This design comes from an exercise in tuning for small area and a short achievable clock period on the open sky130 flow, not from production work.
RTL that was checked went through simulation tests only; none was proved equivalent to the original.
The series may have gaps, and a smaller design here may also do less where the tests do not look.
No functional check of the RTL was part of run 11.

### Placement by cell class, run 1

Scale bar: 100 um.
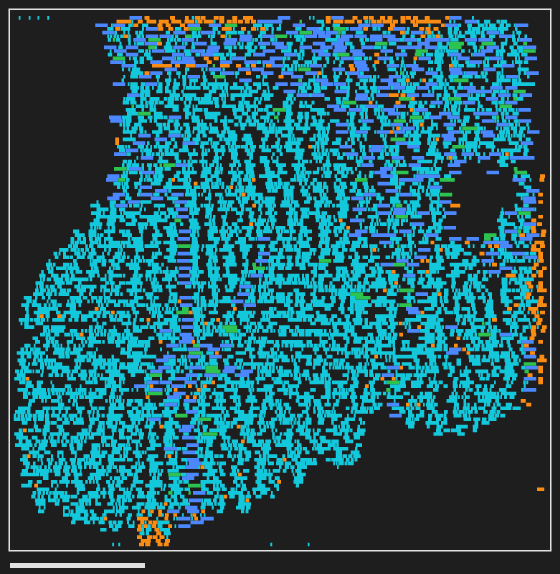
### Track usage over the die, run 1

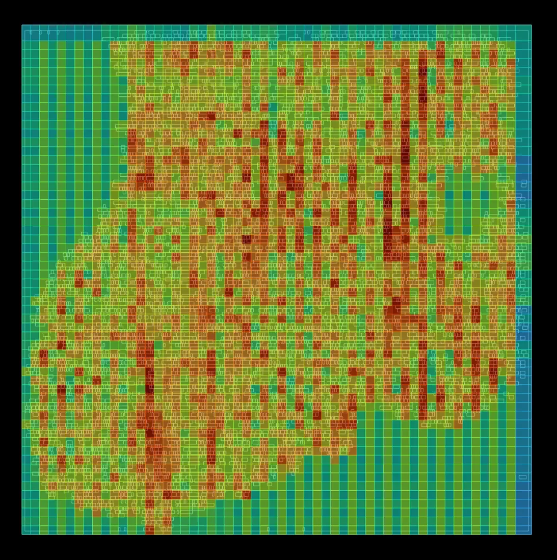
### Clock distribution, run 1

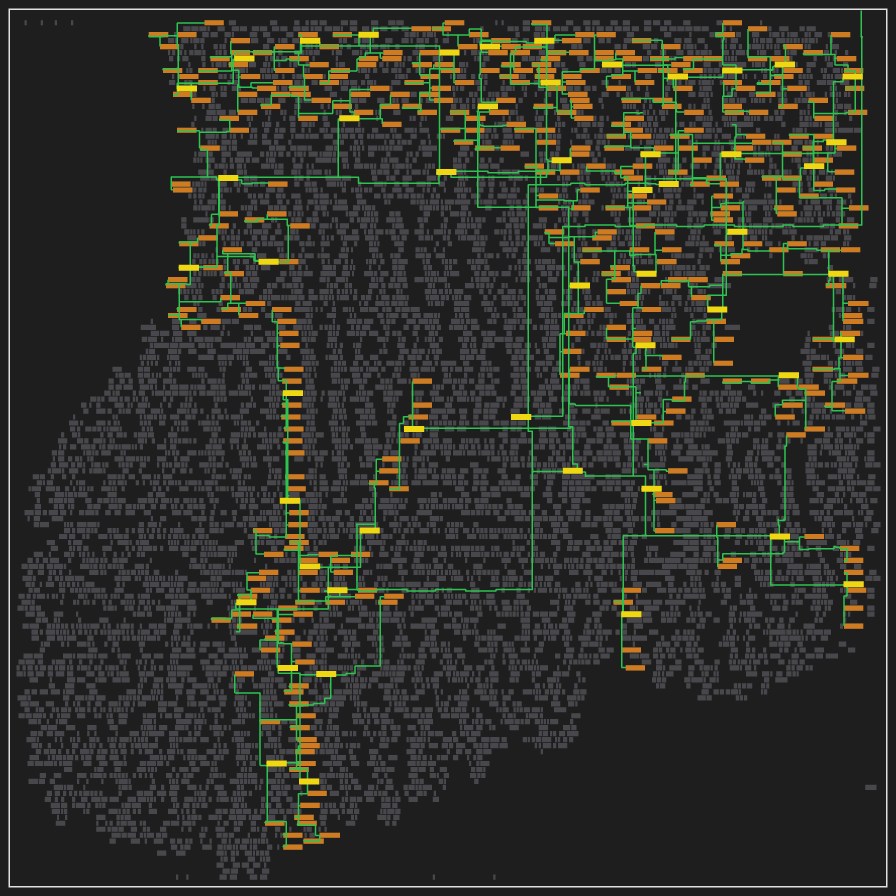
==> flow/design.v <==
module flow_meter_counter #(
    parameter CLOCK_FREQ = 1000,
    parameter PULSES_PER_LITER = 450,
    parameter DEBOUNCE_CYCLES = 50,
    parameter RATE_SAMPLE_PERIOD_MS = 1000,
    parameter VOLUME_WIDTH = 32,
    parameter RATE_WIDTH = 16
)(
    input wire clk,
    input wire rst_n,
    input wire flow_pulse,
    input wire sensor_enable,
    input wire clear_volume,
    input wire clear_statistics,
    input wire start_measurement,
    input wire stop_measurement,
    input wire [15:0] calibration_factor,
    input wire use_custom_calibration,
    input wire [RATE_WIDTH-1:0] max_flow_rate,
    input wire [RATE_WIDTH-1:0] min_flow_rate,
    input wire enable_flow_monitoring,
    output reg [VOLUME_WIDTH-1:0] total_volume_ml,
    output reg [RATE_WIDTH-1:0] flow_rate_ml_per_sec,
    output wire [RATE_WIDTH-1:0] flow_rate_l_per_min,
    output reg [31:0] pulse_count,
    output reg measurement_active,
    output reg [RATE_WIDTH-1:0] min_flow_rate_measured,
    output reg [RATE_WIDTH-1:0] max_flow_rate_measured,
    output reg [RATE_WIDTH-1:0] avg_flow_rate,
    output reg flow_detected,
    output reg no_flow_timeout,
    output reg over_flow_detected,
    output reg under_flow_detected,
    output reg sensor_error,
    output wire [7:0] error_code
);
    integer i;
    wire en = sensor_enable & measurement_active;
    reg [5:0] db_cnt;
    reg pulse_prev;
    wire pulse_filtered = (db_cnt == 6'd50);
    wire edge_p = pulse_filtered & ~pulse_prev;
    wire pe = en & edge_p;
    always @(posedge clk or negedge rst_n) begin
        if (!rst_n) db_cnt <= 6'd0;
        else if (en & flow_pulse) db_cnt <= pulse_filtered ? db_cnt : db_cnt + 6'd1;
        else db_cnt <= 6'd0;
    end
    always @(posedge clk or negedge rst_n) begin
        if (!rst_n) pulse_prev <= 1'b0;
        else pulse_prev <= pulse_filtered;
    end
    reg [15:0] ppl;
    wire [15:0] ppl_n = (use_custom_calibration && (calibration_factor != 16'd0)) ?
                        calibration_factor : 16'd450;
    always @(posedge clk or negedge rst_n) begin
        if (!rst_n) ppl <= 16'd450;
        else ppl <= ppl_n;
    end
    always @(posedge clk or negedge rst_n) begin
        if (!rst_n) measurement_active <= 1'b0;
        else if (start_measurement) measurement_active <= 1'b1;
        else if (stop_measurement) measurement_active <= 1'b0;
    end
    always @(posedge clk or negedge rst_n) begin
        if (!rst_n) begin
            pulse_count <= 32'd0;
            flow_detected <= 1'b0;
        end else if (clear_volume) begin
            pulse_count <= 32'd0;
        end else if (en) begin
            if (edge_p) begin
                pulse_count <= pulse_count + 32'd1;
                flow_detected <= 1'b1;
            end
        end else begin
            flow_detected <= 1'b0;
        end
    end
    reg [9:0] rate_timer;
    wire win_end = rate_timer[9] & rate_timer[8] & rate_timer[7] & rate_timer[6] &
                   rate_timer[5] & rate_timer[3];    
    wire close = en & win_end;
    reg [28:0] win_e;
    reg win_nz;
    wire win_clr = (!clear_statistics && close) || clear_volume;
    wire [28:0] win_e_n = win_clr ? 29'd0 : pe ? win_e + 29'd125 : win_e;
    always @(posedge clk or negedge rst_n) begin
        if (!rst_n) begin
            win_e <= 29'd0;
            win_nz <= 1'b0;
        end else begin
            win_e <= win_e_n;
            if (win_clr) win_nz <= 1'b0;
            else if (pe) win_nz <= 1'b1;
        end
    end
    localparam RK = 13;
    wire [31:0] rn_n = {win_e_n, 3'b000};
    wire [31:0] rn = {win_e, 3'b000};
    reg [15:0] rr, rrem, rr_n;
    reg [16:0] rt;
    reg [17:0] rd;
    reg [15:0] rq, rq_hi, rq_hi_n;
    always @* begin
        rr_n = 16'd0;
        rq_hi_n = 16'd0;
        for (i = 31; i >= 32 - RK; i = i - 1) begin
            rt = {rr_n, rn_n[i]};
            rd = {1'b0, rt} - {2'b00, ppl_n};
            if (!rd[17]) begin
                rr_n = rd[15:0];
                if (i < 16) rq_hi_n[i] = 1'b1;
            end else begin
                rr_n = rt[15:0];
            end
        end
        rr = rrem;
        rq = rq_hi;
        for (i = 31 - RK; i >= 0; i = i - 1) begin
            rt = {rr, rn[i]};
            rd = {1'b0, rt} - {2'b00, ppl};
            if (!rd[17]) begin
                rr = rd[15:0];
                if (i < 16) rq[i] = 1'b1;
            end else begin
                rr = rt[15:0];
            end
        end
    end
    always @(posedge clk or negedge rst_n) begin
        if (!rst_n) begin
            rrem <= 16'd0;
            rq_hi <= 16'd0;
        end else begin
            rrem <= rr_n;
            rq_hi <= rq_hi_n;
        end
    end
    localparam VK = 8;
    reg [16:0] acc;
    wire [16:0] acc_n = clear_volume ? 17'd0 : acc;
    reg [15:0] vr, vrem, vr_n;
    reg [16:0] vt;
    reg [17:0] vd;
    reg [16:0] vq, vq_hi, vq_hi_n;
    always @* begin
        vr_n = 16'd0;
        vq_hi_n = 17'd0;
        for (i = 16; i >= 17 - VK; i = i - 1) begin
            vt = {vr_n, acc_n[i]};
            vd = {1'b0, vt} - {2'b00, ppl_n};
            if (!vd[17]) begin
                vr_n = vd[15:0];
                vq_hi_n[i] = 1'b1;
            end else begin
                vr_n = vt[15:0];
            end
        end
        vr = vrem;
        vq = vq_hi;
        for (i = 16 - VK; i >= 0; i = i - 1) begin
            vt = {vr, acc[i]};
            vd = {1'b0, vt} - {2'b00, ppl};
            if (!vd[17]) begin
                vr = vd[15:0];
                vq[i] = 1'b1;
            end else begin
                vr = vt[15:0];
            end
        end
    end
    always @(posedge clk or negedge rst_n) begin
        if (!rst_n) begin
            vrem <= 16'd0;
            vq_hi <= 17'd0;
        end else begin
            vrem <= vr_n;
            vq_hi <= vq_hi_n;
        end
    end
    always @(posedge clk or negedge rst_n) begin
        if (!rst_n) begin
            total_volume_ml <= 32'd0;
            acc <= 17'd0;
        end else if (clear_volume) begin
            total_volume_ml <= 32'd0;
            acc <= 17'd0;
        end else if (pe) begin
            total_volume_ml <= total_volume_ml + {15'd0, vq};
            acc <= (|vq) ? {1'b0, vr} : acc + 17'd1000;
        end
    end
    reg [11:0] lpm;
    wire [11:0] lpm_val;
    assign flow_rate_l_per_min = {4'd0, lpm};
    always @(posedge clk or negedge rst_n) begin
        if (!rst_n) begin
            rate_timer <= 10'd0;
            flow_rate_ml_per_sec <= 16'd0;
            lpm <= 12'd0;
        end else if (clear_statistics) begin
            rate_timer <= 10'd0;
            flow_rate_ml_per_sec <= 16'd0;
            lpm <= 12'd0;
        end else if (en) begin
            if (win_end) begin
                flow_rate_ml_per_sec <= win_nz ? rq : 16'd0;
                lpm <= win_nz ? lpm_val : 12'd0;
                rate_timer <= 10'd0;
            end else begin
                rate_timer <= rate_timer + 10'd1;
            end
        end
    end
    wire [31:0] fr60 = flow_rate_ml_per_sec * 32'd60;
    wire [31:0] lpm_full = fr60 / 32'd1000;
    assign lpm_val = lpm_full[11:0];
    reg [31:0] sample_cnt;
    reg [47:0] rate_sum;
    reg [31:0] arem;
    reg [15:0] aq;
    reg [5:0] astep;
    wire fr_nz = |flow_rate_ml_per_sec;
    wire [32:0] at = {arem, rate_sum[47]};
    wire [33:0] ad = {1'b0, at} - {2'b00, sample_cnt};
    wire abit = ~ad[33];
    always @(posedge clk or negedge rst_n) begin
        if (!rst_n) begin
            min_flow_rate_measured <= 16'hFFFF;
            max_flow_rate_measured <= 16'd0;
            avg_flow_rate <= 16'd0;
            sample_cnt <= 32'd0;
            rate_sum <= 48'd0;
            arem <= 32'd0;
            aq <= 16'd0;
            astep <= 6'd0;
        end else if (clear_statistics) begin
            min_flow_rate_measured <= 16'hFFFF;
            max_flow_rate_measured <= 16'd0;
            avg_flow_rate <= 16'd0;
            sample_cnt <= 32'd0;
            rate_sum <= 48'd0;
            arem <= 32'd0;
            aq <= 16'd0;
            astep <= 6'd0;
        end else if (close) begin
            if (flow_rate_ml_per_sec < min_flow_rate_measured && fr_nz)
                min_flow_rate_measured <= flow_rate_ml_per_sec;
            if (flow_rate_ml_per_sec > max_flow_rate_measured)
                max_flow_rate_measured <= flow_rate_ml_per_sec;
            if (fr_nz) begin
                sample_cnt <= sample_cnt + 32'd1;
                rate_sum <= rate_sum + {32'd0, flow_rate_ml_per_sec};
                if (sample_cnt != 32'd0) avg_flow_rate <= aq;
            end
            arem <= 32'd0;
            astep <= 6'd48;
        end else if (astep != 6'd0) begin
            arem <= abit ? ad[31:0] : at[31:0];
            aq <= {aq[14:0], abit};
            rate_sum <= {rate_sum[46:0], rate_sum[47]};
            astep <= astep - 6'd1;
        end
    end
    reg [12:0] nf_timer;
    reg [1:0] ec;
    assign error_code = {6'd0, ec};
    wire nf_end = nf_timer[12] & nf_timer[9] & nf_timer[8] & nf_timer[7] & nf_timer[3];
    wire over_c = flow_rate_ml_per_sec > max_flow_rate;
    wire under_c = fr_nz && (flow_rate_ml_per_sec < min_flow_rate);
    always @(posedge clk or negedge rst_n) begin
        if (!rst_n) begin
            nf_timer <= 13'd0;
            no_flow_timeout <= 1'b0;
            over_flow_detected <= 1'b0;
            under_flow_detected <= 1'b0;
            sensor_error <= 1'b0;
            ec <= 2'd0;
        end else if (clear_statistics) begin
            nf_timer <= 13'd0;
            no_flow_timeout <= 1'b0;
            over_flow_detected <= 1'b0;
            under_flow_detected <= 1'b0;
            sensor_error <= 1'b0;
            ec <= 2'd0;
        end else if (en && enable_flow_monitoring) begin
            if (edge_p) begin
                nf_timer <= 13'd0;
                no_flow_timeout <= 1'b0;
            end else if (nf_end) begin
                no_flow_timeout <= 1'b1;
            end else begin
                nf_timer <= nf_timer + 13'd1;
            end
            over_flow_detected <= over_c;
            under_flow_detected <= under_c;
            if (under_c) ec <= 2'd3;
            else if (over_c) ec <= 2'd2;
            else if (!edge_p && nf_end) ec <= 2'd1;
            sensor_error <= no_flow_timeout | over_flow_detected | under_flow_detected;
        end
    end
endmodule
==> flow/run.sh <==
#!/bin/bash
# synth_recipe.tcl (not shown) runs the flow's synth.tcl, then flattens the netlist and writes it again
# the make line also repeats each setting of config.mk as NAME=value (left out here)
make -C /OpenROAD-flow-scripts/flow DESIGN_CONFIG=/design/flow/config.mk WORK_HOME=/design/flow/orfs CLKGATE_MAP_FILE= SYNTH_SCRIPT=/design/flow/synth_recipe.tcl finish
==> flow/config.mk <==
export PLATFORM = sky130hd
export DESIGN_NAME = flow_meter_counter
export DESIGN_NICKNAME = flow_meter_counter
export VERILOG_FILES = /design/flow/design.v
export SDC_FILE = /design/flow/constraint.sdc
export NUM_CORES = 4
export LEC_CHECK = 0
export CAP_MARGIN = 20
export CORE_MARGIN = 2
export CORE_UTILIZATION = 40
export SLEW_MARGIN = 20
==> flow/constraint.sdc <==
create_clock -name core_clock -period 330.0 [get_ports {clk}]
set_input_delay 66.0000 -clock core_clock [delete_from_list [all_inputs] [get_ports {clk}]]
set_output_delay 66.0000 -clock core_clock [all_outputs]
set_load 0.01 [all_outputs]
==> impl_metrics.json, run 1 <==
{
  "worstSetupStartpointType": "input port",
  "die_h_um": 398.8,
  "nFillCells": 15210,
  "numClockSinks": 415,
  "crit_arrival_ns": 114.43,
  "ios": 216,
  "coreArea_mm2": 0.1544,
  "die_w_um": 398.8,
  "dpl.hpwl_mm": 125.1,
  "syn_area_mm2": 0.06236,
  "drc": 0,
  "tightestPinTransition_ns": 1.077,
  "fin_hold_ws_ns": 0.4760,
  "post-place-ws_ns": 216.01,
  "layout-drive-gt1-share_pct": 7.717,
  "port_buffers": 205,
  "drt-total-wl_mm": 166.7,
  "dpl.cell_count": 10160,
  "synth_top_area_share_pct": 18.50,
  "nets": 9231,
  "crit_top_cell": "o21ai_0",
  "antenna_found_initial": 0,
  "cts_buffer_depth": 3,
  "grt_pass1_wl_mm": 271.8,
  "cp-end-kind": "flip-flop",
  "synth_edf_count": 0,
  "rsz0062_at_grt": "no",
  "grt_pass1_vias": 53690,
  "slowest_stage": "nand3_1",
  "ctsResizeCount": 0,
  "via_count": 55970,
  "synth_area_per_cell_um2": 7.793,
  "synth.distinct_cells": 121,
  "yosys_warnings": 1,
  "slew_viol_final": 0,
  "cts-root-buf": "clkbuf_16",
  "diodes": 0,
  "period_minus_slack_ns": 113.93,
  "grt_max_degree": 140,
  "ant_nets": 0,
  "firstDrtPassIters": 5,
  "clkTransAtPathRegs_ns": 0.06,
  "ys_ff_latch": 415,
  "slowest_delay_ns": 0.58,
  "synth.top_cells.by_count": "ha_1, nor2_1, a21oi_1",
  "cts_tree": "done",
  "fin_tns_setup_ns": 0,
  "postCtsSetupRepairBufs": 0,
  "synthTopCellsByArea": "ha_1, dfrtp_1, a21oi_1, xnor2_1, o21ai_0",
  "rows": 144,
  "status": "no timing/DRC/antenna violations",
  "fp.dieArea_mm2": 0.1591,
  "setup_viol": 0,
  "fmaxAchievable_mhz": 8.777,
  "max-cap-violations": 0,
  "cp.required_ns": 330.50,
  "hold_buffers": 0,
  "initial_utilization_pct": 40.39,
  "grt-ovfl-total": 0,
  "timing.final.ws_setup_ns": 216.07,
  "crit_fanout": 28,
  "yosys.area.top_type": "ha_1",
  "reg2regPathDepth": 352,
  "routabilityCongestion": 0.8583,
  "synthCells": 8002,
  "instances_no_fill": 10260,
  "finalHoldViolations": 0,
  "yosysSeqAreaShare_pct": 16.69,
  "async_reset_ff_share_pct": 100.0,
  "whs_path_depth": 2,
  "synthMostInstantiatedCell": "ha_1",
  "htree_levels": 2,
  "vias_per_cell": 5.455,
  "hold_class": "reg2reg",
  "fin_crit_sh_pct": 34.52,
  "max-slew-margin-rel_pct": 27.95,
  "synth-main-ff-cell": "dfrtp_1",
  "cts_buffers": 52,
  "critPathKind": "in2reg",
  "drt-initial-drc-count": 2702,
  "area_delta_synth_final_pct": 10.62
}
About 'Placement by cell class':
[cyan] remaining logic cells | cells: 7388 | share of their area: 77%
[blue] registers | cells: 415 | share of their area: 16%
[orange] remaining buffers and delay cells | cells: 317 | share of their area: 4.4%
[green] clock drivers and dummy loads | cells: 96 | share of their area: 2.9%

About 'Track usage over the die':
met3 GRT Util: 1.710%
met2 usage: 36.61%
final core occ: 44.68%
wire per inst: 16.25 um
Total GRT Usage: 20.37%

About 'Clock distribution':
[green] clock wires | length: 7380 um
[yellow] clock-net drivers | count: 52
[orange] flip-flops | count: 415
flops lie: widely spread
routed clock nets: 53
clock latency (worst-skew pair): 0.68 ns
final clock skew: 0.07189 ns

==> run 1: sequential cells by signal, summed over array words and instances (netlist names), 17 cells and up <==
name             cells
acc                 17
rate_sum            48
total_volume_ml     32
sample_cnt          32
pulse_count         32
arem                32
win_e               29
==> run 1: stage by stage <==
| stage | cell area, um^2 | util, % |
|---|---|---|
| final | 68980 | 44.68 |
| after global routing | 68980 | 44.68 |
| after CTS | 68980 | 44.67 |
| after detailed placement | 67080 | 43.44 |
| after global placement | 67080 | 43.44 |
| after floorplan | 62450 | - |
==> run 1: path summary, 6_finish.rpt <==
kind | startpoint | end | slack [ns]
max reg2reg | ppl[1]$_DFF_PN1_ | flow_rate_ml_per_sec[0]$_DFFE_PN0P_ | 262.40
min in group asynchronous | rst_n | lpm[9]$_DFFE_PN0P_ | 65.31
min | lpm[7]$_DFFE_PN0P_ | lpm[7]$_DFFE_PN0P_ | 0.48
min reg2reg | lpm[7]$_DFFE_PN0P_ | lpm[7]$_DFFE_PN0P_ | 0.48
max in group asynchronous | rst_n | avg_flow_rate[9]$_DFFE_PN0P_ | 262.68
max | sensor_enable | rrem[1]$_DFF_PN0_ | 216.07
==> run 1: worst max-delay path, delay by kind of cell <==
family | cells | cell delay [ns]
adder cells (fa/ha/maj) | 14 | 4.16
AND/OR/NAND/NOR | 29 | 6.12
buffers and inverters | 18 | 2.95
XOR/XNOR | 1 | 0.17
AO/OA/AOI/OAI | 171 | 30.89
multiplexers | 10 | 4.00
==> run 1: placed cells by master (no fill, tap or decap), types with 181 or more instances in the layout <==
cell	count
xor2_1	232
ha_1	922
inv_1	678
nand2_1	552
a21o_1	323
o21ai_0	684
a21oi_1	788
xnor2_1	433
nor2_1	785
clkdlybuf4s50_1	202
mux2_2	278
nand2b_1	181
dfrtp_1	395
==> run 1: logic make-up (layout without fill, tap and decap cells) <==
kind of cell,Yosys count,after routing,synth area share (%)
AOI/OAI and AO/OA,2410,2410,23.85
and+or+nand+nor,2216,2216,16.68
adders and majority gates,1000,1000,20.99
buffers and inverters,902,1093,5.554
xor gates and xnor gates,667,667,9.392
DFF,415,415,16.69
muxes,391,391,6.840
other,1,24,0.006013
==> run 1: layer usage <==
layer  track usage, %  share of wire [%]  vias up
met5                0                  0        -
met1            26.00                 46    26330
li1                 -                  -    28650
met2            36.61                 49      786
met3            1.710                2.9      205
met4            5.337                2.6        0
==> run 1: layout make-up <==
class                           instances  area (um^2)  share of cell area (%)
Clock inverter                         31        457.9                  0.6638
Multi-Input combinational cell       6708        48660                   70.54
Tap cell                             2044         2557                   3.707
Inverter                              680         2552                   3.700
Clock buffer                           65         1440                   2.088
Timing Repair Buffer                  317         2905                   4.212
Sequential cell                       415        10410                   15.09
### Sizing map, run 1

Scale bar: 100 um.
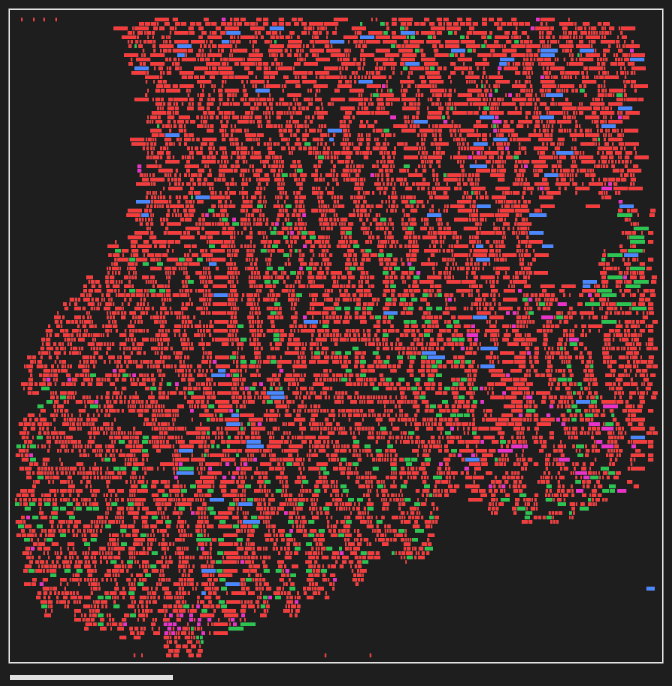

## Run 2: what changed since run 1
--- a/flow/design.v
+++ b/flow/design.v
@@ -95,7 +95,7 @@
             else if (pe) win_nz <= 1'b1;
         end
     end
-    localparam RK = 13;
+    localparam RK = 7;
     wire [31:0] rn_n = {win_e_n, 3'b000};
     wire [31:0] rn = {win_e, 3'b000};
     reg [15:0] rr, rrem, rr_n;
@@ -128,38 +128,19 @@
             end
         end
     end
-    always @(posedge clk or negedge rst_n) begin
-        if (!rst_n) begin
-            rrem <= 16'd0;
-            rq_hi <= 16'd0;
-        end else begin
-            rrem <= rr_n;
-            rq_hi <= rq_hi_n;
-        end
-    end
-    localparam VK = 8;
+    always @(posedge clk) begin
+        rrem <= rr_n;
+        rq_hi <= rq_hi_n;
+    end
     reg [16:0] acc;
-    wire [16:0] acc_n = clear_volume ? 17'd0 : acc;
-    reg [15:0] vr, vrem, vr_n;
+    reg [15:0] vr;
     reg [16:0] vt;
     reg [17:0] vd;
-    reg [16:0] vq, vq_hi, vq_hi_n;
+    reg [16:0] vq;
     always @* begin
-        vr_n = 16'd0;
-        vq_hi_n = 17'd0;
-        for (i = 16; i >= 17 - VK; i = i - 1) begin
-            vt = {vr_n, acc_n[i]};
-            vd = {1'b0, vt} - {2'b00, ppl_n};
-            if (!vd[17]) begin
-                vr_n = vd[15:0];
-                vq_hi_n[i] = 1'b1;
-            end else begin
-                vr_n = vt[15:0];
-            end
-        end
-        vr = vrem;
-        vq = vq_hi;
-        for (i = 16 - VK; i >= 0; i = i - 1) begin
+        vr = 16'd0;
+        vq = 17'd0;
+        for (i = 16; i >= 0; i = i - 1) begin
             vt = {vr, acc[i]};
             vd = {1'b0, vt} - {2'b00, ppl};
             if (!vd[17]) begin
@@ -168,15 +149,6 @@
             end else begin
                 vr = vt[15:0];
             end
-        end
-    end
-    always @(posedge clk or negedge rst_n) begin
-        if (!rst_n) begin
-            vrem <= 16'd0;
-            vq_hi <= 17'd0;
-        end else begin
-            vrem <= vr_n;
-            vq_hi <= vq_hi_n;
         end
     end
     always @(posedge clk or negedge rst_n) begin
@@ -213,18 +185,47 @@
             end
         end
     end
-    wire [31:0] fr60 = flow_rate_ml_per_sec * 32'd60;
-    wire [31:0] lpm_full = fr60 / 32'd1000;
-    assign lpm_val = lpm_full[11:0];
     reg [31:0] sample_cnt;
     reg [47:0] rate_sum;
     reg [31:0] arem;
     reg [15:0] aq;
     reg [5:0] astep;
+    reg [10:0] lu;
+    reg [5:0] lr;
     wire fr_nz = |flow_rate_ml_per_sec;
     wire [32:0] at = {arem, rate_sum[47]};
     wire [33:0] ad = {1'b0, at} - {2'b00, sample_cnt};
     wire abit = ~ad[33];
+    wire lrun = (astep <= 6'd16) && (astep != 6'd0);
+    wire [5:0] lidx6 = astep - 6'd1;
+    wire [3:0] lidx = lidx6[3:0];
+    wire [6:0] lt = {lr, flow_rate_ml_per_sec[lidx]};
+    wire lbit = (lt >= 7'd50);
+    wire [1:0] lc = (lr >= 6'd34) ? 2'd2 : (lr >= 6'd17) ? 2'd1 : 2'd0;
+    assign lpm_val = {1'b0, lu} + {lu, 1'b0} + {10'd0, lc};
+    always @(posedge clk or negedge rst_n) begin
+        if (!rst_n) begin
+            astep <= 6'd48;
+        end else if (clear_statistics || close) begin
+            astep <= 6'd48;
+        end else if (astep != 6'd0) begin
+            astep <= astep - 6'd1;
+        end
+    end
+    always @(posedge clk) begin
+        if (clear_statistics || close) begin
+            arem <= 32'd0;
+        end else if (astep != 6'd0) begin
+            arem <= abit ? ad[31:0] : at[31:0];
+            aq <= {aq[14:0], abit};
+        end
+        if (astep == 6'd48) begin
+            lr <= 6'd0;
+        end else if (lrun) begin
+            lr <= lbit ? lt[5:0] - 6'd50 : lt[5:0];
+            lu <= {lu[9:0], lbit};
+        end
+    end
     always @(posedge clk or negedge rst_n) begin
         if (!rst_n) begin
             min_flow_rate_measured <= 16'hFFFF;
@@ -232,18 +233,12 @@
             avg_flow_rate <= 16'd0;
             sample_cnt <= 32'd0;
             rate_sum <= 48'd0;
-            arem <= 32'd0;
-            aq <= 16'd0;
-            astep <= 6'd0;
         end else if (clear_statistics) begin
             min_flow_rate_measured <= 16'hFFFF;
             max_flow_rate_measured <= 16'd0;
             avg_flow_rate <= 16'd0;
             sample_cnt <= 32'd0;
             rate_sum <= 48'd0;
-            arem <= 32'd0;
-            aq <= 16'd0;
-            astep <= 6'd0;
         end else if (close) begin
             if (flow_rate_ml_per_sec < min_flow_rate_measured && fr_nz)
                 min_flow_rate_measured <= flow_rate_ml_per_sec;
@@ -254,13 +249,8 @@
                 rate_sum <= rate_sum + {32'd0, flow_rate_ml_per_sec};
                 if (sample_cnt != 32'd0) avg_flow_rate <= aq;
             end
-            arem <= 32'd0;
-            astep <= 6'd48;
         end else if (astep != 6'd0) begin
-            arem <= abit ? ad[31:0] : at[31:0];
-            aq <= {aq[14:0], abit};
             rate_sum <= {rate_sum[46:0], rate_sum[47]};
-            astep <= astep - 6'd1;
         end
     end
     reg [12:0] nf_timer;
### Sizing map, run 2

Scale bar: 100 um.
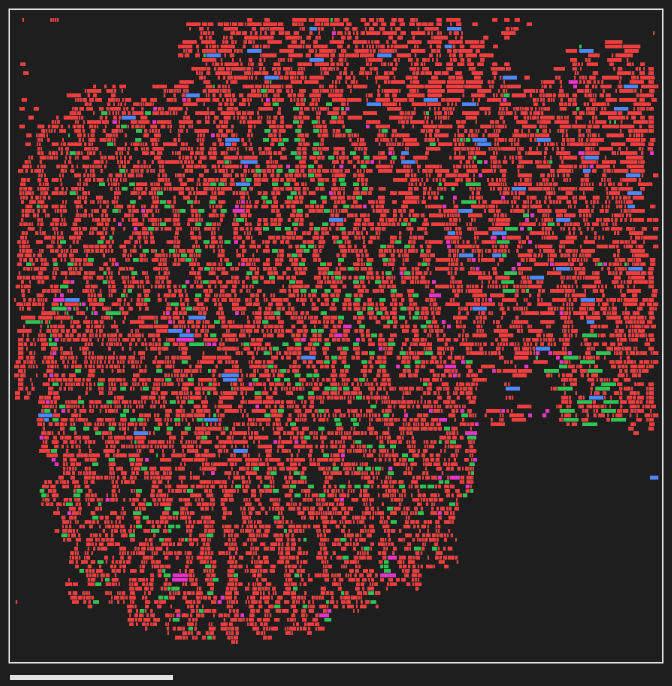
[magenta] x3 and x4 | cells: 131
[blue] x6 and larger | cells: 61
[red] x1 and smaller | cells: 7527
[green] x2 | cells: 456
Buffers, non-clock: 310
final instance area: 0.06871 mm^2
Layout area overhead: 10.06%
final worst slack: 236.83 ns

### Clock distribution, run 2

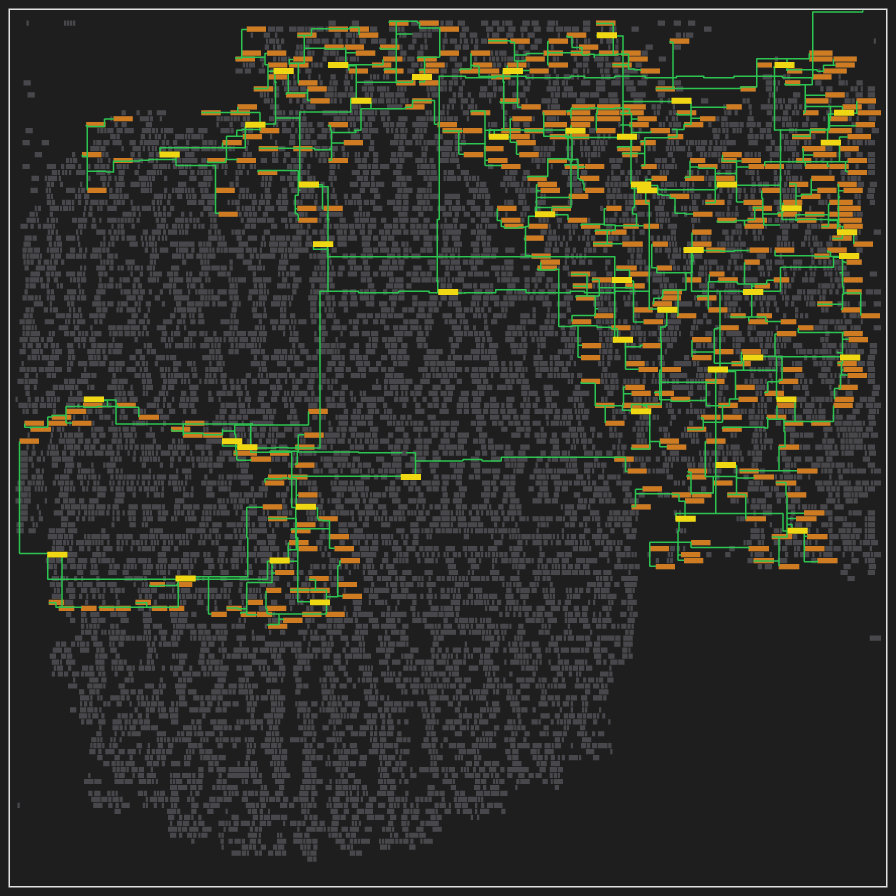
[orange] flip-flops | count: 408
[green] clock wires | length: 7120 um
[yellow] clock-net drivers | count: 47
routed clock nets: 48
clock latency (worst-skew pair): 0.63 ns
final clock skew: 0.03251 ns

==> run 2 against run 1 <==
Still clean on timing, DRC and antenna. Global-route usage up 1.6 points. Utilization down 0.23 points. Area after synthesis up 0.11%. Flip-flop and latch count down 7. Critical path depth down 99. Final cell count down 0.39%. Clock skew down 0.039 ns. Die area up 0.11%.
==> impl_metrics.json, run 2 <==
{
  "ys_ff_latch": 408,
  "slew_viol_final": 0,
  "dpl.hpwl_mm": 139.4,
  "synth.distinct_cells": 117,
  "cts_tree": "done",
  "initial_utilization_pct": 40.38,
  "critPathKind": "in2reg",
  "most-common-layout-cells": "ha_1, nor2_1, nand2_1, o21ai_0, inv_1",
  "largest_reg_flops": 48,
  "hold_class": "reg2reg",
  "drt-total-wl_mm": 179.8,
  "finalHoldViolations": 0,
  "cts_buffers": 47,
  "status": "no timing/DRC/antenna violations",
  "max-slew-margin-rel_pct": 34.01,
  "wire_per_inst_um": 17.60,
  "grt_use_total_pct": 22.01,
  "period_minus_slack_ns": 93.17,
  "grt-ovfl-total": 0,
  "antenna_found_initial": 4,
  "via_count": 57670,
  "slowest_delay_ns": 0.65,
  "max-cap-violations": 0,
  "fp.dieArea_mm2": 0.1592,
  "layout-drive-gt1-share_pct": 7.927,
  "multi_input_area_mm2": 0.04940,
  "firstDrtPassIters": 6,
  "reg2reg_to": "flow_rate_ml_per_sec[0]$_DFFE_PN0P_",
  "fin_tns_setup_ns": 0,
  "grt_pass1_wl_mm": 292.1,
  "ant_nets": 0,
  "fin_crit_sh_pct": 28.23,
  "reg2regPathDepth": 404,
  "synth.top_cells.by_count": "ha_1, nor2_1, nand2_1",
  "endpoint": "rrem[1]$_DFF_P_",
  "nFillCells": 15510,
  "postCtsSetupRepairBufs": 0,
  "yosysSeqAreaShare_pct": 16.18,
  "die_h_um": 399.1,
  "grt_max_degree": 83,
  "crit_start": "sensor_enable",
  "yosys.area.top_type": "ha_1",
  "synthCells": 7947,
  "synthTopCellsByArea": "ha_1, dfrtp_1, mux2_2, a21o_1, o21ai_0",
  "vias_per_cell": 5.643,
  "cts_buffer_depth": 3,
  "rows": 144,
  "setup_viol": 0,
  "ctsResizeCount": 0,
  "cp.required_ns": 330.50,
  "top_register": "rate_sum",
  "yosys_warnings": 1,
  "hold_buffers": 0,
  "clkTransAtPathRegs_ns": 0.06,
  "drc": 0,
  "synth_top_area_share_pct": 18.32,
  "crit_arrival_ns": 93.67,
  "cp-end-kind": "flip-flop",
  "slowest_stage": "or4_1",
  "cts-root-buf": "clkbuf_16",
  "syn_area_mm2": 0.06243,
  "crit_fanout": 31,
  "synthMostInstantiatedCell": "ha_1",
  "htree_levels": 2,
  "numClockSinks": 408,
  "fmaxAchievable_mhz": 10.73,
  "crit_top_cell": "o21ai_0",
  "synth_edf_count": 27,
  "grt_pass1_vias": 55740
}
==> run 2: cell count changes after synthesis, moves of 44 or more <==
| cell | change |
|---|---|
| a21o_1 | +105 |
| xor2_1 | +72 |
| nand2_1 | +153 |
| a21oi_1 | -249 |
| nand2b_1 | -48 |
| mux2i_1 | +44 |
| dfxtp_1 | +54 |
| inv_1 | -83 |
| o21ai_0 | -74 |
| nor2_1 | -67 |
| dfrtp_1 | -90 |
| clkbuf_1 | -45 |
| nor3_1 | +80 |
| xnor2_1 | -111 |
==> run 2: cell families (layout without fill, tap and decap cells) <==
| group | count (synthesis) | count (layout) | synth area share [%] |
|---|---|---|---|
| buffers and inverters | 796 | 1001 | 4.977 |
| AND/OR/NAND/NOR | 2328 | 2328 | 17.23 |
| AO/OA/AOI/OAI | 2350 | 2350 | 24.55 |
| multiplexers | 474 | 474 | 8.350 |
| flip-flops | 408 | 408 | 16.18 |
| adder cells (fa/ha/maj) | 964 | 964 | 19.92 |
| other | 1 | 25 | 0.006007 |
| XOR/XNOR | 626 | 626 | 8.783 |
==> run 2: cell type report <==
type                            instances  share of cell area, %
Clock buffer                           66                  1.918
Antenna cell                            1               0.003642
Multi-Input combinational cell       6766                  71.89
Clock inverter                         22                 0.3296
Sequential cell                       408                  14.71
Tap cell                             2044                  3.722
Timing Repair Buffer                  310                  4.130
Inverter                              603                  3.294
==> run 2: worst min-delay path by stage <==
stage                           from               end  slack, ns  cells after the start
floorplan            aq[9]$_DFFE_PP_  aq[10]$_DFFE_PP_       0.43                      0
finish               aq[0]$_DFFE_PP_   aq[1]$_DFFE_PP_       0.45                      0
global route        aq[14]$_DFFE_PP_  aq[15]$_DFFE_PP_       0.46                      0
global placement    aq[11]$_DFFE_PP_  aq[12]$_DFFE_PP_       0.43                      0
CTS                 aq[14]$_DFFE_PP_  aq[15]$_DFFE_PP_       0.46                      0
detailed placement  aq[14]$_DFFE_PP_  aq[15]$_DFFE_PP_       0.44                      0
==> run 2: layer usage <==
layer	GRT usage (%)	vias up	routed length [um]	part of all wire, %
met3	1.751	212	7092	3.9
met4	3.981	0	3294	1.8
met1	30.54	27430	86670	48
met5	0	-	0	0
met2	37.50	1130	82770	46
li1	-	28900	-	-
==> run 2: worst max-delay path: cells and delay by family <==
family	cells	cell delay, ns
AOI/OAI and AO/OA	76	13.04
xor gates and xnor gates	1	0.14
adders and majority gates	8	2.24
buffers and inverters	12	2.49
muxes	7	2.65
and+or+nand+nor	40	7.00
==> run 2: stage by stage <==
step / instances / cell area [um^2] / hold WS [ns] / worst slack [ns] / util, %
finish: 10220 / 68710 / 0.4513 / 236.83 / 44.45
CTS: 10220 / 68700 / 0.4578 / 237.03 / 44.44
global placement: 10130 / 67150 / 0.4322 / 236.96 / 43.44
detailed placement: 10130 / 67150 / 0.4363 / 236.54 / 43.44
floorplan: 7970 / 62510 / 0.4264 / 239.97 / -
global route: 10220 / 68710 / 0.4604 / 229.94 / 44.45
## Run 3: what changed since run 2
--- a/flow/design.v
+++ b/flow/design.v
@@ -95,37 +95,58 @@
             else if (pe) win_nz <= 1'b1;
         end
     end
-    localparam RK = 7;
+    function [16:0] dstep;
+        input [15:0] r;
+        input nb;
+        input [15:0] d;
+        reg [16:0] t, dd, g, p, G, P, Gn, Pn;
+        integer l, b, k;
+        begin
+            t = {r, nb};
+            dd = {1'b0, d};
+            g = ~t & dd;
+            p = ~(t ^ dd);
+            G = g;
+            P = p;
+            for (l = 0; l < 5; l = l + 1) begin
+                Gn = G;
+                Pn = P;
+                for (b = 0; b < 17; b = b + 1) begin
+                    if (b & (1 << l)) begin
+                        k = ((b >> l) << l) - 1;
+                        Gn[b] = G[b] | (P[b] & G[k]);
+                        Pn[b] = P[b] & P[k];
+                    end
+                end
+                G = Gn;
+                P = Pn;
+            end
+            dstep[16] = ~G[16];
+            dstep[15:0] = G[16] ? t[15:0] : (~p[15:0] ^ {G[14:0], 1'b0});
+        end
+    endfunction
+    localparam RK = 3;
     wire [31:0] rn_n = {win_e_n, 3'b000};
     wire [31:0] rn = {win_e, 3'b000};
     reg [15:0] rr, rrem, rr_n;
     reg [16:0] rt;
     reg [17:0] rd;
     reg [15:0] rq, rq_hi, rq_hi_n;
+    reg [16:0] rs;
     always @* begin
         rr_n = 16'd0;
         rq_hi_n = 16'd0;
         for (i = 31; i >= 32 - RK; i = i - 1) begin
-            rt = {rr_n, rn_n[i]};
-            rd = {1'b0, rt} - {2'b00, ppl_n};
-            if (!rd[17]) begin
-                rr_n = rd[15:0];
-                if (i < 16) rq_hi_n[i] = 1'b1;
-            end else begin
-                rr_n = rt[15:0];
-            end
+            rs = dstep(rr_n, rn_n[i], ppl_n);
+            rr_n = rs[15:0];
+            if (i < 16) rq_hi_n[i] = rs[16];
         end
         rr = rrem;
         rq = rq_hi;
         for (i = 31 - RK; i >= 0; i = i - 1) begin
-            rt = {rr, rn[i]};
-            rd = {1'b0, rt} - {2'b00, ppl};
-            if (!rd[17]) begin
-                rr = rd[15:0];
-                if (i < 16) rq[i] = 1'b1;
-            end else begin
-                rr = rt[15:0];
-            end
+            rs = dstep(rr, rn[i], ppl);
+            rr = rs[15:0];
+            if (i < 16) rq[i] = rs[16];
         end
     end
     always @(posedge clk) begin
@@ -134,21 +155,15 @@
     end
     reg [16:0] acc;
     reg [15:0] vr;
-    reg [16:0] vt;
-    reg [17:0] vd;
     reg [16:0] vq;
+    reg [16:0] vs;
     always @* begin
         vr = 16'd0;
         vq = 17'd0;
         for (i = 16; i >= 0; i = i - 1) begin
-            vt = {vr, acc[i]};
-            vd = {1'b0, vt} - {2'b00, ppl};
-            if (!vd[17]) begin
-                vr = vd[15:0];
-                vq[i] = 1'b1;
-            end else begin
-                vr = vt[15:0];
-            end
+            vs = dstep(vr, acc[i], ppl);
+            vr = vs[15:0];
+            vq[i] = vs[16];
         end
     end
     always @(posedge clk or negedge rst_n) begin
### Sizing map, run 3

Scale bar: 100 um.
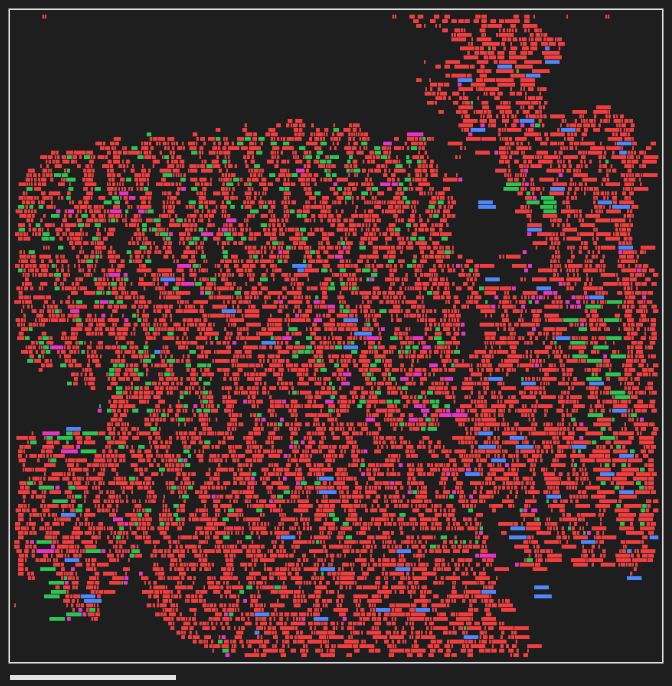
[magenta] x3 and x4 | cells: 159
[green] x2 | cells: 446
[blue] x6 and larger | cells: 71
[red] x1 and smaller | cells: 6919
Layout area overhead: 10.25%
final instance area: 0.06626 mm^2

### Clock distribution, run 3

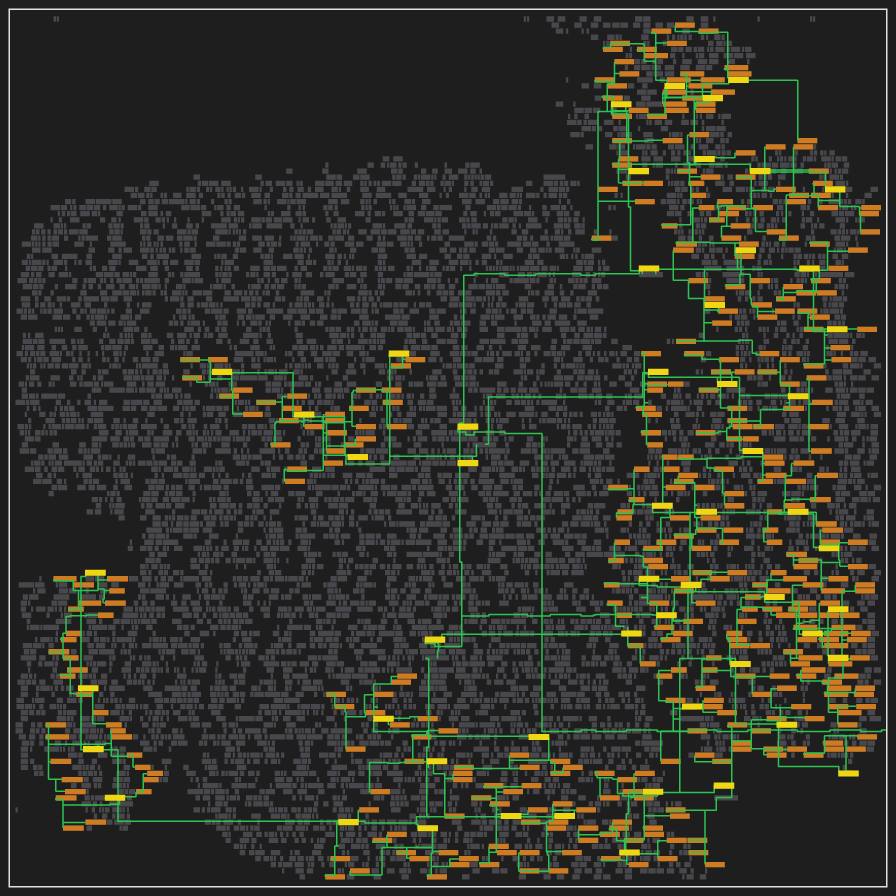
[yellow] clock-net drivers | count: 54
[green] clock wires | length: 7200 um
[orange] flip-flops | count: 408
flops lie: widely spread
routed clock nets: 55
final clock skew: 0.06678 ns
clock latency (worst-skew pair): 0.68 ns

==> run 3 against run 2 <==
Still clean on timing, DRC and antenna. Non-clock buffer count fell by 1. Worst hold slack barely moved. Sequential share of layout area rose by 0.57 points. Critical path depth rose by 224. Clock-buffer cell count fell by 1. Critical endpoint is now flow_rate_ml_per_sec[0]$_DFFE_PN0P_. Highest routed layer unchanged.
==> impl_metrics.json, run 3 <==
{
  "status": "no timing/DRC/antenna violations",
  "cp-end-kind": "flip-flop",
  "cts_tree": "done",
  "synthMostInstantiatedCell": "ha_1",
  "worstSetupStartpointType": "flip-flop",
  "routabilityCongestion": 0.8939,
  "initial_utilization_pct": 40.18,
  "period_minus_slack_ns": 78.72,
  "finalHoldViolations": 0,
  "synth_edf_count": 27,
  "ant_nets": 0,
  "critPathKind": "reg2reg",
  "synthTopCellsByArea": "ha_1, dfrtp_1, a21oi_1, o21ai_0, fa_1",
  "reg2reg_setup_slack_ns": 251.28,
  "grt_pass1_vias": 52770,
  "rsz0062_at_grt": "no",
  "holdPathEnd": "aq[1]$_DFFE_PP_",
  "cts_buffers": 54,
  "nets": 8647,
  "cts_buffer_depth": 3,
  "hold_buffers": 0,
  "postCtsSetupRepairBufs": 0,
  "crit_arrival_ns": 79.32,
  "synth-main-ff-cell": "dfrtp_1",
  "rows": 142,
  "dpl.hpwl_mm": 133.4,
  "die_h_um": 391.6,
  "min_from": "aq[0]$_DFFE_PP_",
  "fp.dieArea_mm2": 0.1534,
  "cts-root-buf": "clkbuf_16",
  "hold_class": "reg2reg",
  "drt-initial-drc-count": 3639,
  "grt_pass1_wl_mm": 283.8,
  "ctsResizeCount": 0,
  "reg2reg_to": "flow_rate_ml_per_sec[0]$_DFFE_PN0P_",
  "coreArea_mm2": 0.1496,
  "via_count": 54200,
  "vias_per_cell": 5.638,
  "cp.required_ns": 330.60,
  "whs_path_depth": 0,
  "largest_reg_flops": 48,
  "wire_per_inst_um": 18.29,
  "slew_viol_final": 0,
  "layout-drive-gt1-share_pct": 8.901,
  "slowest_delay_ns": 0.99,
  "firstDrtPassIters": 6,
  "yosys_warnings": 1,
  "setup_viol": 0,
  "grt-ovfl-total": 0,
  "die_w_um": 391.6,
  "synth_area_per_cell_um2": 8.123,
  "max-slew-margin-rel_pct": 29.73,
  "top_register": "rate_sum",
  "antenna_found_initial": 4,
  "ios": 216,
  "post-route-util_pct": 44.29,
  "drt-total-wl_mm": 175.8,
  "yosys.area.top_type": "ha_1",
  "synth.top_cells.by_count": "ha_1, nor2_1, nand2_1",
  "ys_ff_latch": 408,
  "reg2regPathDepth": 368,
  "crit_fanout": 30,
  "max-cap-violations": 0,
  "final_common_cell": "ha_1",
  "slowest_stage": "dfstp_2",
  "grt_max_degree": 95,
  "grt_use_total_pct": 22.54,
  "synthCells": 7399,
  "numClockSinks": 408,
  "fin_tns_setup_ns": 0,
  "syn_area_mm2": 0.06010,
  "port_buffers": 205,
  "async_reset_ff_share_pct": 80.15,
  "fmaxAchievable_mhz": 12.70,
  "most-common-layout-cells": "ha_1, nor2_1, nand2_1, a21oi_1, o21ai_0"
}
## run 3: cell type report
| type | count | area [um^2] |
|---|---|---|
| Antenna cell | 1 | 2.502 |
| Clock buffer | 65 | 1424 |
| Clock inverter | 36 | 435.4 |
| Fill cell | 14910 | 83340 |
| Inverter | 445 | 1673 |
| Multi-Input combinational cell | 6332 | 47240 |
| Sequential cell | 408 | 10130 |
| Tap cell | 2016 | 2522 |
| Timing Repair Buffer | 309 | 2836 |
## run 3: worst max path at each step
| stage | slack [ns] | cells after the start | startpoint | endpoint |
|---|---|---|---|---|
| after floorplan | 253.57 | 57 | sensor_enable | rrem[3]$_DFF_P_ |
| after global routing | 244.57 | 369 | ppl[1]$_DFF_PN1_ | flow_rate_ml_per_sec[0]$_DFFE_PN0P_ |
| final | 251.28 | 368 | ppl[1]$_DFF_PN1_ | flow_rate_ml_per_sec[0]$_DFFE_PN0P_ |
| after CTS | 251.17 | 356 | ppl[1]$_DFF_PN1_ | flow_rate_ml_per_sec[0]$_DFFE_PN0P_ |
| after global placement | 251.63 | 54 | sensor_enable | rrem[14]$_DFF_P_ |
| after detailed placement | 251.48 | 356 | ppl[1]$_DFF_PN1_ | flow_rate_ml_per_sec[0]$_DFFE_PN0P_ |
## run 3: through the flow
| step | setup slack (ns) | cells | instance area [um^2] | hold WS, ns |
|---|---|---|---|---|
| after floorplan | 253.57 | 7423 | 60190 | 0.4269 |
| after global routing | 244.57 | 9611 | 66260 | 0.4660 |
| after CTS | 251.17 | 9610 | 66240 | 0.4562 |
| after detailed placement | 251.48 | 9509 | 64380 | 0.4385 |
| final | 251.28 | 9612 | 66260 | 0.4513 |
| after global placement | 251.63 | 9508 | 64370 | 0.4289 |
## run 3: logic make-up (layout without fill, tap and decap cells)
logic type      count (synthesis)  count (layout)  share of synthesized area [%]
simple gates                 2289            2289                          18.37
other cells                     2              27                        0.01250
flops                         408             408                          16.81
buf+inv                       683             855                          4.967
fa+ha+maj                    1054            1054                          23.65
compound gates               2143            2143                          23.10
xor+xnor                      546             546                          7.982
mux                           274             274                          5.109
## run 3: critical path, delay by kind of cell, from the launching register on
family,cells,cell delay (ns)
compound gates,201,41.12
fa+ha+maj,40,12.98
simple gates,82,12.83
mux,19,6.12
buf+inv,18,3.34
xor+xnor,8,1.06
flops,1,0.99
## run 3: routing by layer
layer	vias up	share of wire, %	track usage [%]
met5	-	0	0
met4	0	2.1	4.867
met3	225	3.8	1.875
met2	1019	47	39.01
met1	26050	47	30.43
li1	26900	-	-
## Run 4: what changed since run 3
--- a/flow/design.v
+++ b/flow/design.v
@@ -125,7 +125,7 @@
             dstep[15:0] = G[16] ? t[15:0] : (~p[15:0] ^ {G[14:0], 1'b0});
         end
     endfunction
-    localparam RK = 3;
+    localparam RK = 0;
     wire [31:0] rn_n = {win_e_n, 3'b000};
     wire [31:0] rn = {win_e, 3'b000};
     reg [15:0] rr, rrem, rr_n;
--- a/flow/config.mk
+++ b/flow/config.mk
@@ -5,6 +5,7 @@
 export SDC_FILE = /design/flow/constraint.sdc
 export NUM_CORES = 4
 export LEC_CHECK = 0
+export ABC_AREA = 1
 export CAP_MARGIN = 20
 export CORE_MARGIN = 2
 export CORE_UTILIZATION = 40
### Track usage over the die, run 4

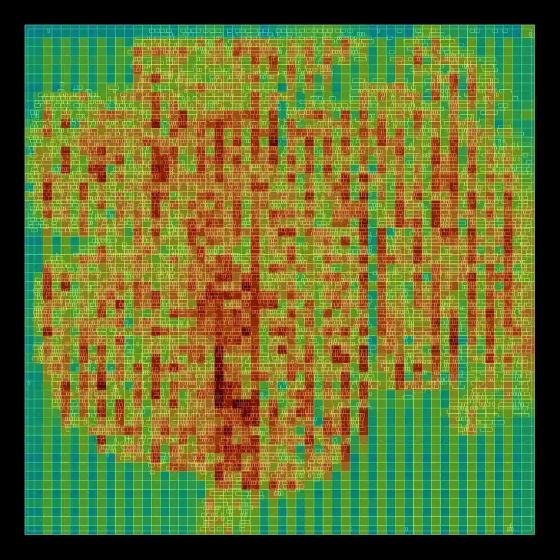
met2 usage: 40.31%
met3 GRT Util: 2.076%
wire per inst: 16.53 um
final core occ: 43.93%
met1 Track Usage GR: 27.64%

### Sizing map, run 4

Scale bar: 100 um.
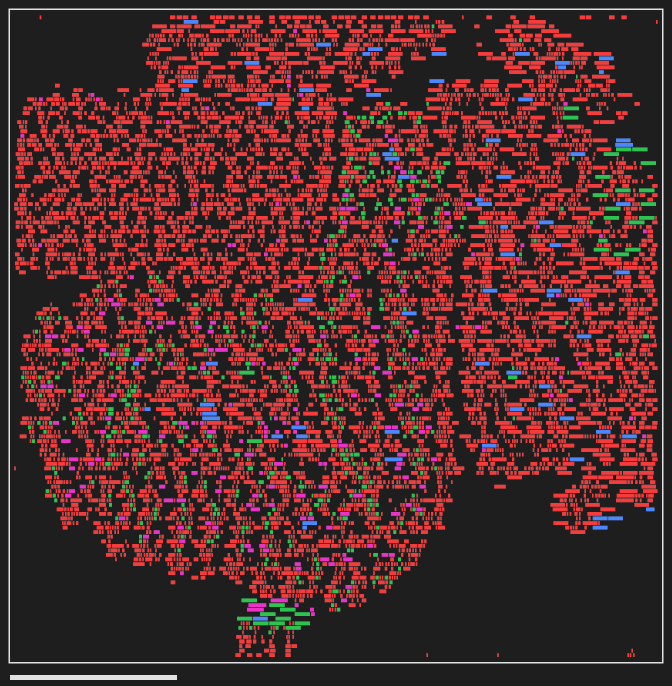
[magenta] x3 and x4 | cells: 214
[green] x2 | cells: 485
[blue] x6 and larger | cells: 72
[red] x1 and smaller | cells: 7693
Buffers, non-clock: 273
final instance area: 0.06480 mm^2

==> run 4 against run 3 <==
Still clean on timing, DRC and antenna. Sequential share of layout area is 0.15 points lower. Flip-flop and latch count is 16 lower. First-iteration DRC count is 14% lower. Synthesized cell count is 12% higher. Global-route usage is 0.14 points lower. Critical path depth is 343 lower.
==> impl_metrics.json, run 4 <==
{
  "final_common_cell": "nand2_1",
  "grt_max_degree": 151,
  "ios": 216,
  "layout-drive-gt1-share_pct": 9.109,
  "synthTopCellsByArea": "ha_1, dfrtp_1, nand2_1, o21ai_0, inv_1",
  "vias_per_cell": 5.286,
  "period_minus_slack_ns": 70.26,
  "status": "no timing/DRC/antenna violations",
  "firstDrtPassIters": 6,
  "largest_reg_flops": 48,
  "dpl.cell_count": 10310,
  "die_h_um": 389.3,
  "routabilityCongestion": 0.8994,
  "area_delta_synth_final_pct": 9.135,
  "cp.required_ns": 330.46,
  "die_w_um": 389.3,
  "fp.dieArea_mm2": 0.1515,
  "rsz0062_at_grt": "no",
  "ant_nets": 0,
  "coreArea_mm2": 0.1475,
  "cts_buffers": 47,
  "cts-root-buf": "clkbuf_16",
  "drt-initial-drc-count": 3141,
  "hold_buffers": 0,
  "initial_utilization_pct": 40.26,
  "cp-end-kind": "flip-flop",
  "fin_tns_setup_ns": 0,
  "yosys.area.top_type": "ha_1",
  "synth-main-ff-cell": "dfrtp_1",
  "synthCells": 8288,
  "synth.top_cells.by_count": "nand2_1, inv_1, ha_1",
  "via_count": 54960,
  "critPathKind": "in2reg",
  "drc": 0,
  "worstSetupStartpointType": "input port",
  "nets": 9522,
  "tightestPinTransition_ns": 1.067,
  "nFillCells": 14950,
  "max-slew-margin-rel_pct": 28.61,
  "clkTransAtPathRegs_ns": 0.06,
  "antenna_found_initial": 2,
  "postCtsSetupRepairBufs": 0,
  "synth.distinct_cells": 87,
  "finalHoldViolations": 0,
  "instances_no_fill": 10400,
  "grt_pass1_vias": 53920,
  "skew_ns": 0.02895,
  "most-common-layout-cells": "nand2_1, inv_1, ha_1, o21ai_0, nor2_1",
  "fin_crit_sh_pct": 21.29,
  "synth_edf_count": 27,
  "insertion_delay_ns": 0.62,
  "crit_fanout": 34,
  "fmaxAchievable_mhz": 14.23,
  "yosys_warnings": 1,
  "cts_tree": "done",
  "synth_area_per_cell_um2": 7.164,
  "numClockSinks": 392,
  "port_buffers": 205,
  "synth_top_area_share_pct": 18.95,
  "synthMostInstantiatedCell": "nand2_1",
  "htree_levels": 2,
  "slew_viol_final": 0,
  "grt_use_total_pct": 22.39,
  "syn_area_mm2": 0.05937,
  "yosysSeqAreaShare_pct": 16.48,
  "cts_buffer_depth": 3,
  "ys_ff_latch": 392,
  "async_reset_ff_share_pct": 83.42,
  "dpl.hpwl_mm": 132.1,
  "ctsResizeCount": 0,
  "max-cap-violations": 0,
  "setup_viol": 0,
  "drt-total-wl_mm": 171.9,
  "crit_arrival_ns": 70.72,
  "hold_class": "reg2reg",
  "grt-ovfl-total": 0,
  "rows": 141,
  "grt_pass1_wl_mm": 280.1,
  "top_register": "rate_sum"
}
==> run 4: changes by cell type after synthesis, moves of 103 or more <==
cell	previous run	this run
nand2_2	2	250
nand2b_1	125	0
nand2_4	1	104
nor2_1	659	540
nor2b_1	153	0
o21a_1	115	10
nand3_1	117	359
o21ai_0	571	850
inv_1	442	992
nand2_1	639	1610
mux2i_1	127	2
mux2_2	120	0
==> run 4: path summary, 6_finish.rpt <==
kind / slack (ns) / from / depth (start not counted) / endpoint
min: 0.45 / aq[7]$_DFFE_PP_ / 0 / aq[8]$_DFFE_PP_
max reg2reg: 260.26 / ppl[1]$_DFF_PN1_ / 351 / flow_rate_ml_per_sec[0]$_DFFE_PN0P_
max in group asynchronous: 262.86 / rst_n / 2 / ppl[2]$_DFF_PN0_
min reg2reg: 0.45 / aq[7]$_DFFE_PP_ / 0 / aq[8]$_DFFE_PP_
max: 259.74 / clear_statistics / 25 / sample_cnt[30]$_DFFE_PN0P_
min in group asynchronous: 65.47 / rst_n / 1 / nf_timer[8]$_DFFE_PN0P_
==> run 4: final cells by class <==
class | instances | area [um^2] | area share [%]
clock inverter | 19 | 215.2 | 0.3321
multi-input combinational | 6648 | 44360 | 68.47
timing repair buffer | 273 | 2605 | 4.020
antenna | 2 | 5.005 | 0.007724
sequential | 392 | 9806 | 15.13
tap | 1930 | 2415 | 3.727
clock buffer | 68 | 1346 | 2.078
inverter | 1064 | 4041 | 6.237
==> run 4: kinds of logic after synthesis <==
family | share of synthesized area (%)
xor+xnor | 7.936
compound gates | 17.65
other cells | 0.01265
simple gates | 25.23
fa+ha+maj | 23.63
mux | 0.05689
flops | 16.48
buf+inv | 9.003
==> run 4: metal layers <==
layer	part of all wire, %	global-route usage [%]	wire, um
met1	44	27.64	75380
met2	49	40.31	83660
met3	3.7	2.076	6288
met4	3.8	8.027	6510
met5	0.0076	0	13
==> run 4: per-stage QoR <==
| stage | hold slack (ns) | setup slack (ns) | area [um^2] | utilization (%) |
|---|---|---|---|---|
| 2_1_floorplan | 0.4271 | 260.59 | 59460 | - |
| 3_3_place_gp | 0.4336 | 258.56 | 63230 | 42.87 |
| 3_5_place_dp | 0.4321 | 259.08 | 63230 | 42.87 |
| 4_1_cts | 0.4477 | 259.69 | 64790 | 43.93 |
| 5_1_grt | 0.4692 | 252.08 | 64800 | 43.93 |
| 6_report | 0.4454 | 259.74 | 64800 | 43.93 |
==> run 4: worst max-delay path, cell delays in order <==
cell	delay, ns
clkdlybuf4s50_1	0.46
buf_4	0.40
a21oi_1	0.27
nor3_1	0.35
nand3_1	0.17
nor3_1	0.33
nand2_1	0.09
nor2_1	0.15
nand2_1	0.13
nor4_1	0.51
nand3_1	0.27
nor2_1	0.23
nand2_1	0.09
nor2_1	0.13
nand2_1	0.08
nor2_1	0.13
nand2_1	0.08
nor2_1	0.09
inv_1	0.07
nor3_1	0.14
inv_1	0.09
nor2_1	0.15
inv_1	0.09
nor3_1	0.14
nor3_1	0.07
## Run 5: what changed since run 4
--- a/flow/design.v
+++ b/flow/design.v
@@ -125,34 +125,19 @@
             dstep[15:0] = G[16] ? t[15:0] : (~p[15:0] ^ {G[14:0], 1'b0});
         end
     endfunction
-    localparam RK = 0;
-    wire [31:0] rn_n = {win_e_n, 3'b000};
     wire [31:0] rn = {win_e, 3'b000};
-    reg [15:0] rr, rrem, rr_n;
-    reg [16:0] rt;
-    reg [17:0] rd;
-    reg [15:0] rq, rq_hi, rq_hi_n;
+    reg [15:0] rr;
     reg [16:0] rs;
+    reg [15:0] rq;
     always @* begin
-        rr_n = 16'd0;
-        rq_hi_n = 16'd0;
-        for (i = 31; i >= 32 - RK; i = i - 1) begin
-            rs = dstep(rr_n, rn_n[i], ppl_n);
-            rr_n = rs[15:0];
-            if (i < 16) rq_hi_n[i] = rs[16];
-        end
-        rr = rrem;
-        rq = rq_hi;
-        for (i = 31 - RK; i >= 0; i = i - 1) begin
+        rr = 16'd0;
+        rq = 16'd0;
+        for (i = 31; i >= 0; i = i - 1) begin
             rs = dstep(rr, rn[i], ppl);
-            rr = rs[15:0];
+            rr = (i >= 16) ? (rs[15:0] & ~(16'hFFFF << (32 - i))) : rs[15:0];
             if (i < 16) rq[i] = rs[16];
         end
     end
-    always @(posedge clk) begin
-        rrem <= rr_n;
-        rq_hi <= rq_hi_n;
-    end
     reg [16:0] acc;
     reg [15:0] vr;
     reg [16:0] vq;
@@ -162,7 +147,7 @@
         vq = 17'd0;
         for (i = 16; i >= 0; i = i - 1) begin
             vs = dstep(vr, acc[i], ppl);
-            vr = vs[15:0];
+            vr = (i >= 1) ? (vs[15:0] & ~(16'hFFFF << (17 - i))) : vs[15:0];
             vq[i] = vs[16];
         end
     end
### Track usage over the die, run 5

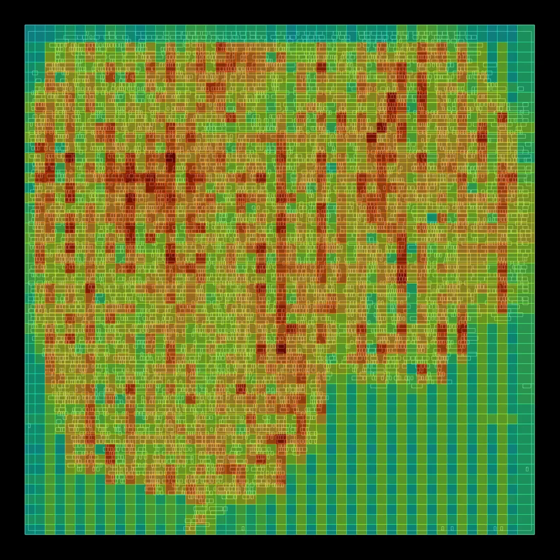
met2 usage: 37.78%
met1 Track Usage GR: 27.22%
most used routing layer: met2
met3 GRT Util: 2.062%

==> run 5 against run 4 <==
Utilization increased by 1.2 points. Sequential share of layout area increased by 3.2 points. Clock skew increased by 0.016 ns. Final cell count decreased by 20%. Die area decreased by 19%. Via count decreased by 21%. Flip-flop and latch count unchanged. First-iteration DRC count decreased by 29%. Non-clock buffer count decreased by 10. Register-to-register slack improved by 2.0 ns. Largest cell class unchanged. Highest routed layer is now met4.
==> impl_metrics.json, run 5 <==
{
  "status": "no timing/DRC/antenna violations",
  "numClockSinks": 392,
  "fin_hold_ws_ns": 0.4482,
  "fin_crit_sh_pct": 21.31,
  "nets": 7565,
  "synth-simple-area-share_pct": 22.94,
  "grt_pass1_vias": 41630,
  "synth_top_area_share_pct": 17.47,
  "insertion_delay_ns": 0.66,
  "synth-main-ff-cell": "dfrtp_1",
  "crit_fanout": 22,
  "largest_reg_flops": 48,
  "fmaxAchievable_mhz": 14.22,
  "rsz0062_at_grt": "no",
  "setup_viol": 0,
  "nFillCells": 12020,
  "synthAdderAreaFrac_pct": 23.17,
  "diodes": 0,
  "cts-root-buf": "clkbuf_16",
  "vias_per_cell": 5.172,
  "die_h_um": 349.8,
  "grt_use_total_pct": 21.06,
  "slowest_delay_ns": 0.45,
  "synthTopCellsByArea": "ha_1, dfrtp_1, nand2_1, o21ai_0, inv_1",
  "period_minus_slack_ns": 70.33,
  "crit_top_cell": "nor2_1",
  "cts_tree": "done",
  "post-route-util_pct": 45.10,
  "coreArea_mm2": 0.1184,
  "timing.final.ws_setup_ns": 259.67,
  "die_w_um": 349.8,
  "top_register": "rate_sum",
  "postCtsSetupRepairBufs": 0,
  "hold_class": "reg2reg",
  "synthMostInstantiatedCell": "nand2_1",
  "max-cap-violations": 0,
  "cts_buffers": 49,
  "dpl.hpwl_mm": 98.20,
  "tightestPinTransition_ns": 1.001,
  "fin_tns_setup_ns": 0,
  "most-common-layout-cells": "nand2_1, inv_1, o21ai_0, ha_1, a21oi_1",
  "yosys.area.top_type": "ha_1",
  "drt-initial-drc-count": 2235,
  "reg2regPathDepth": 341,
  "slowest_stage": "clkdlybuf4s50_1",
  "drt-total-wl_mm": 128.8,
  "async_reset_ff_share_pct": 83.42,
  "post-place-ws_ns": 259.02,
  "synthMuxAreaShare_pct": 0.1543,
  "grt-ovfl-total": 0,
  "synth_top_family_by_area": "adder cells",
  "routabilityCongestion": 0.8445,
  "yosys_warnings": 1,
  "finalHoldViolations": 0,
  "wire_per_inst_um": 15.44,
  "ios": 216,
  "worstSetupStartpointType": "input port",
  "final_common_cell": "nand2_1",
  "synth-xor-area-share_pct": 6.592,
  "ctsResizeCount": 0,
  "firstDrtPassIters": 5,
  "antenna_found_initial": 1,
  "whs_path_depth": 0,
  "max-slew-margin-rel_pct": 32.86,
  "ant_nets": 0,
  "ys_ff_latch": 392,
  "crit_arrival_ns": 70.81,
  "hold_buffers": 0,
  "grt_pass1_wl_mm": 213.8,
  "clkTransAtPathRegs_ns": 0.06,
  "cp-end-kind": "flip-flop",
  "yosysSeqAreaShare_pct": 20.45,
  "skew_ns": 0.04517,
  "cts_buffer_depth": 3,
  "area_delta_synth_final_pct": 11.64,
  "grt_max_degree": 163,
  "synthCells": 6540,
  "cp.required_ns": 330.48,
  "synth_compound_area_share_pct": 17.81,
  "fp.dieArea_mm2": 0.1224,
  "htree_levels": 2,
  "drc": 0,
  "initial_utilization_pct": 40.40,
  "layout-drive-gt1-share_pct": 7.844,
  "synth.distinct_cells": 87,
  "port_buffers": 205,
  "synth.top_cells.by_count": "nand2_1, inv_1, o21ai_0",
  "rows": 126,
  "synth_area_per_cell_um2": 7.314,
  "via_count": 43160,
  "synth_edf_count": 27,
  "critPathKind": "in2reg",
  "slew_viol_final": 0,
  "syn_area_mm2": 0.04783
}
### I/O nets highlighted, run 5

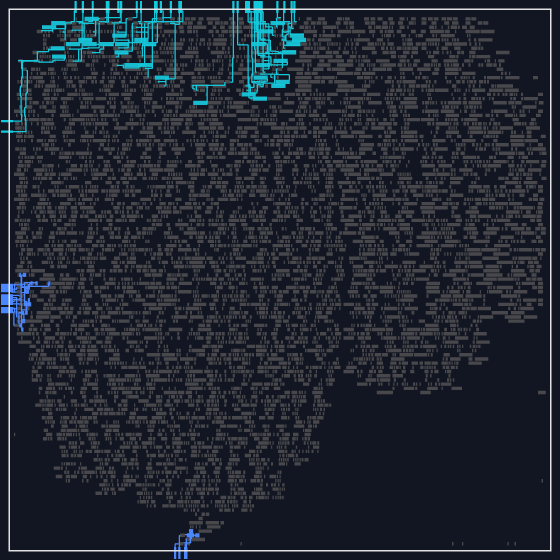
[blue] calibration_factor | direction: input | edge: 12 west, 4 south | end cells: 20 | buffers: 16 | wire: 302 um
[cyan] total_volume_ml | direction: output | edge: 30 north, 2 west | end cells: 32 | buffers: 32 | wire: 1720 um

[run 5: changes by cell type in the layout (fill, tap and decap cells not counted), sizes merged, moves of 72 or more]
| cell | before | now |
|---|---|---|
| nand2 | 1966 | 1414 |
| ha | 899 | 668 |
| inv | 1053 | 892 |
| nand3 | 408 | 278 |
| o21ai | 934 | 805 |
| nor2 | 544 | 416 |
| xnor2 | 269 | 152 |
| a21o | 112 | 40 |
[run 5: worst paths after layout]
path	slack, ns	startpoint	endpoint
max	259.67	sensor_enable	sample_cnt[30]$_DFFE_PN0P_
min	0.45	aq[9]$_DFFE_PP_	aq[10]$_DFFE_PP_
max reg2reg	262.30	ppl[12]$_DFF_PN0_	flow_rate_ml_per_sec[0]$_DFFE_PN0P_
min reg2reg	0.45	aq[9]$_DFFE_PP_	aq[10]$_DFFE_PP_
max in group asynchronous	263.01	rst_n	ppl[4]$_DFF_PN0_
min in group asynchronous	65.44	rst_n	avg_flow_rate[15]$_DFFE_PN0P_
[run 5: final cells by class]
class                   instances  area [um^2]  share of cell area (%)
clock inverters                30        409.1                  0.7662
inverters                     900         3412                   6.390
repair buffers                263         2517                   4.714
clock buffers                  62         1375                   2.575
well taps                    1600         2002                   3.749
flip-flops and latches        392         9797                   18.35
multi-input cells            5097        33890                   63.46
[run 5: kinds of logic after synthesis]
group	count (synthesis)
simple gates	2399
buf+inv	1060
xor+xnor	360
other cells	1
flops	392
compound gates	1517
mux	7
fa+ha+maj	804
[run 5: stage by stage]
stage | area, um^2 | cells
after floorplan | 47870 | 6549
after global placement | 51590 | 8251
after detailed placement | 51590 | 8251
after CTS | 53370 | 8343
after global routing | 53400 | 8344
final | 53400 | 8344
[run 5: worst max-delay path, delay by kind of cell]
kind	cells	cell delay (ns)
buffers and inverters	7	1.18
AND/OR/NAND/NOR	24	3.47
AO/OA/AOI/OAI	1	0.09
[run 5: per-layer routing]
layer	part of all wire [%]	routed length, um	GRT usage, %	vias to the layer above
met4	2.1	2702	4.574	0
li1	-	-	-	22240
met1	46	59170	27.22	20210
met5	0	0	0	-
met3	3.0	3916	2.062	129
met2	49	63010	37.78	580
## Run 6: what changed since run 5
--- a/flow/config.mk
+++ b/flow/config.mk
@@ -9,4 +9,6 @@
 export CAP_MARGIN = 20
 export CORE_MARGIN = 2
 export CORE_UTILIZATION = 40
+export CTS_BUF_LIST = sky130_fd_sc_hd__clkbuf_4 sky130_fd_sc_hd__clkbuf_8
+export GPL_TIMING_DRIVEN = 0
 export SLEW_MARGIN = 20
### Sizing map, run 6

Scale bar: 100 um.
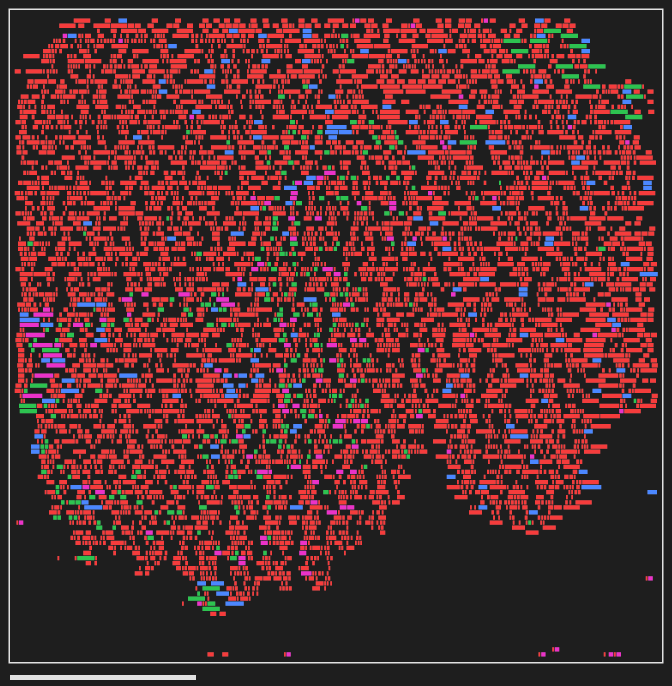
[red] x1 and smaller | cells: 6350
[green] x2 | cells: 293
[blue] x6 and larger | cells: 150
[magenta] x3 and x4 | cells: 122
Layout area overhead: 13.18%
Buffers, non-clock: 384
final instance area: 0.05414 mm^2
final worst slack: 257.46 ns

==> run 6 against run 5 <==
Still clean on timing, DRC and antenna. Final cell count grew 2.1%. Synthesized cell count unchanged. Setup slack worse by 2.2 ns. Via count grew 2.2%. Utilization rose by 0.62 points. Final area up 1.4%. Wire length up 5.2%. Highest routed layer unchanged.
==> impl_metrics.json, run 6 <==
{
  "synth.top_cells.by_count": "nand2_1, inv_1, o21ai_0",
  "crit_top_cell": "nand2_1",
  "critPathKind": "reg2reg",
  "yosys.area.top_type": "ha_1",
  "vias_per_cell": 5.178,
  "finalHoldViolations": 0,
  "placed_cell_area_mm2": 0.05239,
  "synthTopCellsByArea": "ha_1, dfrtp_1, nand2_1, o21ai_0, inv_1",
  "antenna_found_initial": 3,
  "ant_nets": 0,
  "coreArea_mm2": 0.1184,
  "routabilityCongestion": 0.8810,
  "slew_viol_final": 0,
  "most-common-layout-cells": "nand2_1, inv_1, o21ai_0, ha_1, a21oi_1",
  "multi_input_area_mm2": 0.03384,
  "yosys_warnings": 1,
  "hold_buffers": 0,
  "cts_tree": "done",
  "nets": 7715,
  "worstSetupStartpointType": "flip-flop",
  "drt-total-wl_mm": 135.4,
  "synth_top_area_share_pct": 17.47,
  "hold_class": "reg2reg",
  "postCtsSetupRepairBufs": 0,
  "via_count": 44120,
  "synth_area_per_cell_um2": 7.314,
  "ctsResizeCount": 0,
  "syn_area_mm2": 0.04783,
  "fin_tns_setup_ns": 0,
  "cts_buffers": 78,
  "largest_reg_flops": 48,
  "fmaxAchievable_mhz": 13.79,
  "fp.dieArea_mm2": 0.1224,
  "port_buffers": 203,
  "dpl.hpwl_mm": 106.6,
  "post-place-ws_ns": 257.52,
  "grt_pass1_wl_mm": 219.8,
  "crit_arrival_ns": 73.23,
  "rows": 126,
  "grt_max_degree": 88,
  "top_register": "rate_sum",
  "die_h_um": 349.8,
  "yosysSeqAreaShare_pct": 20.45,
  "final_common_cell": "nand2_1",
  "drc": 0,
  "max-cap-violations": 0,
  "tightestPinTransition_ns": 1.029,
  "synth.distinct_cells": 87,
  "initial_utilization_pct": 40.40,
  "max-slew-margin-rel_pct": 31.13,
  "crit_fanout": 38,
  "cts-root-buf": "clkbuf_8",
  "rsz0062_at_grt": "no",
  "synthCells": 6540,
  "nFillCells": 11950,
  "wire_per_inst_um": 15.90,
  "clkTransAtPathRegs_ns": 0.06,
  "slowest_stage": "dfstp_4",
  "drt-initial-drc-count": 2258,
  "status": "no timing/DRC/antenna violations",
  "fin_hold_ws_ns": 0.4487,
  "cp-end-kind": "flip-flop",
  "skew_ns": 0.06500,
  "firstDrtPassIters": 6,
  "grt_use_total_pct": 22.08,
  "ios": 216,
  "fin_crit_sh_pct": 21.98,
  "ys_ff_latch": 392,
  "numClockSinks": 392,
  "grt-ovfl-total": 0,
  "grt_pass1_vias": 42170,
  "htree_levels": 3,
  "period_minus_slack_ns": 72.54,
  "insertion_delay_ns": 0.78,
  "die_w_um": 349.8,
  "synth_edf_count": 27,
  "layout-drive-gt1-share_pct": 8.171,
  "synthMostInstantiatedCell": "nand2_1",
  "cts_buffer_depth": 3,
  "setup_viol": 0,
  "slowest_delay_ns": 1.06,
  "cp.required_ns": 330.69,
  "async_reset_ff_share_pct": 83.42,
  "seqCellArea_mm2": 0.009821,
  "synth-main-ff-cell": "dfrtp_1"
}
### Placement by cell class, run 6

Scale bar: 100 um.
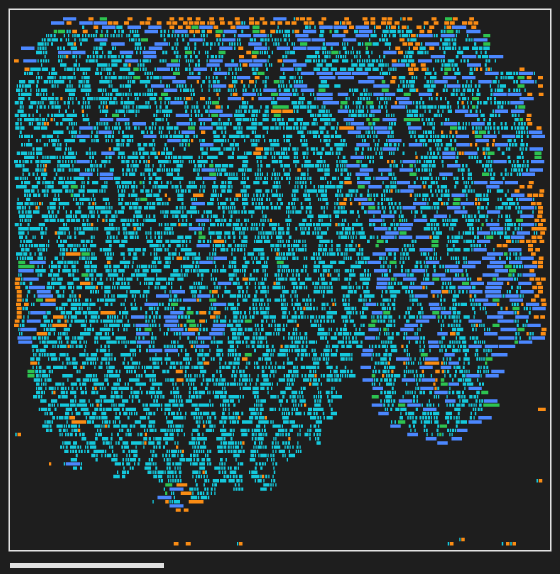
[blue] registers | cells: 392 | share of their area: 19%
[orange] remaining buffers and delay cells | cells: 384 | share of their area: 6.3%
[cyan] remaining logic cells | cells: 5997 | share of their area: 71%
[green] clock drivers and dummy loads | cells: 142 | share of their area: 3.3%

[run 6: worst paths after layout]
path / depth (start not counted) / slack [ns] / from / end
setup / recovery: 391 / 257.46 / ppl[6]$_DFF_PN1_ / flow_rate_ml_per_sec[0]$_DFFE_PN0P_
hold / removal: 0 / 0.45 / aq[6]$_DFFE_PP_ / aq[7]$_DFFE_PP_
setup reg to reg: 391 / 257.46 / ppl[6]$_DFF_PN1_ / flow_rate_ml_per_sec[0]$_DFFE_PN0P_
hold reg to reg: 0 / 0.45 / aq[6]$_DFFE_PP_ / aq[7]$_DFFE_PP_
max in group asynchronous: 3 / 263.32 / rst_n / acc[4]$_DFFE_PN0P_
min in group asynchronous: 1 / 65.27 / rst_n / sample_cnt[27]$_DFFE_PN0P_
[run 6: stage by stage]
| stage | instances | utilization (%) |
|---|---|---|
| 2_1_floorplan | 6549 | - |
| 3_3_place_gp | 8352 | 43.84 |
| 3_5_place_dp | 8373 | 44.25 |
| 4_1_cts | 8515 | 45.71 |
| 5_1_grt | 8518 | 45.72 |
| 6_report | 8520 | 45.73 |
[run 6: cell families after synthesis]
| logic type | after synthesis | share of synthesized area, % |
|---|---|---|
| DFF | 392 | 20.45 |
| other | 1 | 0.007840 |
| buffers and inverters | 1060 | 8.886 |
| AOI/OAI and AO/OA | 1517 | 17.81 |
| xor gates and xnor gates | 360 | 6.592 |
| and+or+nand+nor | 2399 | 22.94 |
| muxes | 7 | 0.1543 |
| adders and majority gates | 804 | 23.17 |
[run 6: critical path, delay by kind of cell (launching register included)]
family | cells | cell delay, ns
AOI/OAI and AO/OA | 101 | 21.42
adders and majority gates | 31 | 10.24
buffers and inverters | 83 | 19.01
DFF | 1 | 1.06
muxes | 3 | 1.12
and+or+nand+nor | 173 | 19.47
[run 6: layout make-up]
type                    instances  area share (%)
diodes                          5         0.02311
plain buffers                 160           1.553
clock buffers                 117           2.720
clock inverters                25          0.4853
inverters                     900           6.305
multi-input cells            5097           62.52
flip-flops and latches        392           18.14
well taps                    1600           3.698
repair buffers                224           4.560
[run 6: per-layer routing]
layer	GRT usage [%]	wire length (um)	share of wire (%)
met3	2.636	4863	3.6
met5	0	0	0
met2	38.08	63960	47
met1	28.61	62150	46
met4	7.099	4471	3.3
## Run 7: what changed since run 6
--- a/flow/design.v
+++ b/flow/design.v
@@ -53,10 +53,7 @@
     reg [15:0] ppl;
     wire [15:0] ppl_n = (use_custom_calibration && (calibration_factor != 16'd0)) ?
                         calibration_factor : 16'd450;
-    always @(posedge clk or negedge rst_n) begin
-        if (!rst_n) ppl <= 16'd450;
-        else ppl <= ppl_n;
-    end
+    always @(posedge clk) ppl <= ppl_n;
     always @(posedge clk or negedge rst_n) begin
         if (!rst_n) measurement_active <= 1'b0;
         else if (start_measurement) measurement_active <= 1'b1;
@@ -203,23 +200,27 @@
     wire lbit = (lt >= 7'd50);
     wire [1:0] lc = (lr >= 6'd34) ? 2'd2 : (lr >= 6'd17) ? 2'd1 : 2'd0;
     assign lpm_val = {1'b0, lu} + {lu, 1'b0} + {10'd0, lc};
-    always @(posedge clk or negedge rst_n) begin
-        if (!rst_n) begin
-            astep <= 6'd48;
+    reg cnt_inc;
+    wire astart = (astep == 6'd49);
+    always @(posedge clk or negedge rst_n) begin
+        if (!rst_n) begin
+            astep <= 6'd49;
         end else if (clear_statistics || close) begin
-            astep <= 6'd48;
+            astep <= 6'd49;
         end else if (astep != 6'd0) begin
             astep <= astep - 6'd1;
         end
     end
+    always @(posedge clk or negedge rst_n) begin
+        if (!rst_n) sample_cnt <= 32'd0;
+        else if (clear_statistics) sample_cnt <= 32'd0;
+        else if (cnt_inc) sample_cnt <= sample_cnt + 32'd1;
+    end
     always @(posedge clk) begin
-        if (clear_statistics || close) begin
-            arem <= 32'd0;
-        end else if (astep != 6'd0) begin
-            arem <= abit ? ad[31:0] : at[31:0];
-            aq <= {aq[14:0], abit};
-        end
-        if (astep == 6'd48) begin
+        if (astart) arem <= 32'd0;
+        else arem <= abit ? ad[31:0] : at[31:0];
+        if (astep != 6'd0 && !astart) aq <= {aq[14:0], abit};
+        if (astart) begin
             lr <= 6'd0;
         end else if (lrun) begin
             lr <= lbit ? lt[5:0] - 6'd50 : lt[5:0];
@@ -231,26 +232,27 @@
             min_flow_rate_measured <= 16'hFFFF;
             max_flow_rate_measured <= 16'd0;
             avg_flow_rate <= 16'd0;
-            sample_cnt <= 32'd0;
             rate_sum <= 48'd0;
+            cnt_inc <= 1'b0;
         end else if (clear_statistics) begin
             min_flow_rate_measured <= 16'hFFFF;
             max_flow_rate_measured <= 16'd0;
             avg_flow_rate <= 16'd0;
-            sample_cnt <= 32'd0;
             rate_sum <= 48'd0;
+            cnt_inc <= 1'b0;
         end else if (close) begin
             if (flow_rate_ml_per_sec < min_flow_rate_measured && fr_nz)
                 min_flow_rate_measured <= flow_rate_ml_per_sec;
             if (flow_rate_ml_per_sec > max_flow_rate_measured)
                 max_flow_rate_measured <= flow_rate_ml_per_sec;
             if (fr_nz) begin
-                sample_cnt <= sample_cnt + 32'd1;
                 rate_sum <= rate_sum + {32'd0, flow_rate_ml_per_sec};
                 if (sample_cnt != 32'd0) avg_flow_rate <= aq;
             end
-        end else if (astep != 6'd0) begin
-            rate_sum <= {rate_sum[46:0], rate_sum[47]};
+            cnt_inc <= fr_nz;
+        end else begin
+            cnt_inc <= 1'b0;
+            if (astep != 6'd0 && !astart) rate_sum <= {rate_sum[46:0], rate_sum[47]};
         end
     end
     reg [12:0] nf_timer;
--- a/flow/config.mk
+++ b/flow/config.mk
@@ -9,6 +9,4 @@
 export CAP_MARGIN = 20
 export CORE_MARGIN = 2
 export CORE_UTILIZATION = 40
-export CTS_BUF_LIST = sky130_fd_sc_hd__clkbuf_4 sky130_fd_sc_hd__clkbuf_8
-export GPL_TIMING_DRIVEN = 0
 export SLEW_MARGIN = 20
### I/O nets highlighted, run 7

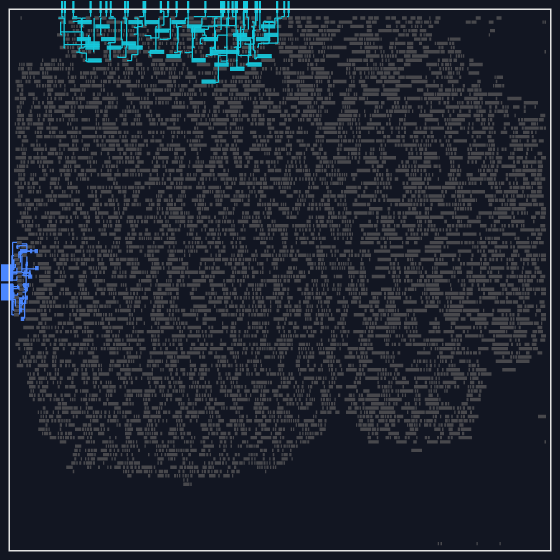
[blue] calibration_factor | direction: input | edge: west | end cells: 20 | buffers: 16 | wire: 331 um
[cyan] total_volume_ml | direction: output | edge: north | end cells: 32 | buffers: 32 | wire: 1280 um

### Sizing map, run 7

Scale bar: 100 um.
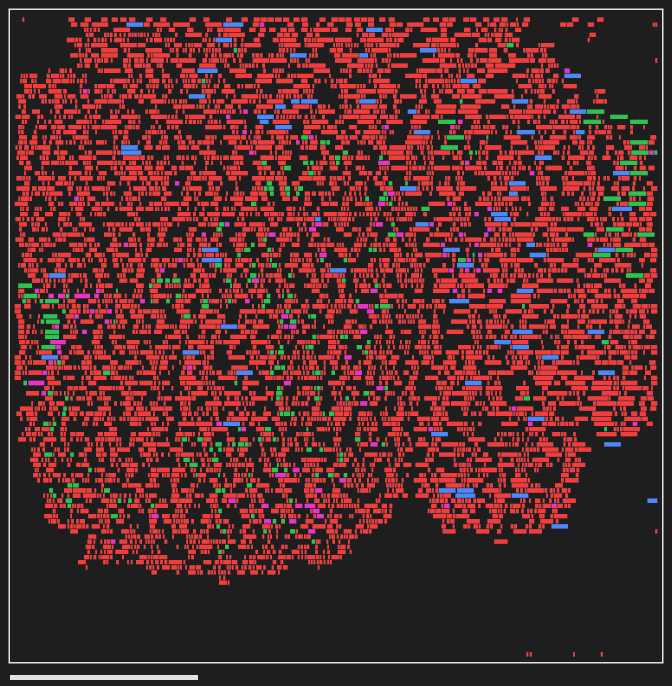
[magenta] x3 and x4 | cells: 109
[green] x2 | cells: 228
[blue] x6 and larger | cells: 68
[red] x1 and smaller | cells: 6236

==> run 7 against run 6 <==
Still clean on timing, DRC and antenna. Setup slack improved by 1.9 ns. Synthesized cell count decreased by 1.5%. Worst hold slack got worse by 0.0019 ns. Global-route usage decreased by 0.89 points. Area after synthesis decreased by 1.9%. Sequential share of layout area increased by 0.48 points. Final area decreased by 3.3%. Clock skew decreased by 0.043 ns. Via count decreased by 2.9%. Flip-flop and latch count increased by 1. Fmax increased by 2.7%. Utilization decreased by 0.69 points. Highest routed layer unchanged.
==> impl_metrics.json, run 7 <==
{
  "reg2regPathDepth": 356,
  "nets": 7466,
  "rsz0062_at_grt": "no",
  "initial_utilization_pct": 40.36,
  "nFillCells": 11800,
  "coreArea_mm2": 0.1162,
  "die_w_um": 346.4,
  "slowest_stage": "inv_1",
  "fp.dieArea_mm2": 0.1200,
  "synthTopCellsByArea": "ha_1, dfrtp_1, nand2_1, o21ai_0, inv_1",
  "final_common_cell": "nand2_1",
  "instances_no_fill": 8165,
  "status": "no timing/DRC/antenna violations",
  "skew_ns": 0.02208,
  "max-slew-margin-rel_pct": 31.52,
  "cts-root-buf": "clkbuf_16",
  "diodes": 0,
  "grt_pass1_wl_mm": 212.7,
  "slowest_delay_ns": 0.59,
  "synthMostInstantiatedCell": "nand2_1",
  "grt_max_degree": 130,
  "crit_arrival_ns": 71.09,
  "ant_nets": 0,
  "cts_buffers": 47,
  "dpl.hpwl_mm": 98.05,
  "ios": 216,
  "max-cap-violations": 0,
  "period_minus_slack_ns": 70.61,
  "slew_viol_final": 0,
  "async_reset_ff_share_pct": 79.39,
  "synth_area_per_cell_um2": 7.283,
  "numClockSinks": 393,
  "dpl.cell_count": 8078,
  "cts_buffer_depth": 3,
  "rows": 125,
  "yosys_warnings": 1,
  "worstSetupStartpointType": "input port",
  "die_h_um": 346.4,
  "via_count": 42830,
  "drt-total-wl_mm": 127.9,
  "finalHoldViolations": 0,
  "htree_levels": 2,
  "insertion_delay_ns": 0.60,
  "postCtsSetupRepairBufs": 0,
  "grt_pass1_vias": 41440,
  "area_delta_synth_final_pct": 11.58,
  "grt_use_total_pct": 21.19,
  "vias_per_cell": 5.245,
  "fin_tns_setup_ns": 0,
  "synth-main-ff-cell": "dfrtp_1",
  "hold_class": "reg2reg",
  "synth_edf_count": 27,
  "drt-initial-drc-count": 2479,
  "clkTransAtPathRegs_ns": 0.06,
  "port_buffers": 205,
  "synthCells": 6440,
  "fin_crit_sh_pct": 21.40,
  "seqCellArea_mm2": 0.009744,
  "crit_fanout": 23,
  "yosysSeqAreaShare_pct": 20.73,
  "synth.distinct_cells": 79,
  "post-route-util_pct": 45.04,
  "ctsResizeCount": 0,
  "synth.top_cells.by_count": "nand2_1, inv_1, o21ai_0",
  "cp.required_ns": 330.49,
  "crit_top_cell": "nor2_1",
  "fin_area_mm2": 0.05234,
  "cp-end-kind": "flip-flop",
  "cts_tree": "done",
  "synth_top_area_share_pct": 17.85,
  "syn_area_mm2": 0.04690,
  "hold_buffers": 0,
  "antenna_found_initial": 0,
  "layout-drive-gt1-share_pct": 6.098,
  "whs_path_depth": 0,
  "ys_ff_latch": 393,
  "most-common-layout-cells": "nand2_1, inv_1, o21ai_0, ha_1, a21oi_1",
  "setup_viol": 0,
  "grt-ovfl-total": 0,
  "tightestPinTransition_ns": 1.027,
  "critPathKind": "in2reg",
  "wire_per_inst_um": 15.66,
  "placed_cell_area_mm2": 0.05065,
  "largest_reg_flops": 48,
  "multi_input_area_mm2": 0.03316,
  "firstDrtPassIters": 6,
  "routabilityCongestion": 0.8545,
  "drc": 0,
  "top_register": "rate_sum",
  "yosys.area.top_type": "ha_1",
  "fmaxAchievable_mhz": 14.16
}
-- run 7: path summary, 6_finish.rpt --
| kind | slack, ns | start | to |
|---|---|---|---|
| min reg2reg | 0.45 | aq[1]$_DFFE_PP_ | aq[2]$_DFFE_PP_ |
| max reg2reg | 261.69 | ppl[13]$_SDFF_PN0_ | flow_rate_ml_per_sec[0]$_DFFE_PN0P_ |
| max | 259.39 | sensor_enable | pulse_count[31]$_DFFE_PN0P_ |
| min in group asynchronous | 65.42 | rst_n | avg_flow_rate[11]$_DFFE_PN0P_ |
| max in group asynchronous | 263.02 | rst_n | rate_sum[1]$_DFFE_PN0P_ |
| min | 0.45 | aq[1]$_DFFE_PP_ | aq[2]$_DFFE_PP_ |
-- run 7: metrics by stage --
step / hold WS [ns] / setup WS, ns
after global routing: 0.4664 / 253.37
after global placement: 0.4363 / 258.97
after CTS: 0.4514 / 259.53
after floorplan: 0.4271 / 260.92
after detailed placement: 0.4335 / 258.93
final: 0.4469 / 259.39
-- run 7: cell families after synthesis --
logic type      synth area share (%)
buf+inv                        8.701
simple gates                   21.73
compound gates                 18.01
fa+ha+maj                      23.65
xor+xnor                       7.018
mux                           0.1574
other cells                 0.007995
flops                          20.73
-- run 7: critical path, delay by kind of cell --
| kind | cells | cell delay (ns) |
|---|---|---|
| AND/OR/NAND/NOR | 25 | 3.69 |
| buffers and inverters | 5 | 1.40 |
-- run 7: metal layers --
metal	vias up	global-route usage, %	share of wire, %
met4	0	4.652	2.1
met5	-	0	0
met3	133	1.740	3.5
met1	20010	28.27	47
met2	697	37.13	48
li1	21990	-	-
-- run 7: layout make-up --
class | instances | area share, %
well taps | 1524 | 3.643
inverters | 876 | 6.299
flip-flops and latches | 393 | 18.62
repair buffers | 267 | 4.872
multi-input cells | 5018 | 63.35
clock buffers | 61 | 2.522
clock inverters | 26 | 0.6957
## Run 8: what changed since run 7
--- a/flow/config.mk
+++ b/flow/config.mk
@@ -8,5 +8,6 @@
 export ABC_AREA = 1
 export CAP_MARGIN = 20
 export CORE_MARGIN = 2
-export CORE_UTILIZATION = 40
+export CORE_UTILIZATION = 65
+export PLACE_DENSITY = 0.72
 export SLEW_MARGIN = 20
==> run 8 against run 7 <==
Non-clock buffer count shrank 18. First-iteration DRC count grew 28%. Critical endpoint unchanged. Flip-flop and latch count is the same. Worst hold slack lost 0.00074 ns. Largest cell class unchanged.
==> impl_metrics.json, run 8 <==
{
  "drc": 0,
  "numClockSinks": 393,
  "yosys_warnings": 1,
  "final_common_cell": "nand2_1",
  "crit_top_cell": "nor2_1",
  "htree_levels": 2,
  "max-cap-violations": 0,
  "synth-simple-area-share_pct": 21.73,
  "fin_crit_sh_pct": 21.41,
  "ys_ff_latch": 393,
  "synth.distinct_cells": 79,
  "cts_buffer_depth": 3,
  "cts-root-buf": "clkbuf_16",
  "period_minus_slack_ns": 70.65,
  "whs_path_depth": 0,
  "layout-drive-gt1-share_pct": 5.755,
  "nets": 7446,
  "max-slew-margin-rel_pct": 30.93,
  "multi_input_area_mm2": 0.03315,
  "synth-main-ff-cell": "dfrtp_1",
  "antenna_found_initial": 1,
  "via_count": 43650,
  "synth_compound_area_share_pct": 18.01,
  "cts_buffers": 45,
  "synth.top_cells.by_count": "nand2_1, inv_1, o21ai_0",
  "crit_arrival_ns": 71.11,
  "ant_nets": 0,
  "setup_viol": 0,
  "synthAdderAreaFrac_pct": 23.65,
  "drt-total-wl_mm": 122.0,
  "slowest_delay_ns": 0.58,
  "insertion_delay_ns": 0.59,
  "most-common-layout-cells": "nand2_1, inv_1, o21ai_0, ha_1, a21oi_1",
  "tightestPinTransition_ns": 1.035,
  "grt-ovfl-total": 0,
  "critPathKind": "in2reg",
  "clkTransAtPathRegs_ns": 0.06,
  "grt_pass1_vias": 41860,
  "reg2regPathDepth": 355,
  "synth_area_per_cell_um2": 7.283,
  "status": "no timing/DRC/antenna violations",
  "diodes": 0,
  "synthMostInstantiatedCell": "nand2_1",
  "finalHoldViolations": 0,
  "fin_tns_setup_ns": 0,
  "wire_per_inst_um": 16.11,
  "firstDrtPassIters": 6,
  "initial_utilization_pct": 65.61,
  "async_reset_ff_share_pct": 79.39,
  "fmaxAchievable_mhz": 14.15,
  "drt-initial-drc-count": 3171,
  "slew_viol_final": 0,
  "hold_class": "reg2reg",
  "vias_per_cell": 5.767,
  "fin_hold_ws_ns": 0.4461,
  "ios": 216,
  "cp-end-kind": "flip-flop",
  "yosysSeqAreaShare_pct": 20.73,
  "seqCellArea_mm2": 0.009744,
  "area_delta_synth_final_pct": 9.507,
  "routabilityCongestion": 0.9195,
  "worstSetupStartpointType": "input port",
  "ctsResizeCount": 0,
  "synth-xor-area-share_pct": 7.018,
  "crit_fanout": 23,
  "nFillCells": 6046,
  "synthTopCellsByArea": "ha_1, dfrtp_1, nand2_1, o21ai_0, inv_1",
  "top_register": "rate_sum",
  "yosys.area.top_type": "ha_1",
  "dpl.hpwl_mm": 92.55,
  "cts_tree": "done"
}
==> run 8: cell counts after synthesis <==
Identical to the previous run, type by type.
==> run 8: area by class of cell <==
class	instances	share of cell area, %
timing repair buffer	249	4.718
tap	950	2.314
inverter	876	6.419
clock inverter	26	0.5798
clock buffer	58	2.465
multi-input combinational	5018	64.53
sequential	393	18.97
==> run 8: layer usage <==
layer | global-route usage, % | share of wire, %
met1 | 42.27 | 44
met2 | 57.53 | 48
met3 | 2.671 | 4.2
met4 | 11.51 | 3.5
met5 | 0 | 0.011
==> run 8: final timing paths <==
path | startpoint | endpoint | slack, ns
max | sensor_enable | pulse_count[31]$_DFFE_PN0P_ | 259.35
min | aq[7]$_DFFE_PP_ | aq[8]$_DFFE_PP_ | 0.45
max reg2reg | ppl[12]$_SDFF_PN0_ | flow_rate_ml_per_sec[0]$_DFFE_PN0P_ | 261.74
min reg2reg | aq[7]$_DFFE_PP_ | aq[8]$_DFFE_PP_ | 0.45
max in group asynchronous | rst_n | acc[4]$_DFFE_PN0P_ | 262.61
min in group asynchronous | rst_n | sample_cnt[24]$_DFFE_PN0P_ | 65.44
==> run 8: cells by family (layout without fill, tap and decap cells) <==
logic type,Yosys count,after routing
buffers and inverters,1038,1209
and+or+nand+nor,2313,2313
muxes,7,7
xor gates and xnor gates,375,375
DFF,393,393
adders and majority gates,805,805
AOI/OAI and AO/OA,1508,1508
other,1,10
==> run 8: stage by stage <==
stage	cells	util (%)	setup WS, ns	instance area, um^2
floorplan	6449	-	260.92	46940
global placement	7485	69.62	258.75	49770
detailed placement	7485	69.62	258.52	49770
CTS	7569	71.81	259.09	51330
global route	7570	71.85	254.32	51360
finish	7570	71.85	259.35	51360
==> run 8: worst max-delay path, delay by kind of cell <==
kind,cells,cell delay (ns)
AND/OR/NAND/NOR,25,3.71
buffers and inverters,5,1.40
### Placement by cell class, run 8

Scale bar: 100 um.
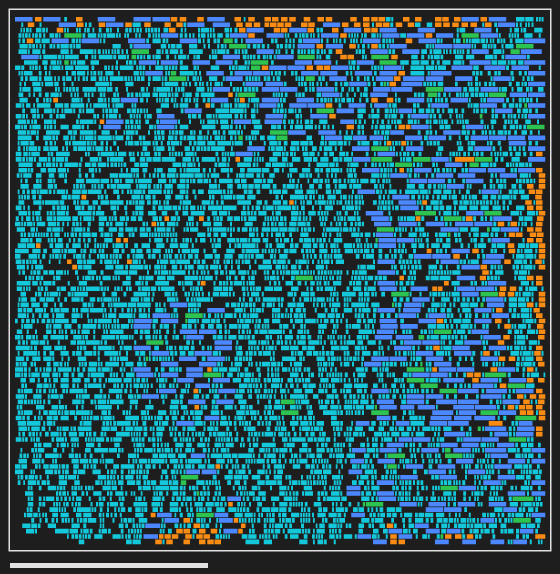
[orange] remaining buffers and delay cells | cells: 249 | share of their area: 4.8%
[green] clock drivers and dummy loads | cells: 84 | share of their area: 3.1%
[cyan] remaining logic cells | cells: 5894 | share of their area: 73%
[blue] registers | cells: 393 | share of their area: 19%
std cell rows: 98
CORE AREA: 0.07149 mm^2
proportion of cell area occupied by registers: 18.97%

### Clock distribution, run 8

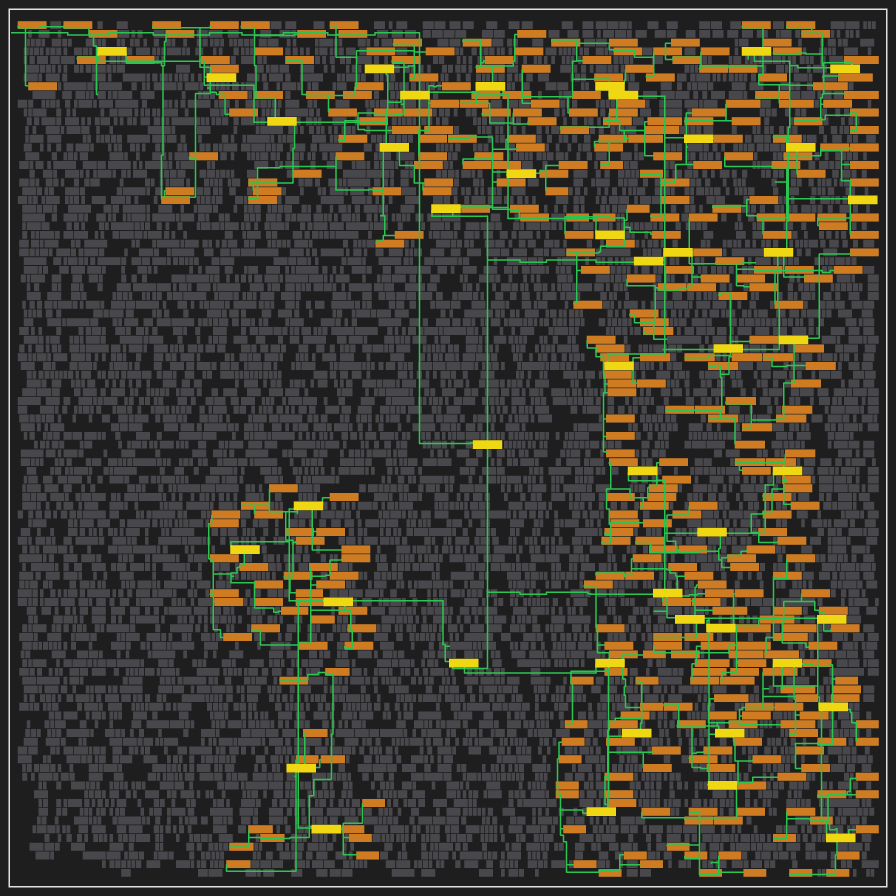
[green] clock wires | length: 5770 um
[orange] flip-flops | count: 393
[yellow] clock-net drivers | count: 45
routed clock nets: 46
final clock skew: 0.02075 ns

## Run 9: what changed since run 8
--- a/flow/design.v
+++ b/flow/design.v
@@ -122,6 +122,22 @@
             dstep[15:0] = G[16] ? t[15:0] : (~p[15:0] ^ {G[14:0], 1'b0});
         end
     endfunction
+    function [16:0] dstep_r;
+        input [15:0] r;
+        input nb;
+        input [15:0] d;
+        reg [16:0] t, dd, B;
+        integer b;
+        begin
+            t = {r, nb};
+            dd = {1'b0, d};
+            B[0] = (~t[0] & dd[0]);
+            for (b = 1; b < 17; b = b + 1)
+                B[b] = (~t[b] & dd[b]) | (~(t[b] ^ dd[b]) & B[b-1]);
+            dstep_r[16] = ~B[16];
+            dstep_r[15:0] = B[16] ? t[15:0] : (t[15:0] ^ dd[15:0] ^ {B[14:0], 1'b0});
+        end
+    endfunction
     wire [31:0] rn = {win_e, 3'b000};
     reg [15:0] rr;
     reg [16:0] rs;
@@ -130,7 +146,7 @@
         rr = 16'd0;
         rq = 16'd0;
         for (i = 31; i >= 0; i = i - 1) begin
-            rs = dstep(rr, rn[i], ppl);
+            rs = (32 - i <= 0) ? dstep_r(rr, rn[i], ppl) : dstep(rr, rn[i], ppl);
             rr = (i >= 16) ? (rs[15:0] & ~(16'hFFFF << (32 - i))) : rs[15:0];
             if (i < 16) rq[i] = rs[16];
         end
@@ -143,7 +159,7 @@
         vr = 16'd0;
         vq = 17'd0;
         for (i = 16; i >= 0; i = i - 1) begin
-            vs = dstep(vr, acc[i], ppl);
+            vs = (17 - i <= 10) ? dstep_r(vr, acc[i], ppl) : dstep(vr, acc[i], ppl);
             vr = (i >= 1) ? (vs[15:0] & ~(16'hFFFF << (17 - i))) : vs[15:0];
             vq[i] = vs[16];
         end
--- a/flow/config.mk
+++ b/flow/config.mk
@@ -8,6 +8,5 @@
 export ABC_AREA = 1
 export CAP_MARGIN = 20
 export CORE_MARGIN = 2
-export CORE_UTILIZATION = 65
-export PLACE_DENSITY = 0.72
+export CORE_UTILIZATION = 40
 export SLEW_MARGIN = 20
### Clock distribution, run 9

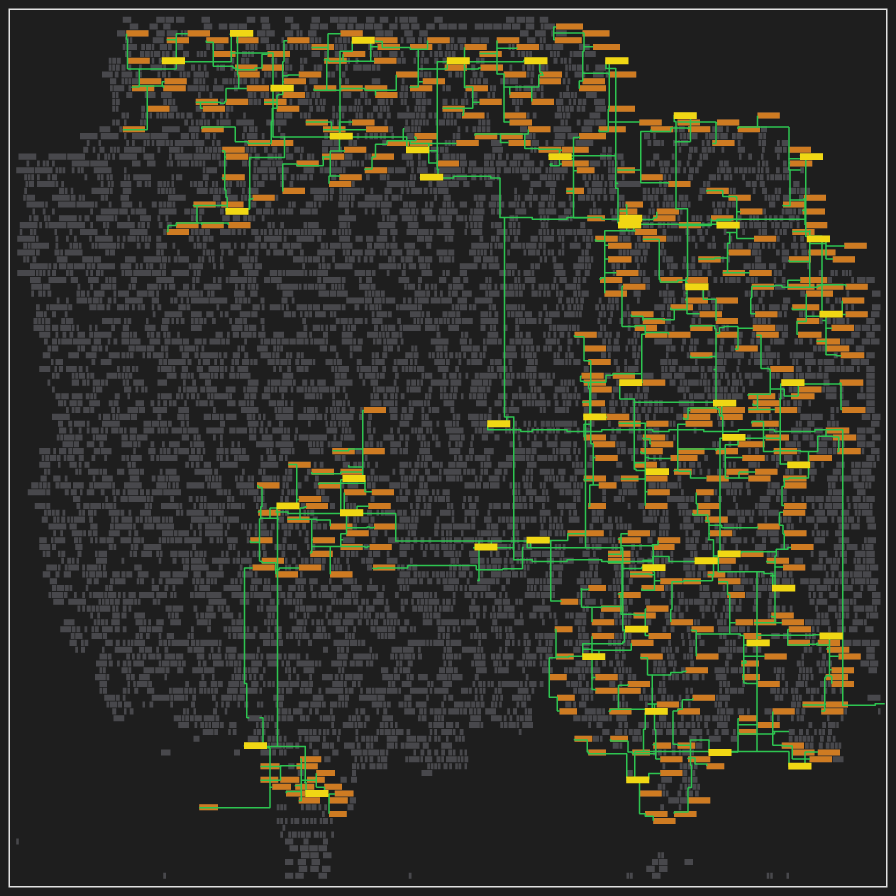
[orange] flip-flops | count: 393
[green] clock wires | length: 6390 um
[yellow] clock-net drivers | count: 47
flops lie: widely spread

==> run 9 against run 8 <==
Synthesized cell count rose by 0.53%. Final cell count rose by 8.5%. Area after synthesis rose by 0.87%. Global-route usage fell by 12 points. Register-to-register slack got worse by 0.36 ns. Wire length rose by 5.6%. Clock-buffer cell count rose by 12. Flip-flop and latch count did not move. Die area rose by 63%. Non-clock buffer count rose by 18. Setup slack improved by 0.75 ns. Critical endpoint is now rate_sum[15]$_DFFE_PN0P_.
==> impl_metrics.json, run 9 <==
{
  "reg2reg_to": "flow_rate_ml_per_sec[0]$_DFFE_PN0P_",
  "synth.distinct_cells": 84,
  "synth_top_area_share_pct": 16.74,
  "grt_max_degree": 115,
  "fp.dieArea_mm2": 0.1211,
  "hold_class": "reg2reg",
  "via_count": 43040,
  "rsz0062_at_grt": "no",
  "placed_cell_area_mm2": 0.05100,
  "layout-drive-gt1-share_pct": 7.111,
  "whs_path_depth": 0,
  "cts_buffer_depth": 3,
  "final_common_cell": "nand2_1",
  "initial_utilization_pct": 40.18,
  "die_h_um": 347.9,
  "drc": 0,
  "crit_fanout": 27,
  "reg2regPathDepth": 340,
  "setup_viol": 0,
  "rows": 126,
  "htree_levels": 2,
  "status": "no timing/DRC/antenna violations",
  "largest_reg_flops": 48,
  "synthTopCellsByArea": "ha_1, dfrtp_1, nand2_1, inv_1, fa_1",
  "cp.required_ns": 330.52,
  "cts_buffers": 47,
  "holdPathEnd": "aq[3]$_DFFE_PP_",
  "routabilityCongestion": 0.8565,
  "ios": 216,
  "coreArea_mm2": 0.1178,
  "min_from": "aq[2]$_DFFE_PP_",
  "hold_buffers": 0,
  "synth-main-ff-cell": "dfrtp_1",
  "synth_area_per_cell_um2": 7.308,
  "skew_ns": 0.03244,
  "grt-ovfl-total": 0,
  "max-slew-margin-rel_pct": 22.87,
  "period_minus_slack_ns": 69.90,
  "fmaxAchievable_mhz": 14.31,
  "vias_per_cell": 5.238,
  "synth_edf_count": 27,
  "diodes": 0,
  "max-cap-violations": 0,
  "fin_crit_sh_pct": 21.18,
  "cp-end-kind": "flip-flop",
  "postCtsSetupRepairBufs": 0,
  "critPathKind": "in2reg",
  "most-common-layout-cells": "nand2_1, inv_1, ha_1, o21ai_0, a21oi_1",
  "firstDrtPassIters": 5,
  "synth.top_cells.by_count": "nand2_1, inv_1, ha_1",
  "top_register": "rate_sum",
  "ys_ff_latch": 393,
  "finalHoldViolations": 0,
  "port_buffers": 205,
  "clkTransAtPathRegs_ns": 0.06,
  "ant_nets": 0,
  "drt-total-wl_mm": 128.8,
  "fin_tns_setup_ns": 0,
  "reg2reg_from": "ppl[14]$_SDFF_PN0_",
  "yosys.area.top_type": "ha_1",
  "antenna_found_initial": 0,
  "nets": 7492,
  "grt_pass1_wl_mm": 213.8,
  "dpl.hpwl_mm": 99.47,
  "worstSetupStartpointType": "input port",
  "grt_pass1_vias": 41410,
  "insertion_delay_ns": 0.63,
  "reg2reg_setup_slack_ns": 261.38,
  "slew_viol_final": 0,
  "drt-initial-drc-count": 2407,
  "async_reset_ff_share_pct": 79.39,
  "cts-root-buf": "clkbuf_16",
  "area_delta_synth_final_pct": 11.05,
  "die_w_um": 347.9,
  "crit_arrival_ns": 70.41,
  "wire_per_inst_um": 15.68,
  "synthCells": 6474,
  "yosysSeqAreaShare_pct": 20.55,
  "numClockSinks": 393,
  "cts_tree": "done",
  "synthMostInstantiatedCell": "nand2_1",
  "syn_area_mm2": 0.04731,
  "yosys_warnings": 1
}
### Track usage over the die, run 9

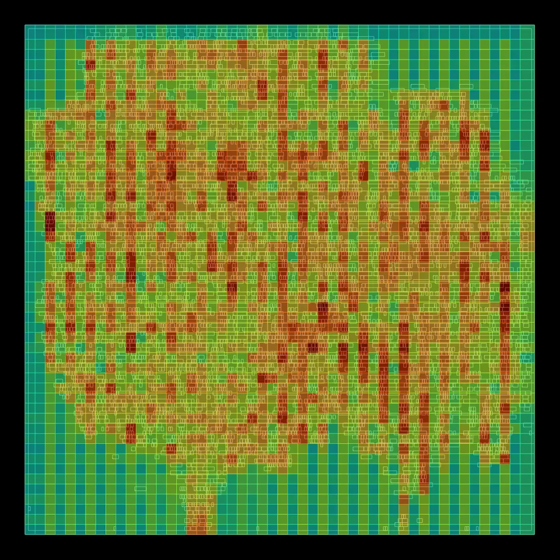
Total GRT Usage: 21.21%
met1 Track Usage GR: 28.11%

-- run 9: cell types whose count changed after synthesis, moves of 25 or more --
cell and delta:
o21ai_0 -96, nor3_1 +40, nand2_2 +37, ha_1 -36, nand3_1 -32, nand2_1 +25
-- run 9: kinds of logic (layout without fill, tap and decap cells) --
family	count (synthesis)	in the layout	synth area share, %
other	1	10	0.007926
buffers and inverters	1055	1252	8.962
adder cells (fa/ha/maj)	792	792	23.47
AO/OA/AOI/OAI	1438	1438	17.29
XOR/XNOR	346	346	6.405
AND/OR/NAND/NOR	2436	2436	23.04
multiplexers	13	13	0.2803
flip-flops	393	393	20.55
-- run 9: area by class of cell --
class,count,area [um^2]
Clock buffer,70,1343
Timing Repair Buffer,267,2522
Fill cell,11890,65220
Clock inverter,17,195.2
Multi-Input combinational cell,5035,33410
Sequential cell,393,9746
Tap cell,1536,1922
Inverter,898,3405
-- run 9: worst max path at each step --
stage,startpoint,end,slack [ns]
after floorplan,sensor_enable,total_volume_ml[31]$_DFFE_PN0P_,261.60
after global placement,sensor_enable,rate_sum[12]$_DFFE_PN0P_,259.55
after detailed placement,sensor_enable,rate_sum[9]$_DFFE_PN0P_,259.45
after CTS,sensor_enable,rate_sum[15]$_DFFE_PN0P_,260.12
after global routing,ppl[1]$_SDFF_PN1_,flow_rate_ml_per_sec[0]$_DFFE_PN0P_,253.47
final,sensor_enable,rate_sum[15]$_DFFE_PN0P_,260.10
-- run 9: worst max-delay path: stages --
cell             delay (ns)
clkdlybuf4s50_1        0.45
nand2_1                0.22
nor2_1                 0.17
buf_4                  0.25
clkinv_1               0.59
nand2_2                0.69
clkinv_1               0.18
o21ai_0                0.10
nand2_1                0.49
nor2_1                 0.53
inv_1                  0.32
a21oi_1                0.19
o21ai_0                0.10
o21ai_0                0.09
-- run 9: stage by stage --
step	utilization (%)	setup WS, ns	hold WS [ns]	instances
floorplan	-	261.60	0.4271	6483
global placement	43.30	259.55	0.4360	8129
detailed placement	43.31	259.45	0.4381	8129
CTS	44.61	260.12	0.4538	8216
global route	44.62	253.47	0.4688	8216
finish	44.62	260.10	0.4509	8216
-- run 9: metal layers --
metal	vias to the layer above	part of all wire [%]	global-route usage, %
met2	621	48	37.65
met1	20260	47	28.11
met5	-	0	0
met3	141	3.1	1.688
met4	0	1.9	4.267
li1	22020	-	-
## Run 10: what changed since run 9
--- a/flow/design.v
+++ b/flow/design.v
@@ -159,7 +159,7 @@
         vr = 16'd0;
         vq = 17'd0;
         for (i = 16; i >= 0; i = i - 1) begin
-            vs = (17 - i <= 10) ? dstep_r(vr, acc[i], ppl) : dstep(vr, acc[i], ppl);
+            vs = (17 - i <= 17) ? dstep_r(vr, acc[i], ppl) : dstep(vr, acc[i], ppl);
             vr = (i >= 1) ? (vs[15:0] & ~(16'hFFFF << (17 - i))) : vs[15:0];
             vq[i] = vs[16];
         end
### I/O nets highlighted, run 10

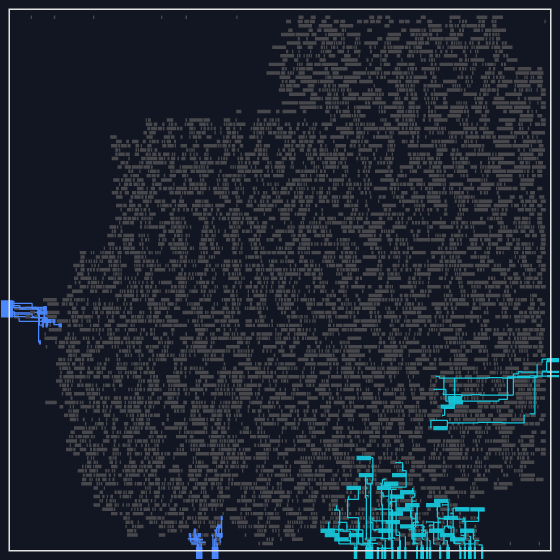
[cyan] total_volume_ml | direction: output | edge: 28 south, 4 east | end cells: 32 | buffers: 32 | wire: 1560 um
[blue] calibration_factor | direction: input | edge: 8 west, 8 south | end cells: 20 | buffers: 16 | wire: 377 um

==> run 10 against run 9 <==
Utilization grew 0.50 points. Critical path depth grew 454. Non-clock buffer count grew 2. First-iteration DRC count grew 12%. Global-route usage grew 1.2 points. Synthesized cell count shrank 6.8%. Wire length grew 1.5%. Setup slack lost 8.7 ns. Area after synthesis shrank 2.7%. Clock skew grew 0.032 ns. Register-to-register slack lost 9.9 ns. Highest routed layer unchanged.
==> impl_metrics.json, run 10 <==
{
  "ys_ff_latch": 393,
  "rows": 124,
  "use_met2_pct": 37.82,
  "fin_tns_setup_ns": 0,
  "synthMostInstantiatedCell": "nand2_1",
  "finalHoldViolations": 0,
  "cts-root-buf": "clkbuf_16",
  "dpl.hpwl_mm": 99.37,
  "fp.dieArea_mm2": 0.1178,
  "synth_edf_count": 27,
  "crit_fanout": 30,
  "slowest_delay_ns": 0.56,
  "insertion_delay_ns": 0.66,
  "wire_per_inst_um": 16.83,
  "yosys_warnings": 1,
  "top_usage_layer": "met2",
  "slew_viol_final": 0,
  "firstDrtPassIters": 5,
  "critPathKind": "reg2reg",
  "cts_buffers": 50,
  "postCtsSetupRepairBufs": 0,
  "yosysSeqAreaShare_pct": 21.12,
  "skew_ns": 0.06405,
  "grt_pass1_vias": 40340,
  "crit_arrival_ns": 79.04,
  "max-cap-violations": 0,
  "rsz0062_at_grt": "no",
  "nets": 7058,
  "layout-drive-gt1-share_pct": 7.670,
  "tightestPinTransition_ns": 1.089,
  "cp-end-kind": "flip-flop",
  "via_count": 40780,
  "synth_area_per_cell_um2": 7.627,
  "async_reset_ff_share_pct": 79.39,
  "instances_no_fill": 7770,
  "grtUsageMet1_pct": 29.90,
  "numClockSinks": 393,
  "ant_nets": 0,
  "grt_pass1_wl_mm": 214.0,
  "globalRouteMet3Util_pct": 2.619,
  "port_buffers": 205,
  "grt-ovfl-total": 0,
  "slowest_stage": "o21ai_0",
  "syn_area_mm2": 0.04605,
  "drt-initial-drc-count": 2697,
  "max-slew-margin-rel_pct": 26.73,
  "reg2reg_setup_slack_ns": 251.44,
  "diodes": 0,
  "fmaxAchievable_mhz": 12.73,
  "grt_use_total_pct": 22.42,
  "antenna_found_initial": 3,
  "die_h_um": 343.3,
  "most-common-layout-cells": "nand2_1, inv_1, ha_1, a21oi_1, o21ai_0",
  "vias_per_cell": 5.249,
  "htree_levels": 2,
  "cp.required_ns": 330.49,
  "drc": 0,
  "hold_buffers": 0,
  "initial_utilization_pct": 40.32,
  "synth.top_cells.by_count": "nand2_1, inv_1, ha_1",
  "synth_top_area_share_pct": 15.92,
  "drt-total-wl_mm": 130.8,
  "synth.distinct_cells": 85,
  "dpl.cell_count": 7676,
  "ios": 216,
  "final_common_cell": "nand2_1",
  "fin_crit_sh_pct": 23.81,
  "die_w_um": 343.3,
  "cts_buffer_depth": 3,
  "setup_viol": 0,
  "cts_tree": "done",
  "top_register": "rate_sum",
  "worstSetupStartpointType": "flip-flop",
  "crit_top_cell": "nand2_1",
  "synthTopCellsByArea": "dfrtp_1, ha_1, fa_1, nand2_1, inv_1",
  "hold_class": "reg2reg",
  "status": "no timing/DRC/antenna violations",
  "routabilityCongestion": 0.8935,
  "synthCells": 6037,
  "period_minus_slack_ns": 78.56,
  "ctsResizeCount": 0,
  "area_delta_synth_final_pct": 11.88,
  "synth-main-ff-cell": "dfrtp_1",
  "grt_max_degree": 154,
  "largest_reg_flops": 48,
  "clkTransAtPathRegs_ns": 0.06,
  "yosys.area.top_type": "dfrtp_1"
}
### Placement by cell class, run 10

Scale bar: 100 um.
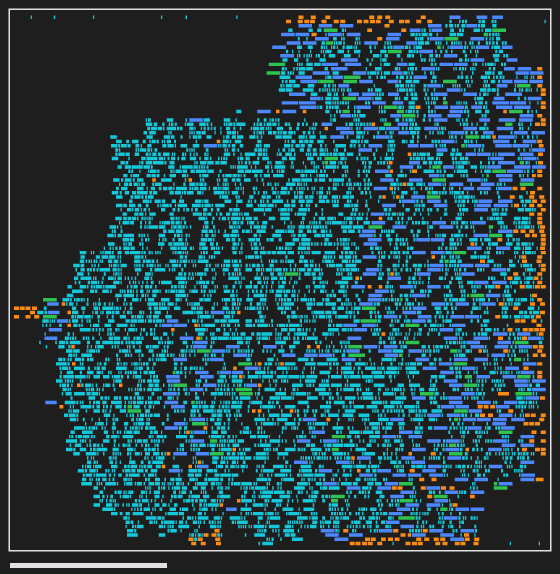
[cyan] remaining logic cells | cells: 5502 | share of their area: 72%
[green] clock drivers and dummy loads | cells: 94 | share of their area: 3.7%
[orange] remaining buffers and delay cells | cells: 269 | share of their area: 5.1%
[blue] registers | cells: 393 | share of their area: 20%
CORE AREA: 0.1142 mm^2
final instance area: 0.05152 mm^2
final core occ: 45.11%

run 10: kinds of logic after synthesis:
group | after synthesis | share of synthesized area, %
simple gates | 2320 | 22.92
xor+xnor | 296 | 5.630
buf+inv | 1031 | 9.125
mux | 26 | 0.5652
fa+ha+maj | 784 | 25.30
flops | 393 | 21.12
other cells | 1 | 0.008144
compound gates | 1186 | 15.34
run 10: final cells by class:
class                      instances  area (um^2)
fill                           11440        62670
multi-input combinational       4622        32180
sequential                       393         9744
inverter                         880         3316
timing repair buffer             269         2550
tap                             1512         1892
clock buffer                      68         1470
clock inverter                    26        360.3
run 10: stage by stage:
stage	util (%)	area [um^2]	hold slack (ns)	setup slack (ns)
final	45.11	51520	0.4520	251.44
after floorplan	-	46080	0.4271	257.50
after detailed placement	43.51	49690	0.4363	251.82
after global routing	45.11	51520	0.4662	242.33
after CTS	45.11	51520	0.4512	251.51
after global placement	43.51	49690	0.4369	253.91
run 10: path summary, 6_finish.rpt:
path | from | end | cells after the start
worst max-delay path | ppl[10]$_SDFF_PN0_ | flow_rate_ml_per_sec[0]$_DFFE_PN0P_ | 468
worst min-delay path | aq[6]$_DFFE_PP_ | aq[7]$_DFFE_PP_ | 0
worst max register to register | ppl[10]$_SDFF_PN0_ | flow_rate_ml_per_sec[0]$_DFFE_PN0P_ | 468
worst min register to register | aq[6]$_DFFE_PP_ | aq[7]$_DFFE_PP_ | 0
max in group asynchronous | rst_n | lpm[1]$_DFFE_PN0P_ | 2
min in group asynchronous | rst_n | pulse_count[24]$_DFFE_PN0P_ | 1
run 10: worst max-delay path, delay by kind of cell, from the launching register on:
family                     cells  cell delay (ns)
adders and majority gates     32            11.07
DFF                            1             0.30
and+or+nand+nor              165            18.17
AOI/OAI and AO/OA            207            40.65
muxes                          2             0.84
buffers and inverters         62             7.20
run 10: metal layers:
metal  routed length [um]  up-vias
met4                 4184        0
met3                 6481      223
met1                59110    19270
met5                    0        -
met2                60980      903
li1                     -    20390
### Track usage over the die, run 10

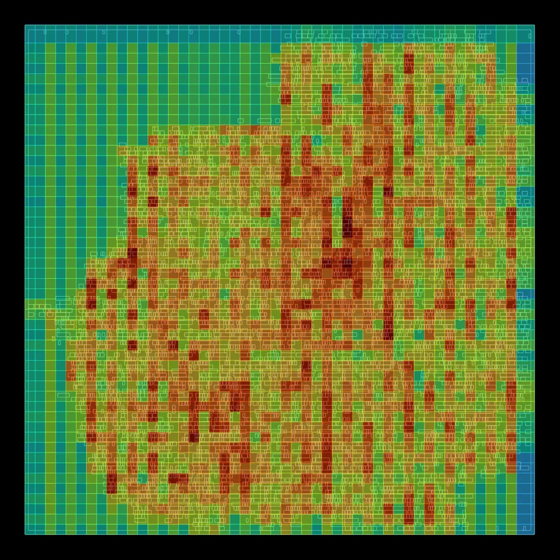

--- run 11: outline of the changes from run 10 ---
flow/design.v: 312 -> 229 lines; modules unchanged: 0
  flow_meter_counter: edited, 312 -> 229 lines
--- a/flow/config.mk
+++ b/flow/config.mk
@@ -6,5 +6,4 @@
 export NUM_CORES = 4
 export LEC_CHECK = 0
-export ABC_AREA = 1
 export CAP_MARGIN = 20
 export CORE_MARGIN = 2
### Track usage over the die, run 11

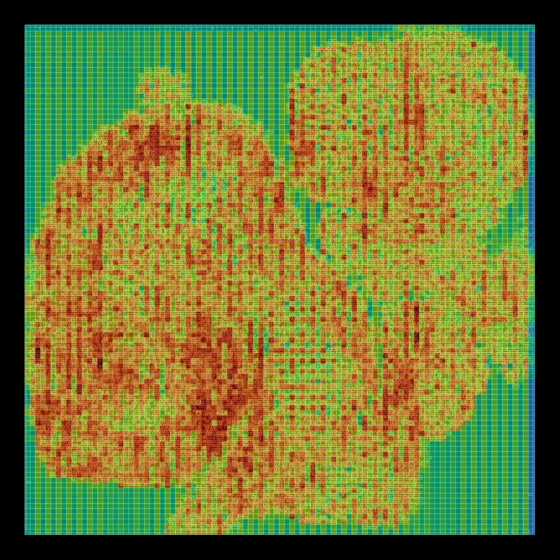
wire per inst: 20.00 um
final core occ: 42.16%

==> run 11 against run 10 <==
Non-clock buffer count is 239 higher. Critical path depth rose by 255. Utilization fell by 3.0 points. Fmax shrank 74%.
==> impl_metrics.json, run 11 <==
{
  "status": "no timing/DRC/antenna violations",
  "reg_top3": "volume_accumulator: 64 flops, pulse_filter: 50 flops, flow_rate_sum: 48 flops",
  "setup_viol": 0,
  "yosysSeqAreaShare_pct": 6.303,
  "fin_hold_ws_ns": 0.4758,
  "skew_ns": 0.1091,
  "fin_tns_setup_ns": 0,
  "slowest_stage": "a2111oi_0",
  "synth.distinct_cells": 220,
  "grt_max_degree": 85,
  "cts_buffers": 74,
  "critPathKind": "reg2reg",
  "routabilityCongestion": 0.9613,
  "crit_fanout": 49,
  "dpl.cell_count": 30350,
  "min_from": "avg_flow_rate[6]$_DFFE_PN0P_",
  "grt_use_total_pct": 25.27,
  "insertion_delay_ns": 0.86,
  "crit_start": "volume_accumulator[4]$_DFFE_PN0N_",
  "synth_area_per_cell_um2": 7.317,
  "yosys_warnings": 1,
  "largest_reg_flops": 64,
  "holdPathEnd": "avg_flow_rate[6]$_DFFE_PN0P_",
  "drc": 0,
  "cts_buffer_depth": 4,
  "grt_pass1_vias": 176200,
  "coreArea_mm2": 0.4521,
  "port_buffers": 206,
  "initial_utilization_pct": 40.13,
  "reg2regPathDepth": 1454,
  "area_delta_synth_final_pct": 5.063,
  "cp.required_ns": 330.70,
  "path_delay_family": "compound AO/OA/AOI/OAI gates",
  "grt-ovfl-total": 0,
  "die_w_um": 677.5,
  "finalHoldViolations": 0,
  "fmaxAchievable_mhz": 3.315,
  "worstSetupStartpointType": "flip-flop",
  "period_minus_slack_ns": 301.69,
  "cts-root-buf": "clkbuf_16",
  "placed_cell_area_mm2": 0.1880,
  "crit_cells": 723,
  "ys_ff_latch": 456,
  "rows": 247,
  "synthTopCellsByArea": "ha_1, o21a_1, dfrtp_1, nor3_1, o31ai_1",
  "htree_levels": 3,
  "reg2reg_to": "total_volume_ml[31]$_DFFE_PN0P_",
  "synth-main-ff-cell": "dfrtp_1",
  "drt-total-wl_mm": 609.7,
  "crit_top_cell": "o21a_1",
  "tightestPinTransition_ns": 1.119,
  "antenna_found_initial": 13,
  "top_register": "volume_accumulator",
  "instances_no_fill": 30480,
  "nets": 27210,
  "reg2reg_from": "volume_accumulator[4]$_DFFE_PN0N_",
  "most-common-layout-cells": "ha_1, nand2_1, nor2_1, nor3_1, o21a_1",
  "final_common_cell": "ha_1",
  "crit_arrival_ns": 302.39,
  "nFillCells": 46610,
  "layout-drive-gt1-share_pct": 8.783,
  "synthCells": 24800,
  "yosys.area.top_type": "ha_1",
  "firstDrtPassIters": 8,
  "ios": 216,
  "numClockSinks": 456,
  "die_h_um": 677.5,
  "vias_per_cell": 6.177,
  "fin_area_mm2": 0.1906,
  "async_reset_ff_share_pct": 100.0,
  "reg2reg_setup_slack_ns": 28.31
}
### Placement by cell class, run 11

Scale bar: 200 um.
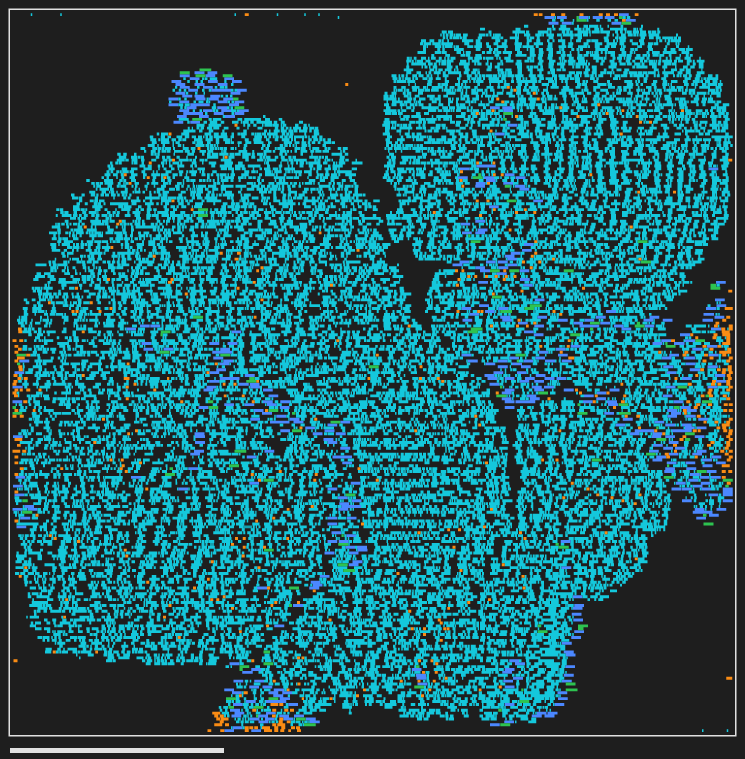
[orange] remaining buffers and delay cells | cells: 508 | share of their area: 2.4%
[cyan] remaining logic cells | cells: 23412 | share of their area: 90%
[green] clock drivers and dummy loads | cells: 127 | share of their area: 1.4%
[blue] registers | cells: 456 | share of their area: 6.2%

## run 11: cell types whose count changed in the layout (fill, tap and decap cells not counted), sizes merged, moves of 374 or more
cell	delta
xnor2	+896
ha	+2033
nor3	+1978
o31ai	+1192
nand4	+374
o21ai	+492
a21oi	+1238
nor2	+1853
xor2	+561
nand2	+1045
o21a	+1733
## run 11: layout make-up
type / count / area [um^2] / area share (%)
well taps: 5976 / 7477 / 3.923
flip-flops and latches: 456 / 11440 / 6.000
diodes: 1 / 2.502 / 0.001313
repair buffers: 508 / 4322 / 2.267
clock buffers: 91 / 2058 / 1.080
inverters: 805 / 3114 / 1.634
clock inverters: 36 / 484.2 / 0.2540
multi-input cells: 22610 / 161700 / 84.84
## run 11: metal layers
metal / track usage, % / share of wire, %
met2: 43.21 / 46
met5: 0 / 0.0052
met1: 33.47 / 45
met3: 2.152 / 5.1
met4: 7.951 / 3.4
## run 11: what timing repair did
action                     CTS  global route
hold buffers                 0             0
gates resized for setup      0            12
setup endpoints to repair    0            16
setup buffers                0             0
## run 11: logic make-up after synthesis
group,Yosys count,share of synthesized area [%]
compound gates,7577,29.35
simple gates,10130,29.00
buf+inv,1743,4.808
fa+ha+maj,2716,19.22
mux,418,2.512
other cells,1,0.002067
xor+xnor,1756,8.808
flops,456,6.303
## run 11: metrics by stage
stage,utilization (%),setup slack (ns)
floorplan,-,45.35
global placement,41.57,38.03
detailed placement,41.58,30.64
CTS,42.14,29.01
global route,42.16,0.002700
finish,42.16,28.31

[separate check: timing with driven ports]
No port has a modelled driver above. Below, the same layouts with a new extraction and two added sets of constraints. Step 1 (the two cells are an assumption about what drives the block):
set clk [get_ports {clk}]
set_driving_cell -lib_cell sky130_fd_sc_hd__clkbuf_16 $clk
set_driving_cell -lib_cell sky130_fd_sc_hd__buf_2 [delete_from_list [all_inputs] $clk]
Step 2, shift: input delay + t, output delay - t, t = (earliest + latest rising clock arrival at the registers) / 2. This alone moves slack from input paths to output paths. Three values: ideal, step 1, step 2; two values: the first two.
run	shift t [ns]	setup WS [ns]	worst setup path after step 2
run 1	0.720	216.070 / 216.099 / 215.379	input to register
run 2	0.693	236.829 / 236.873 / 236.180	input to register
run 3	0.723	251.277 / 251.277 / 251.277	register to register
run 4	0.684	259.739 / 259.787 / 259.103	input to register
run 5	0.701	259.665 / 259.710 / 259.009	input to register
run 6	0.815	257.459 / 257.459 / 257.459	register to register
run 7	0.662	259.394 / 259.436 / 258.774	input to register
run 8	0.648	259.351 / 259.398 / 258.750	input to register
run 9	0.684	260.102 / 260.146 / 259.462	input to register
run 10	0.700	251.443 / 251.443 / 251.443	register to register
run 11	0.899	28.314 / 28.314 / 28.314	register to register
After both steps every run listed still meets setup and hold. For run 1, which loses most, drivers alone change the setup slack by +0.029 ns; drivers and shift together by -0.691 ns.
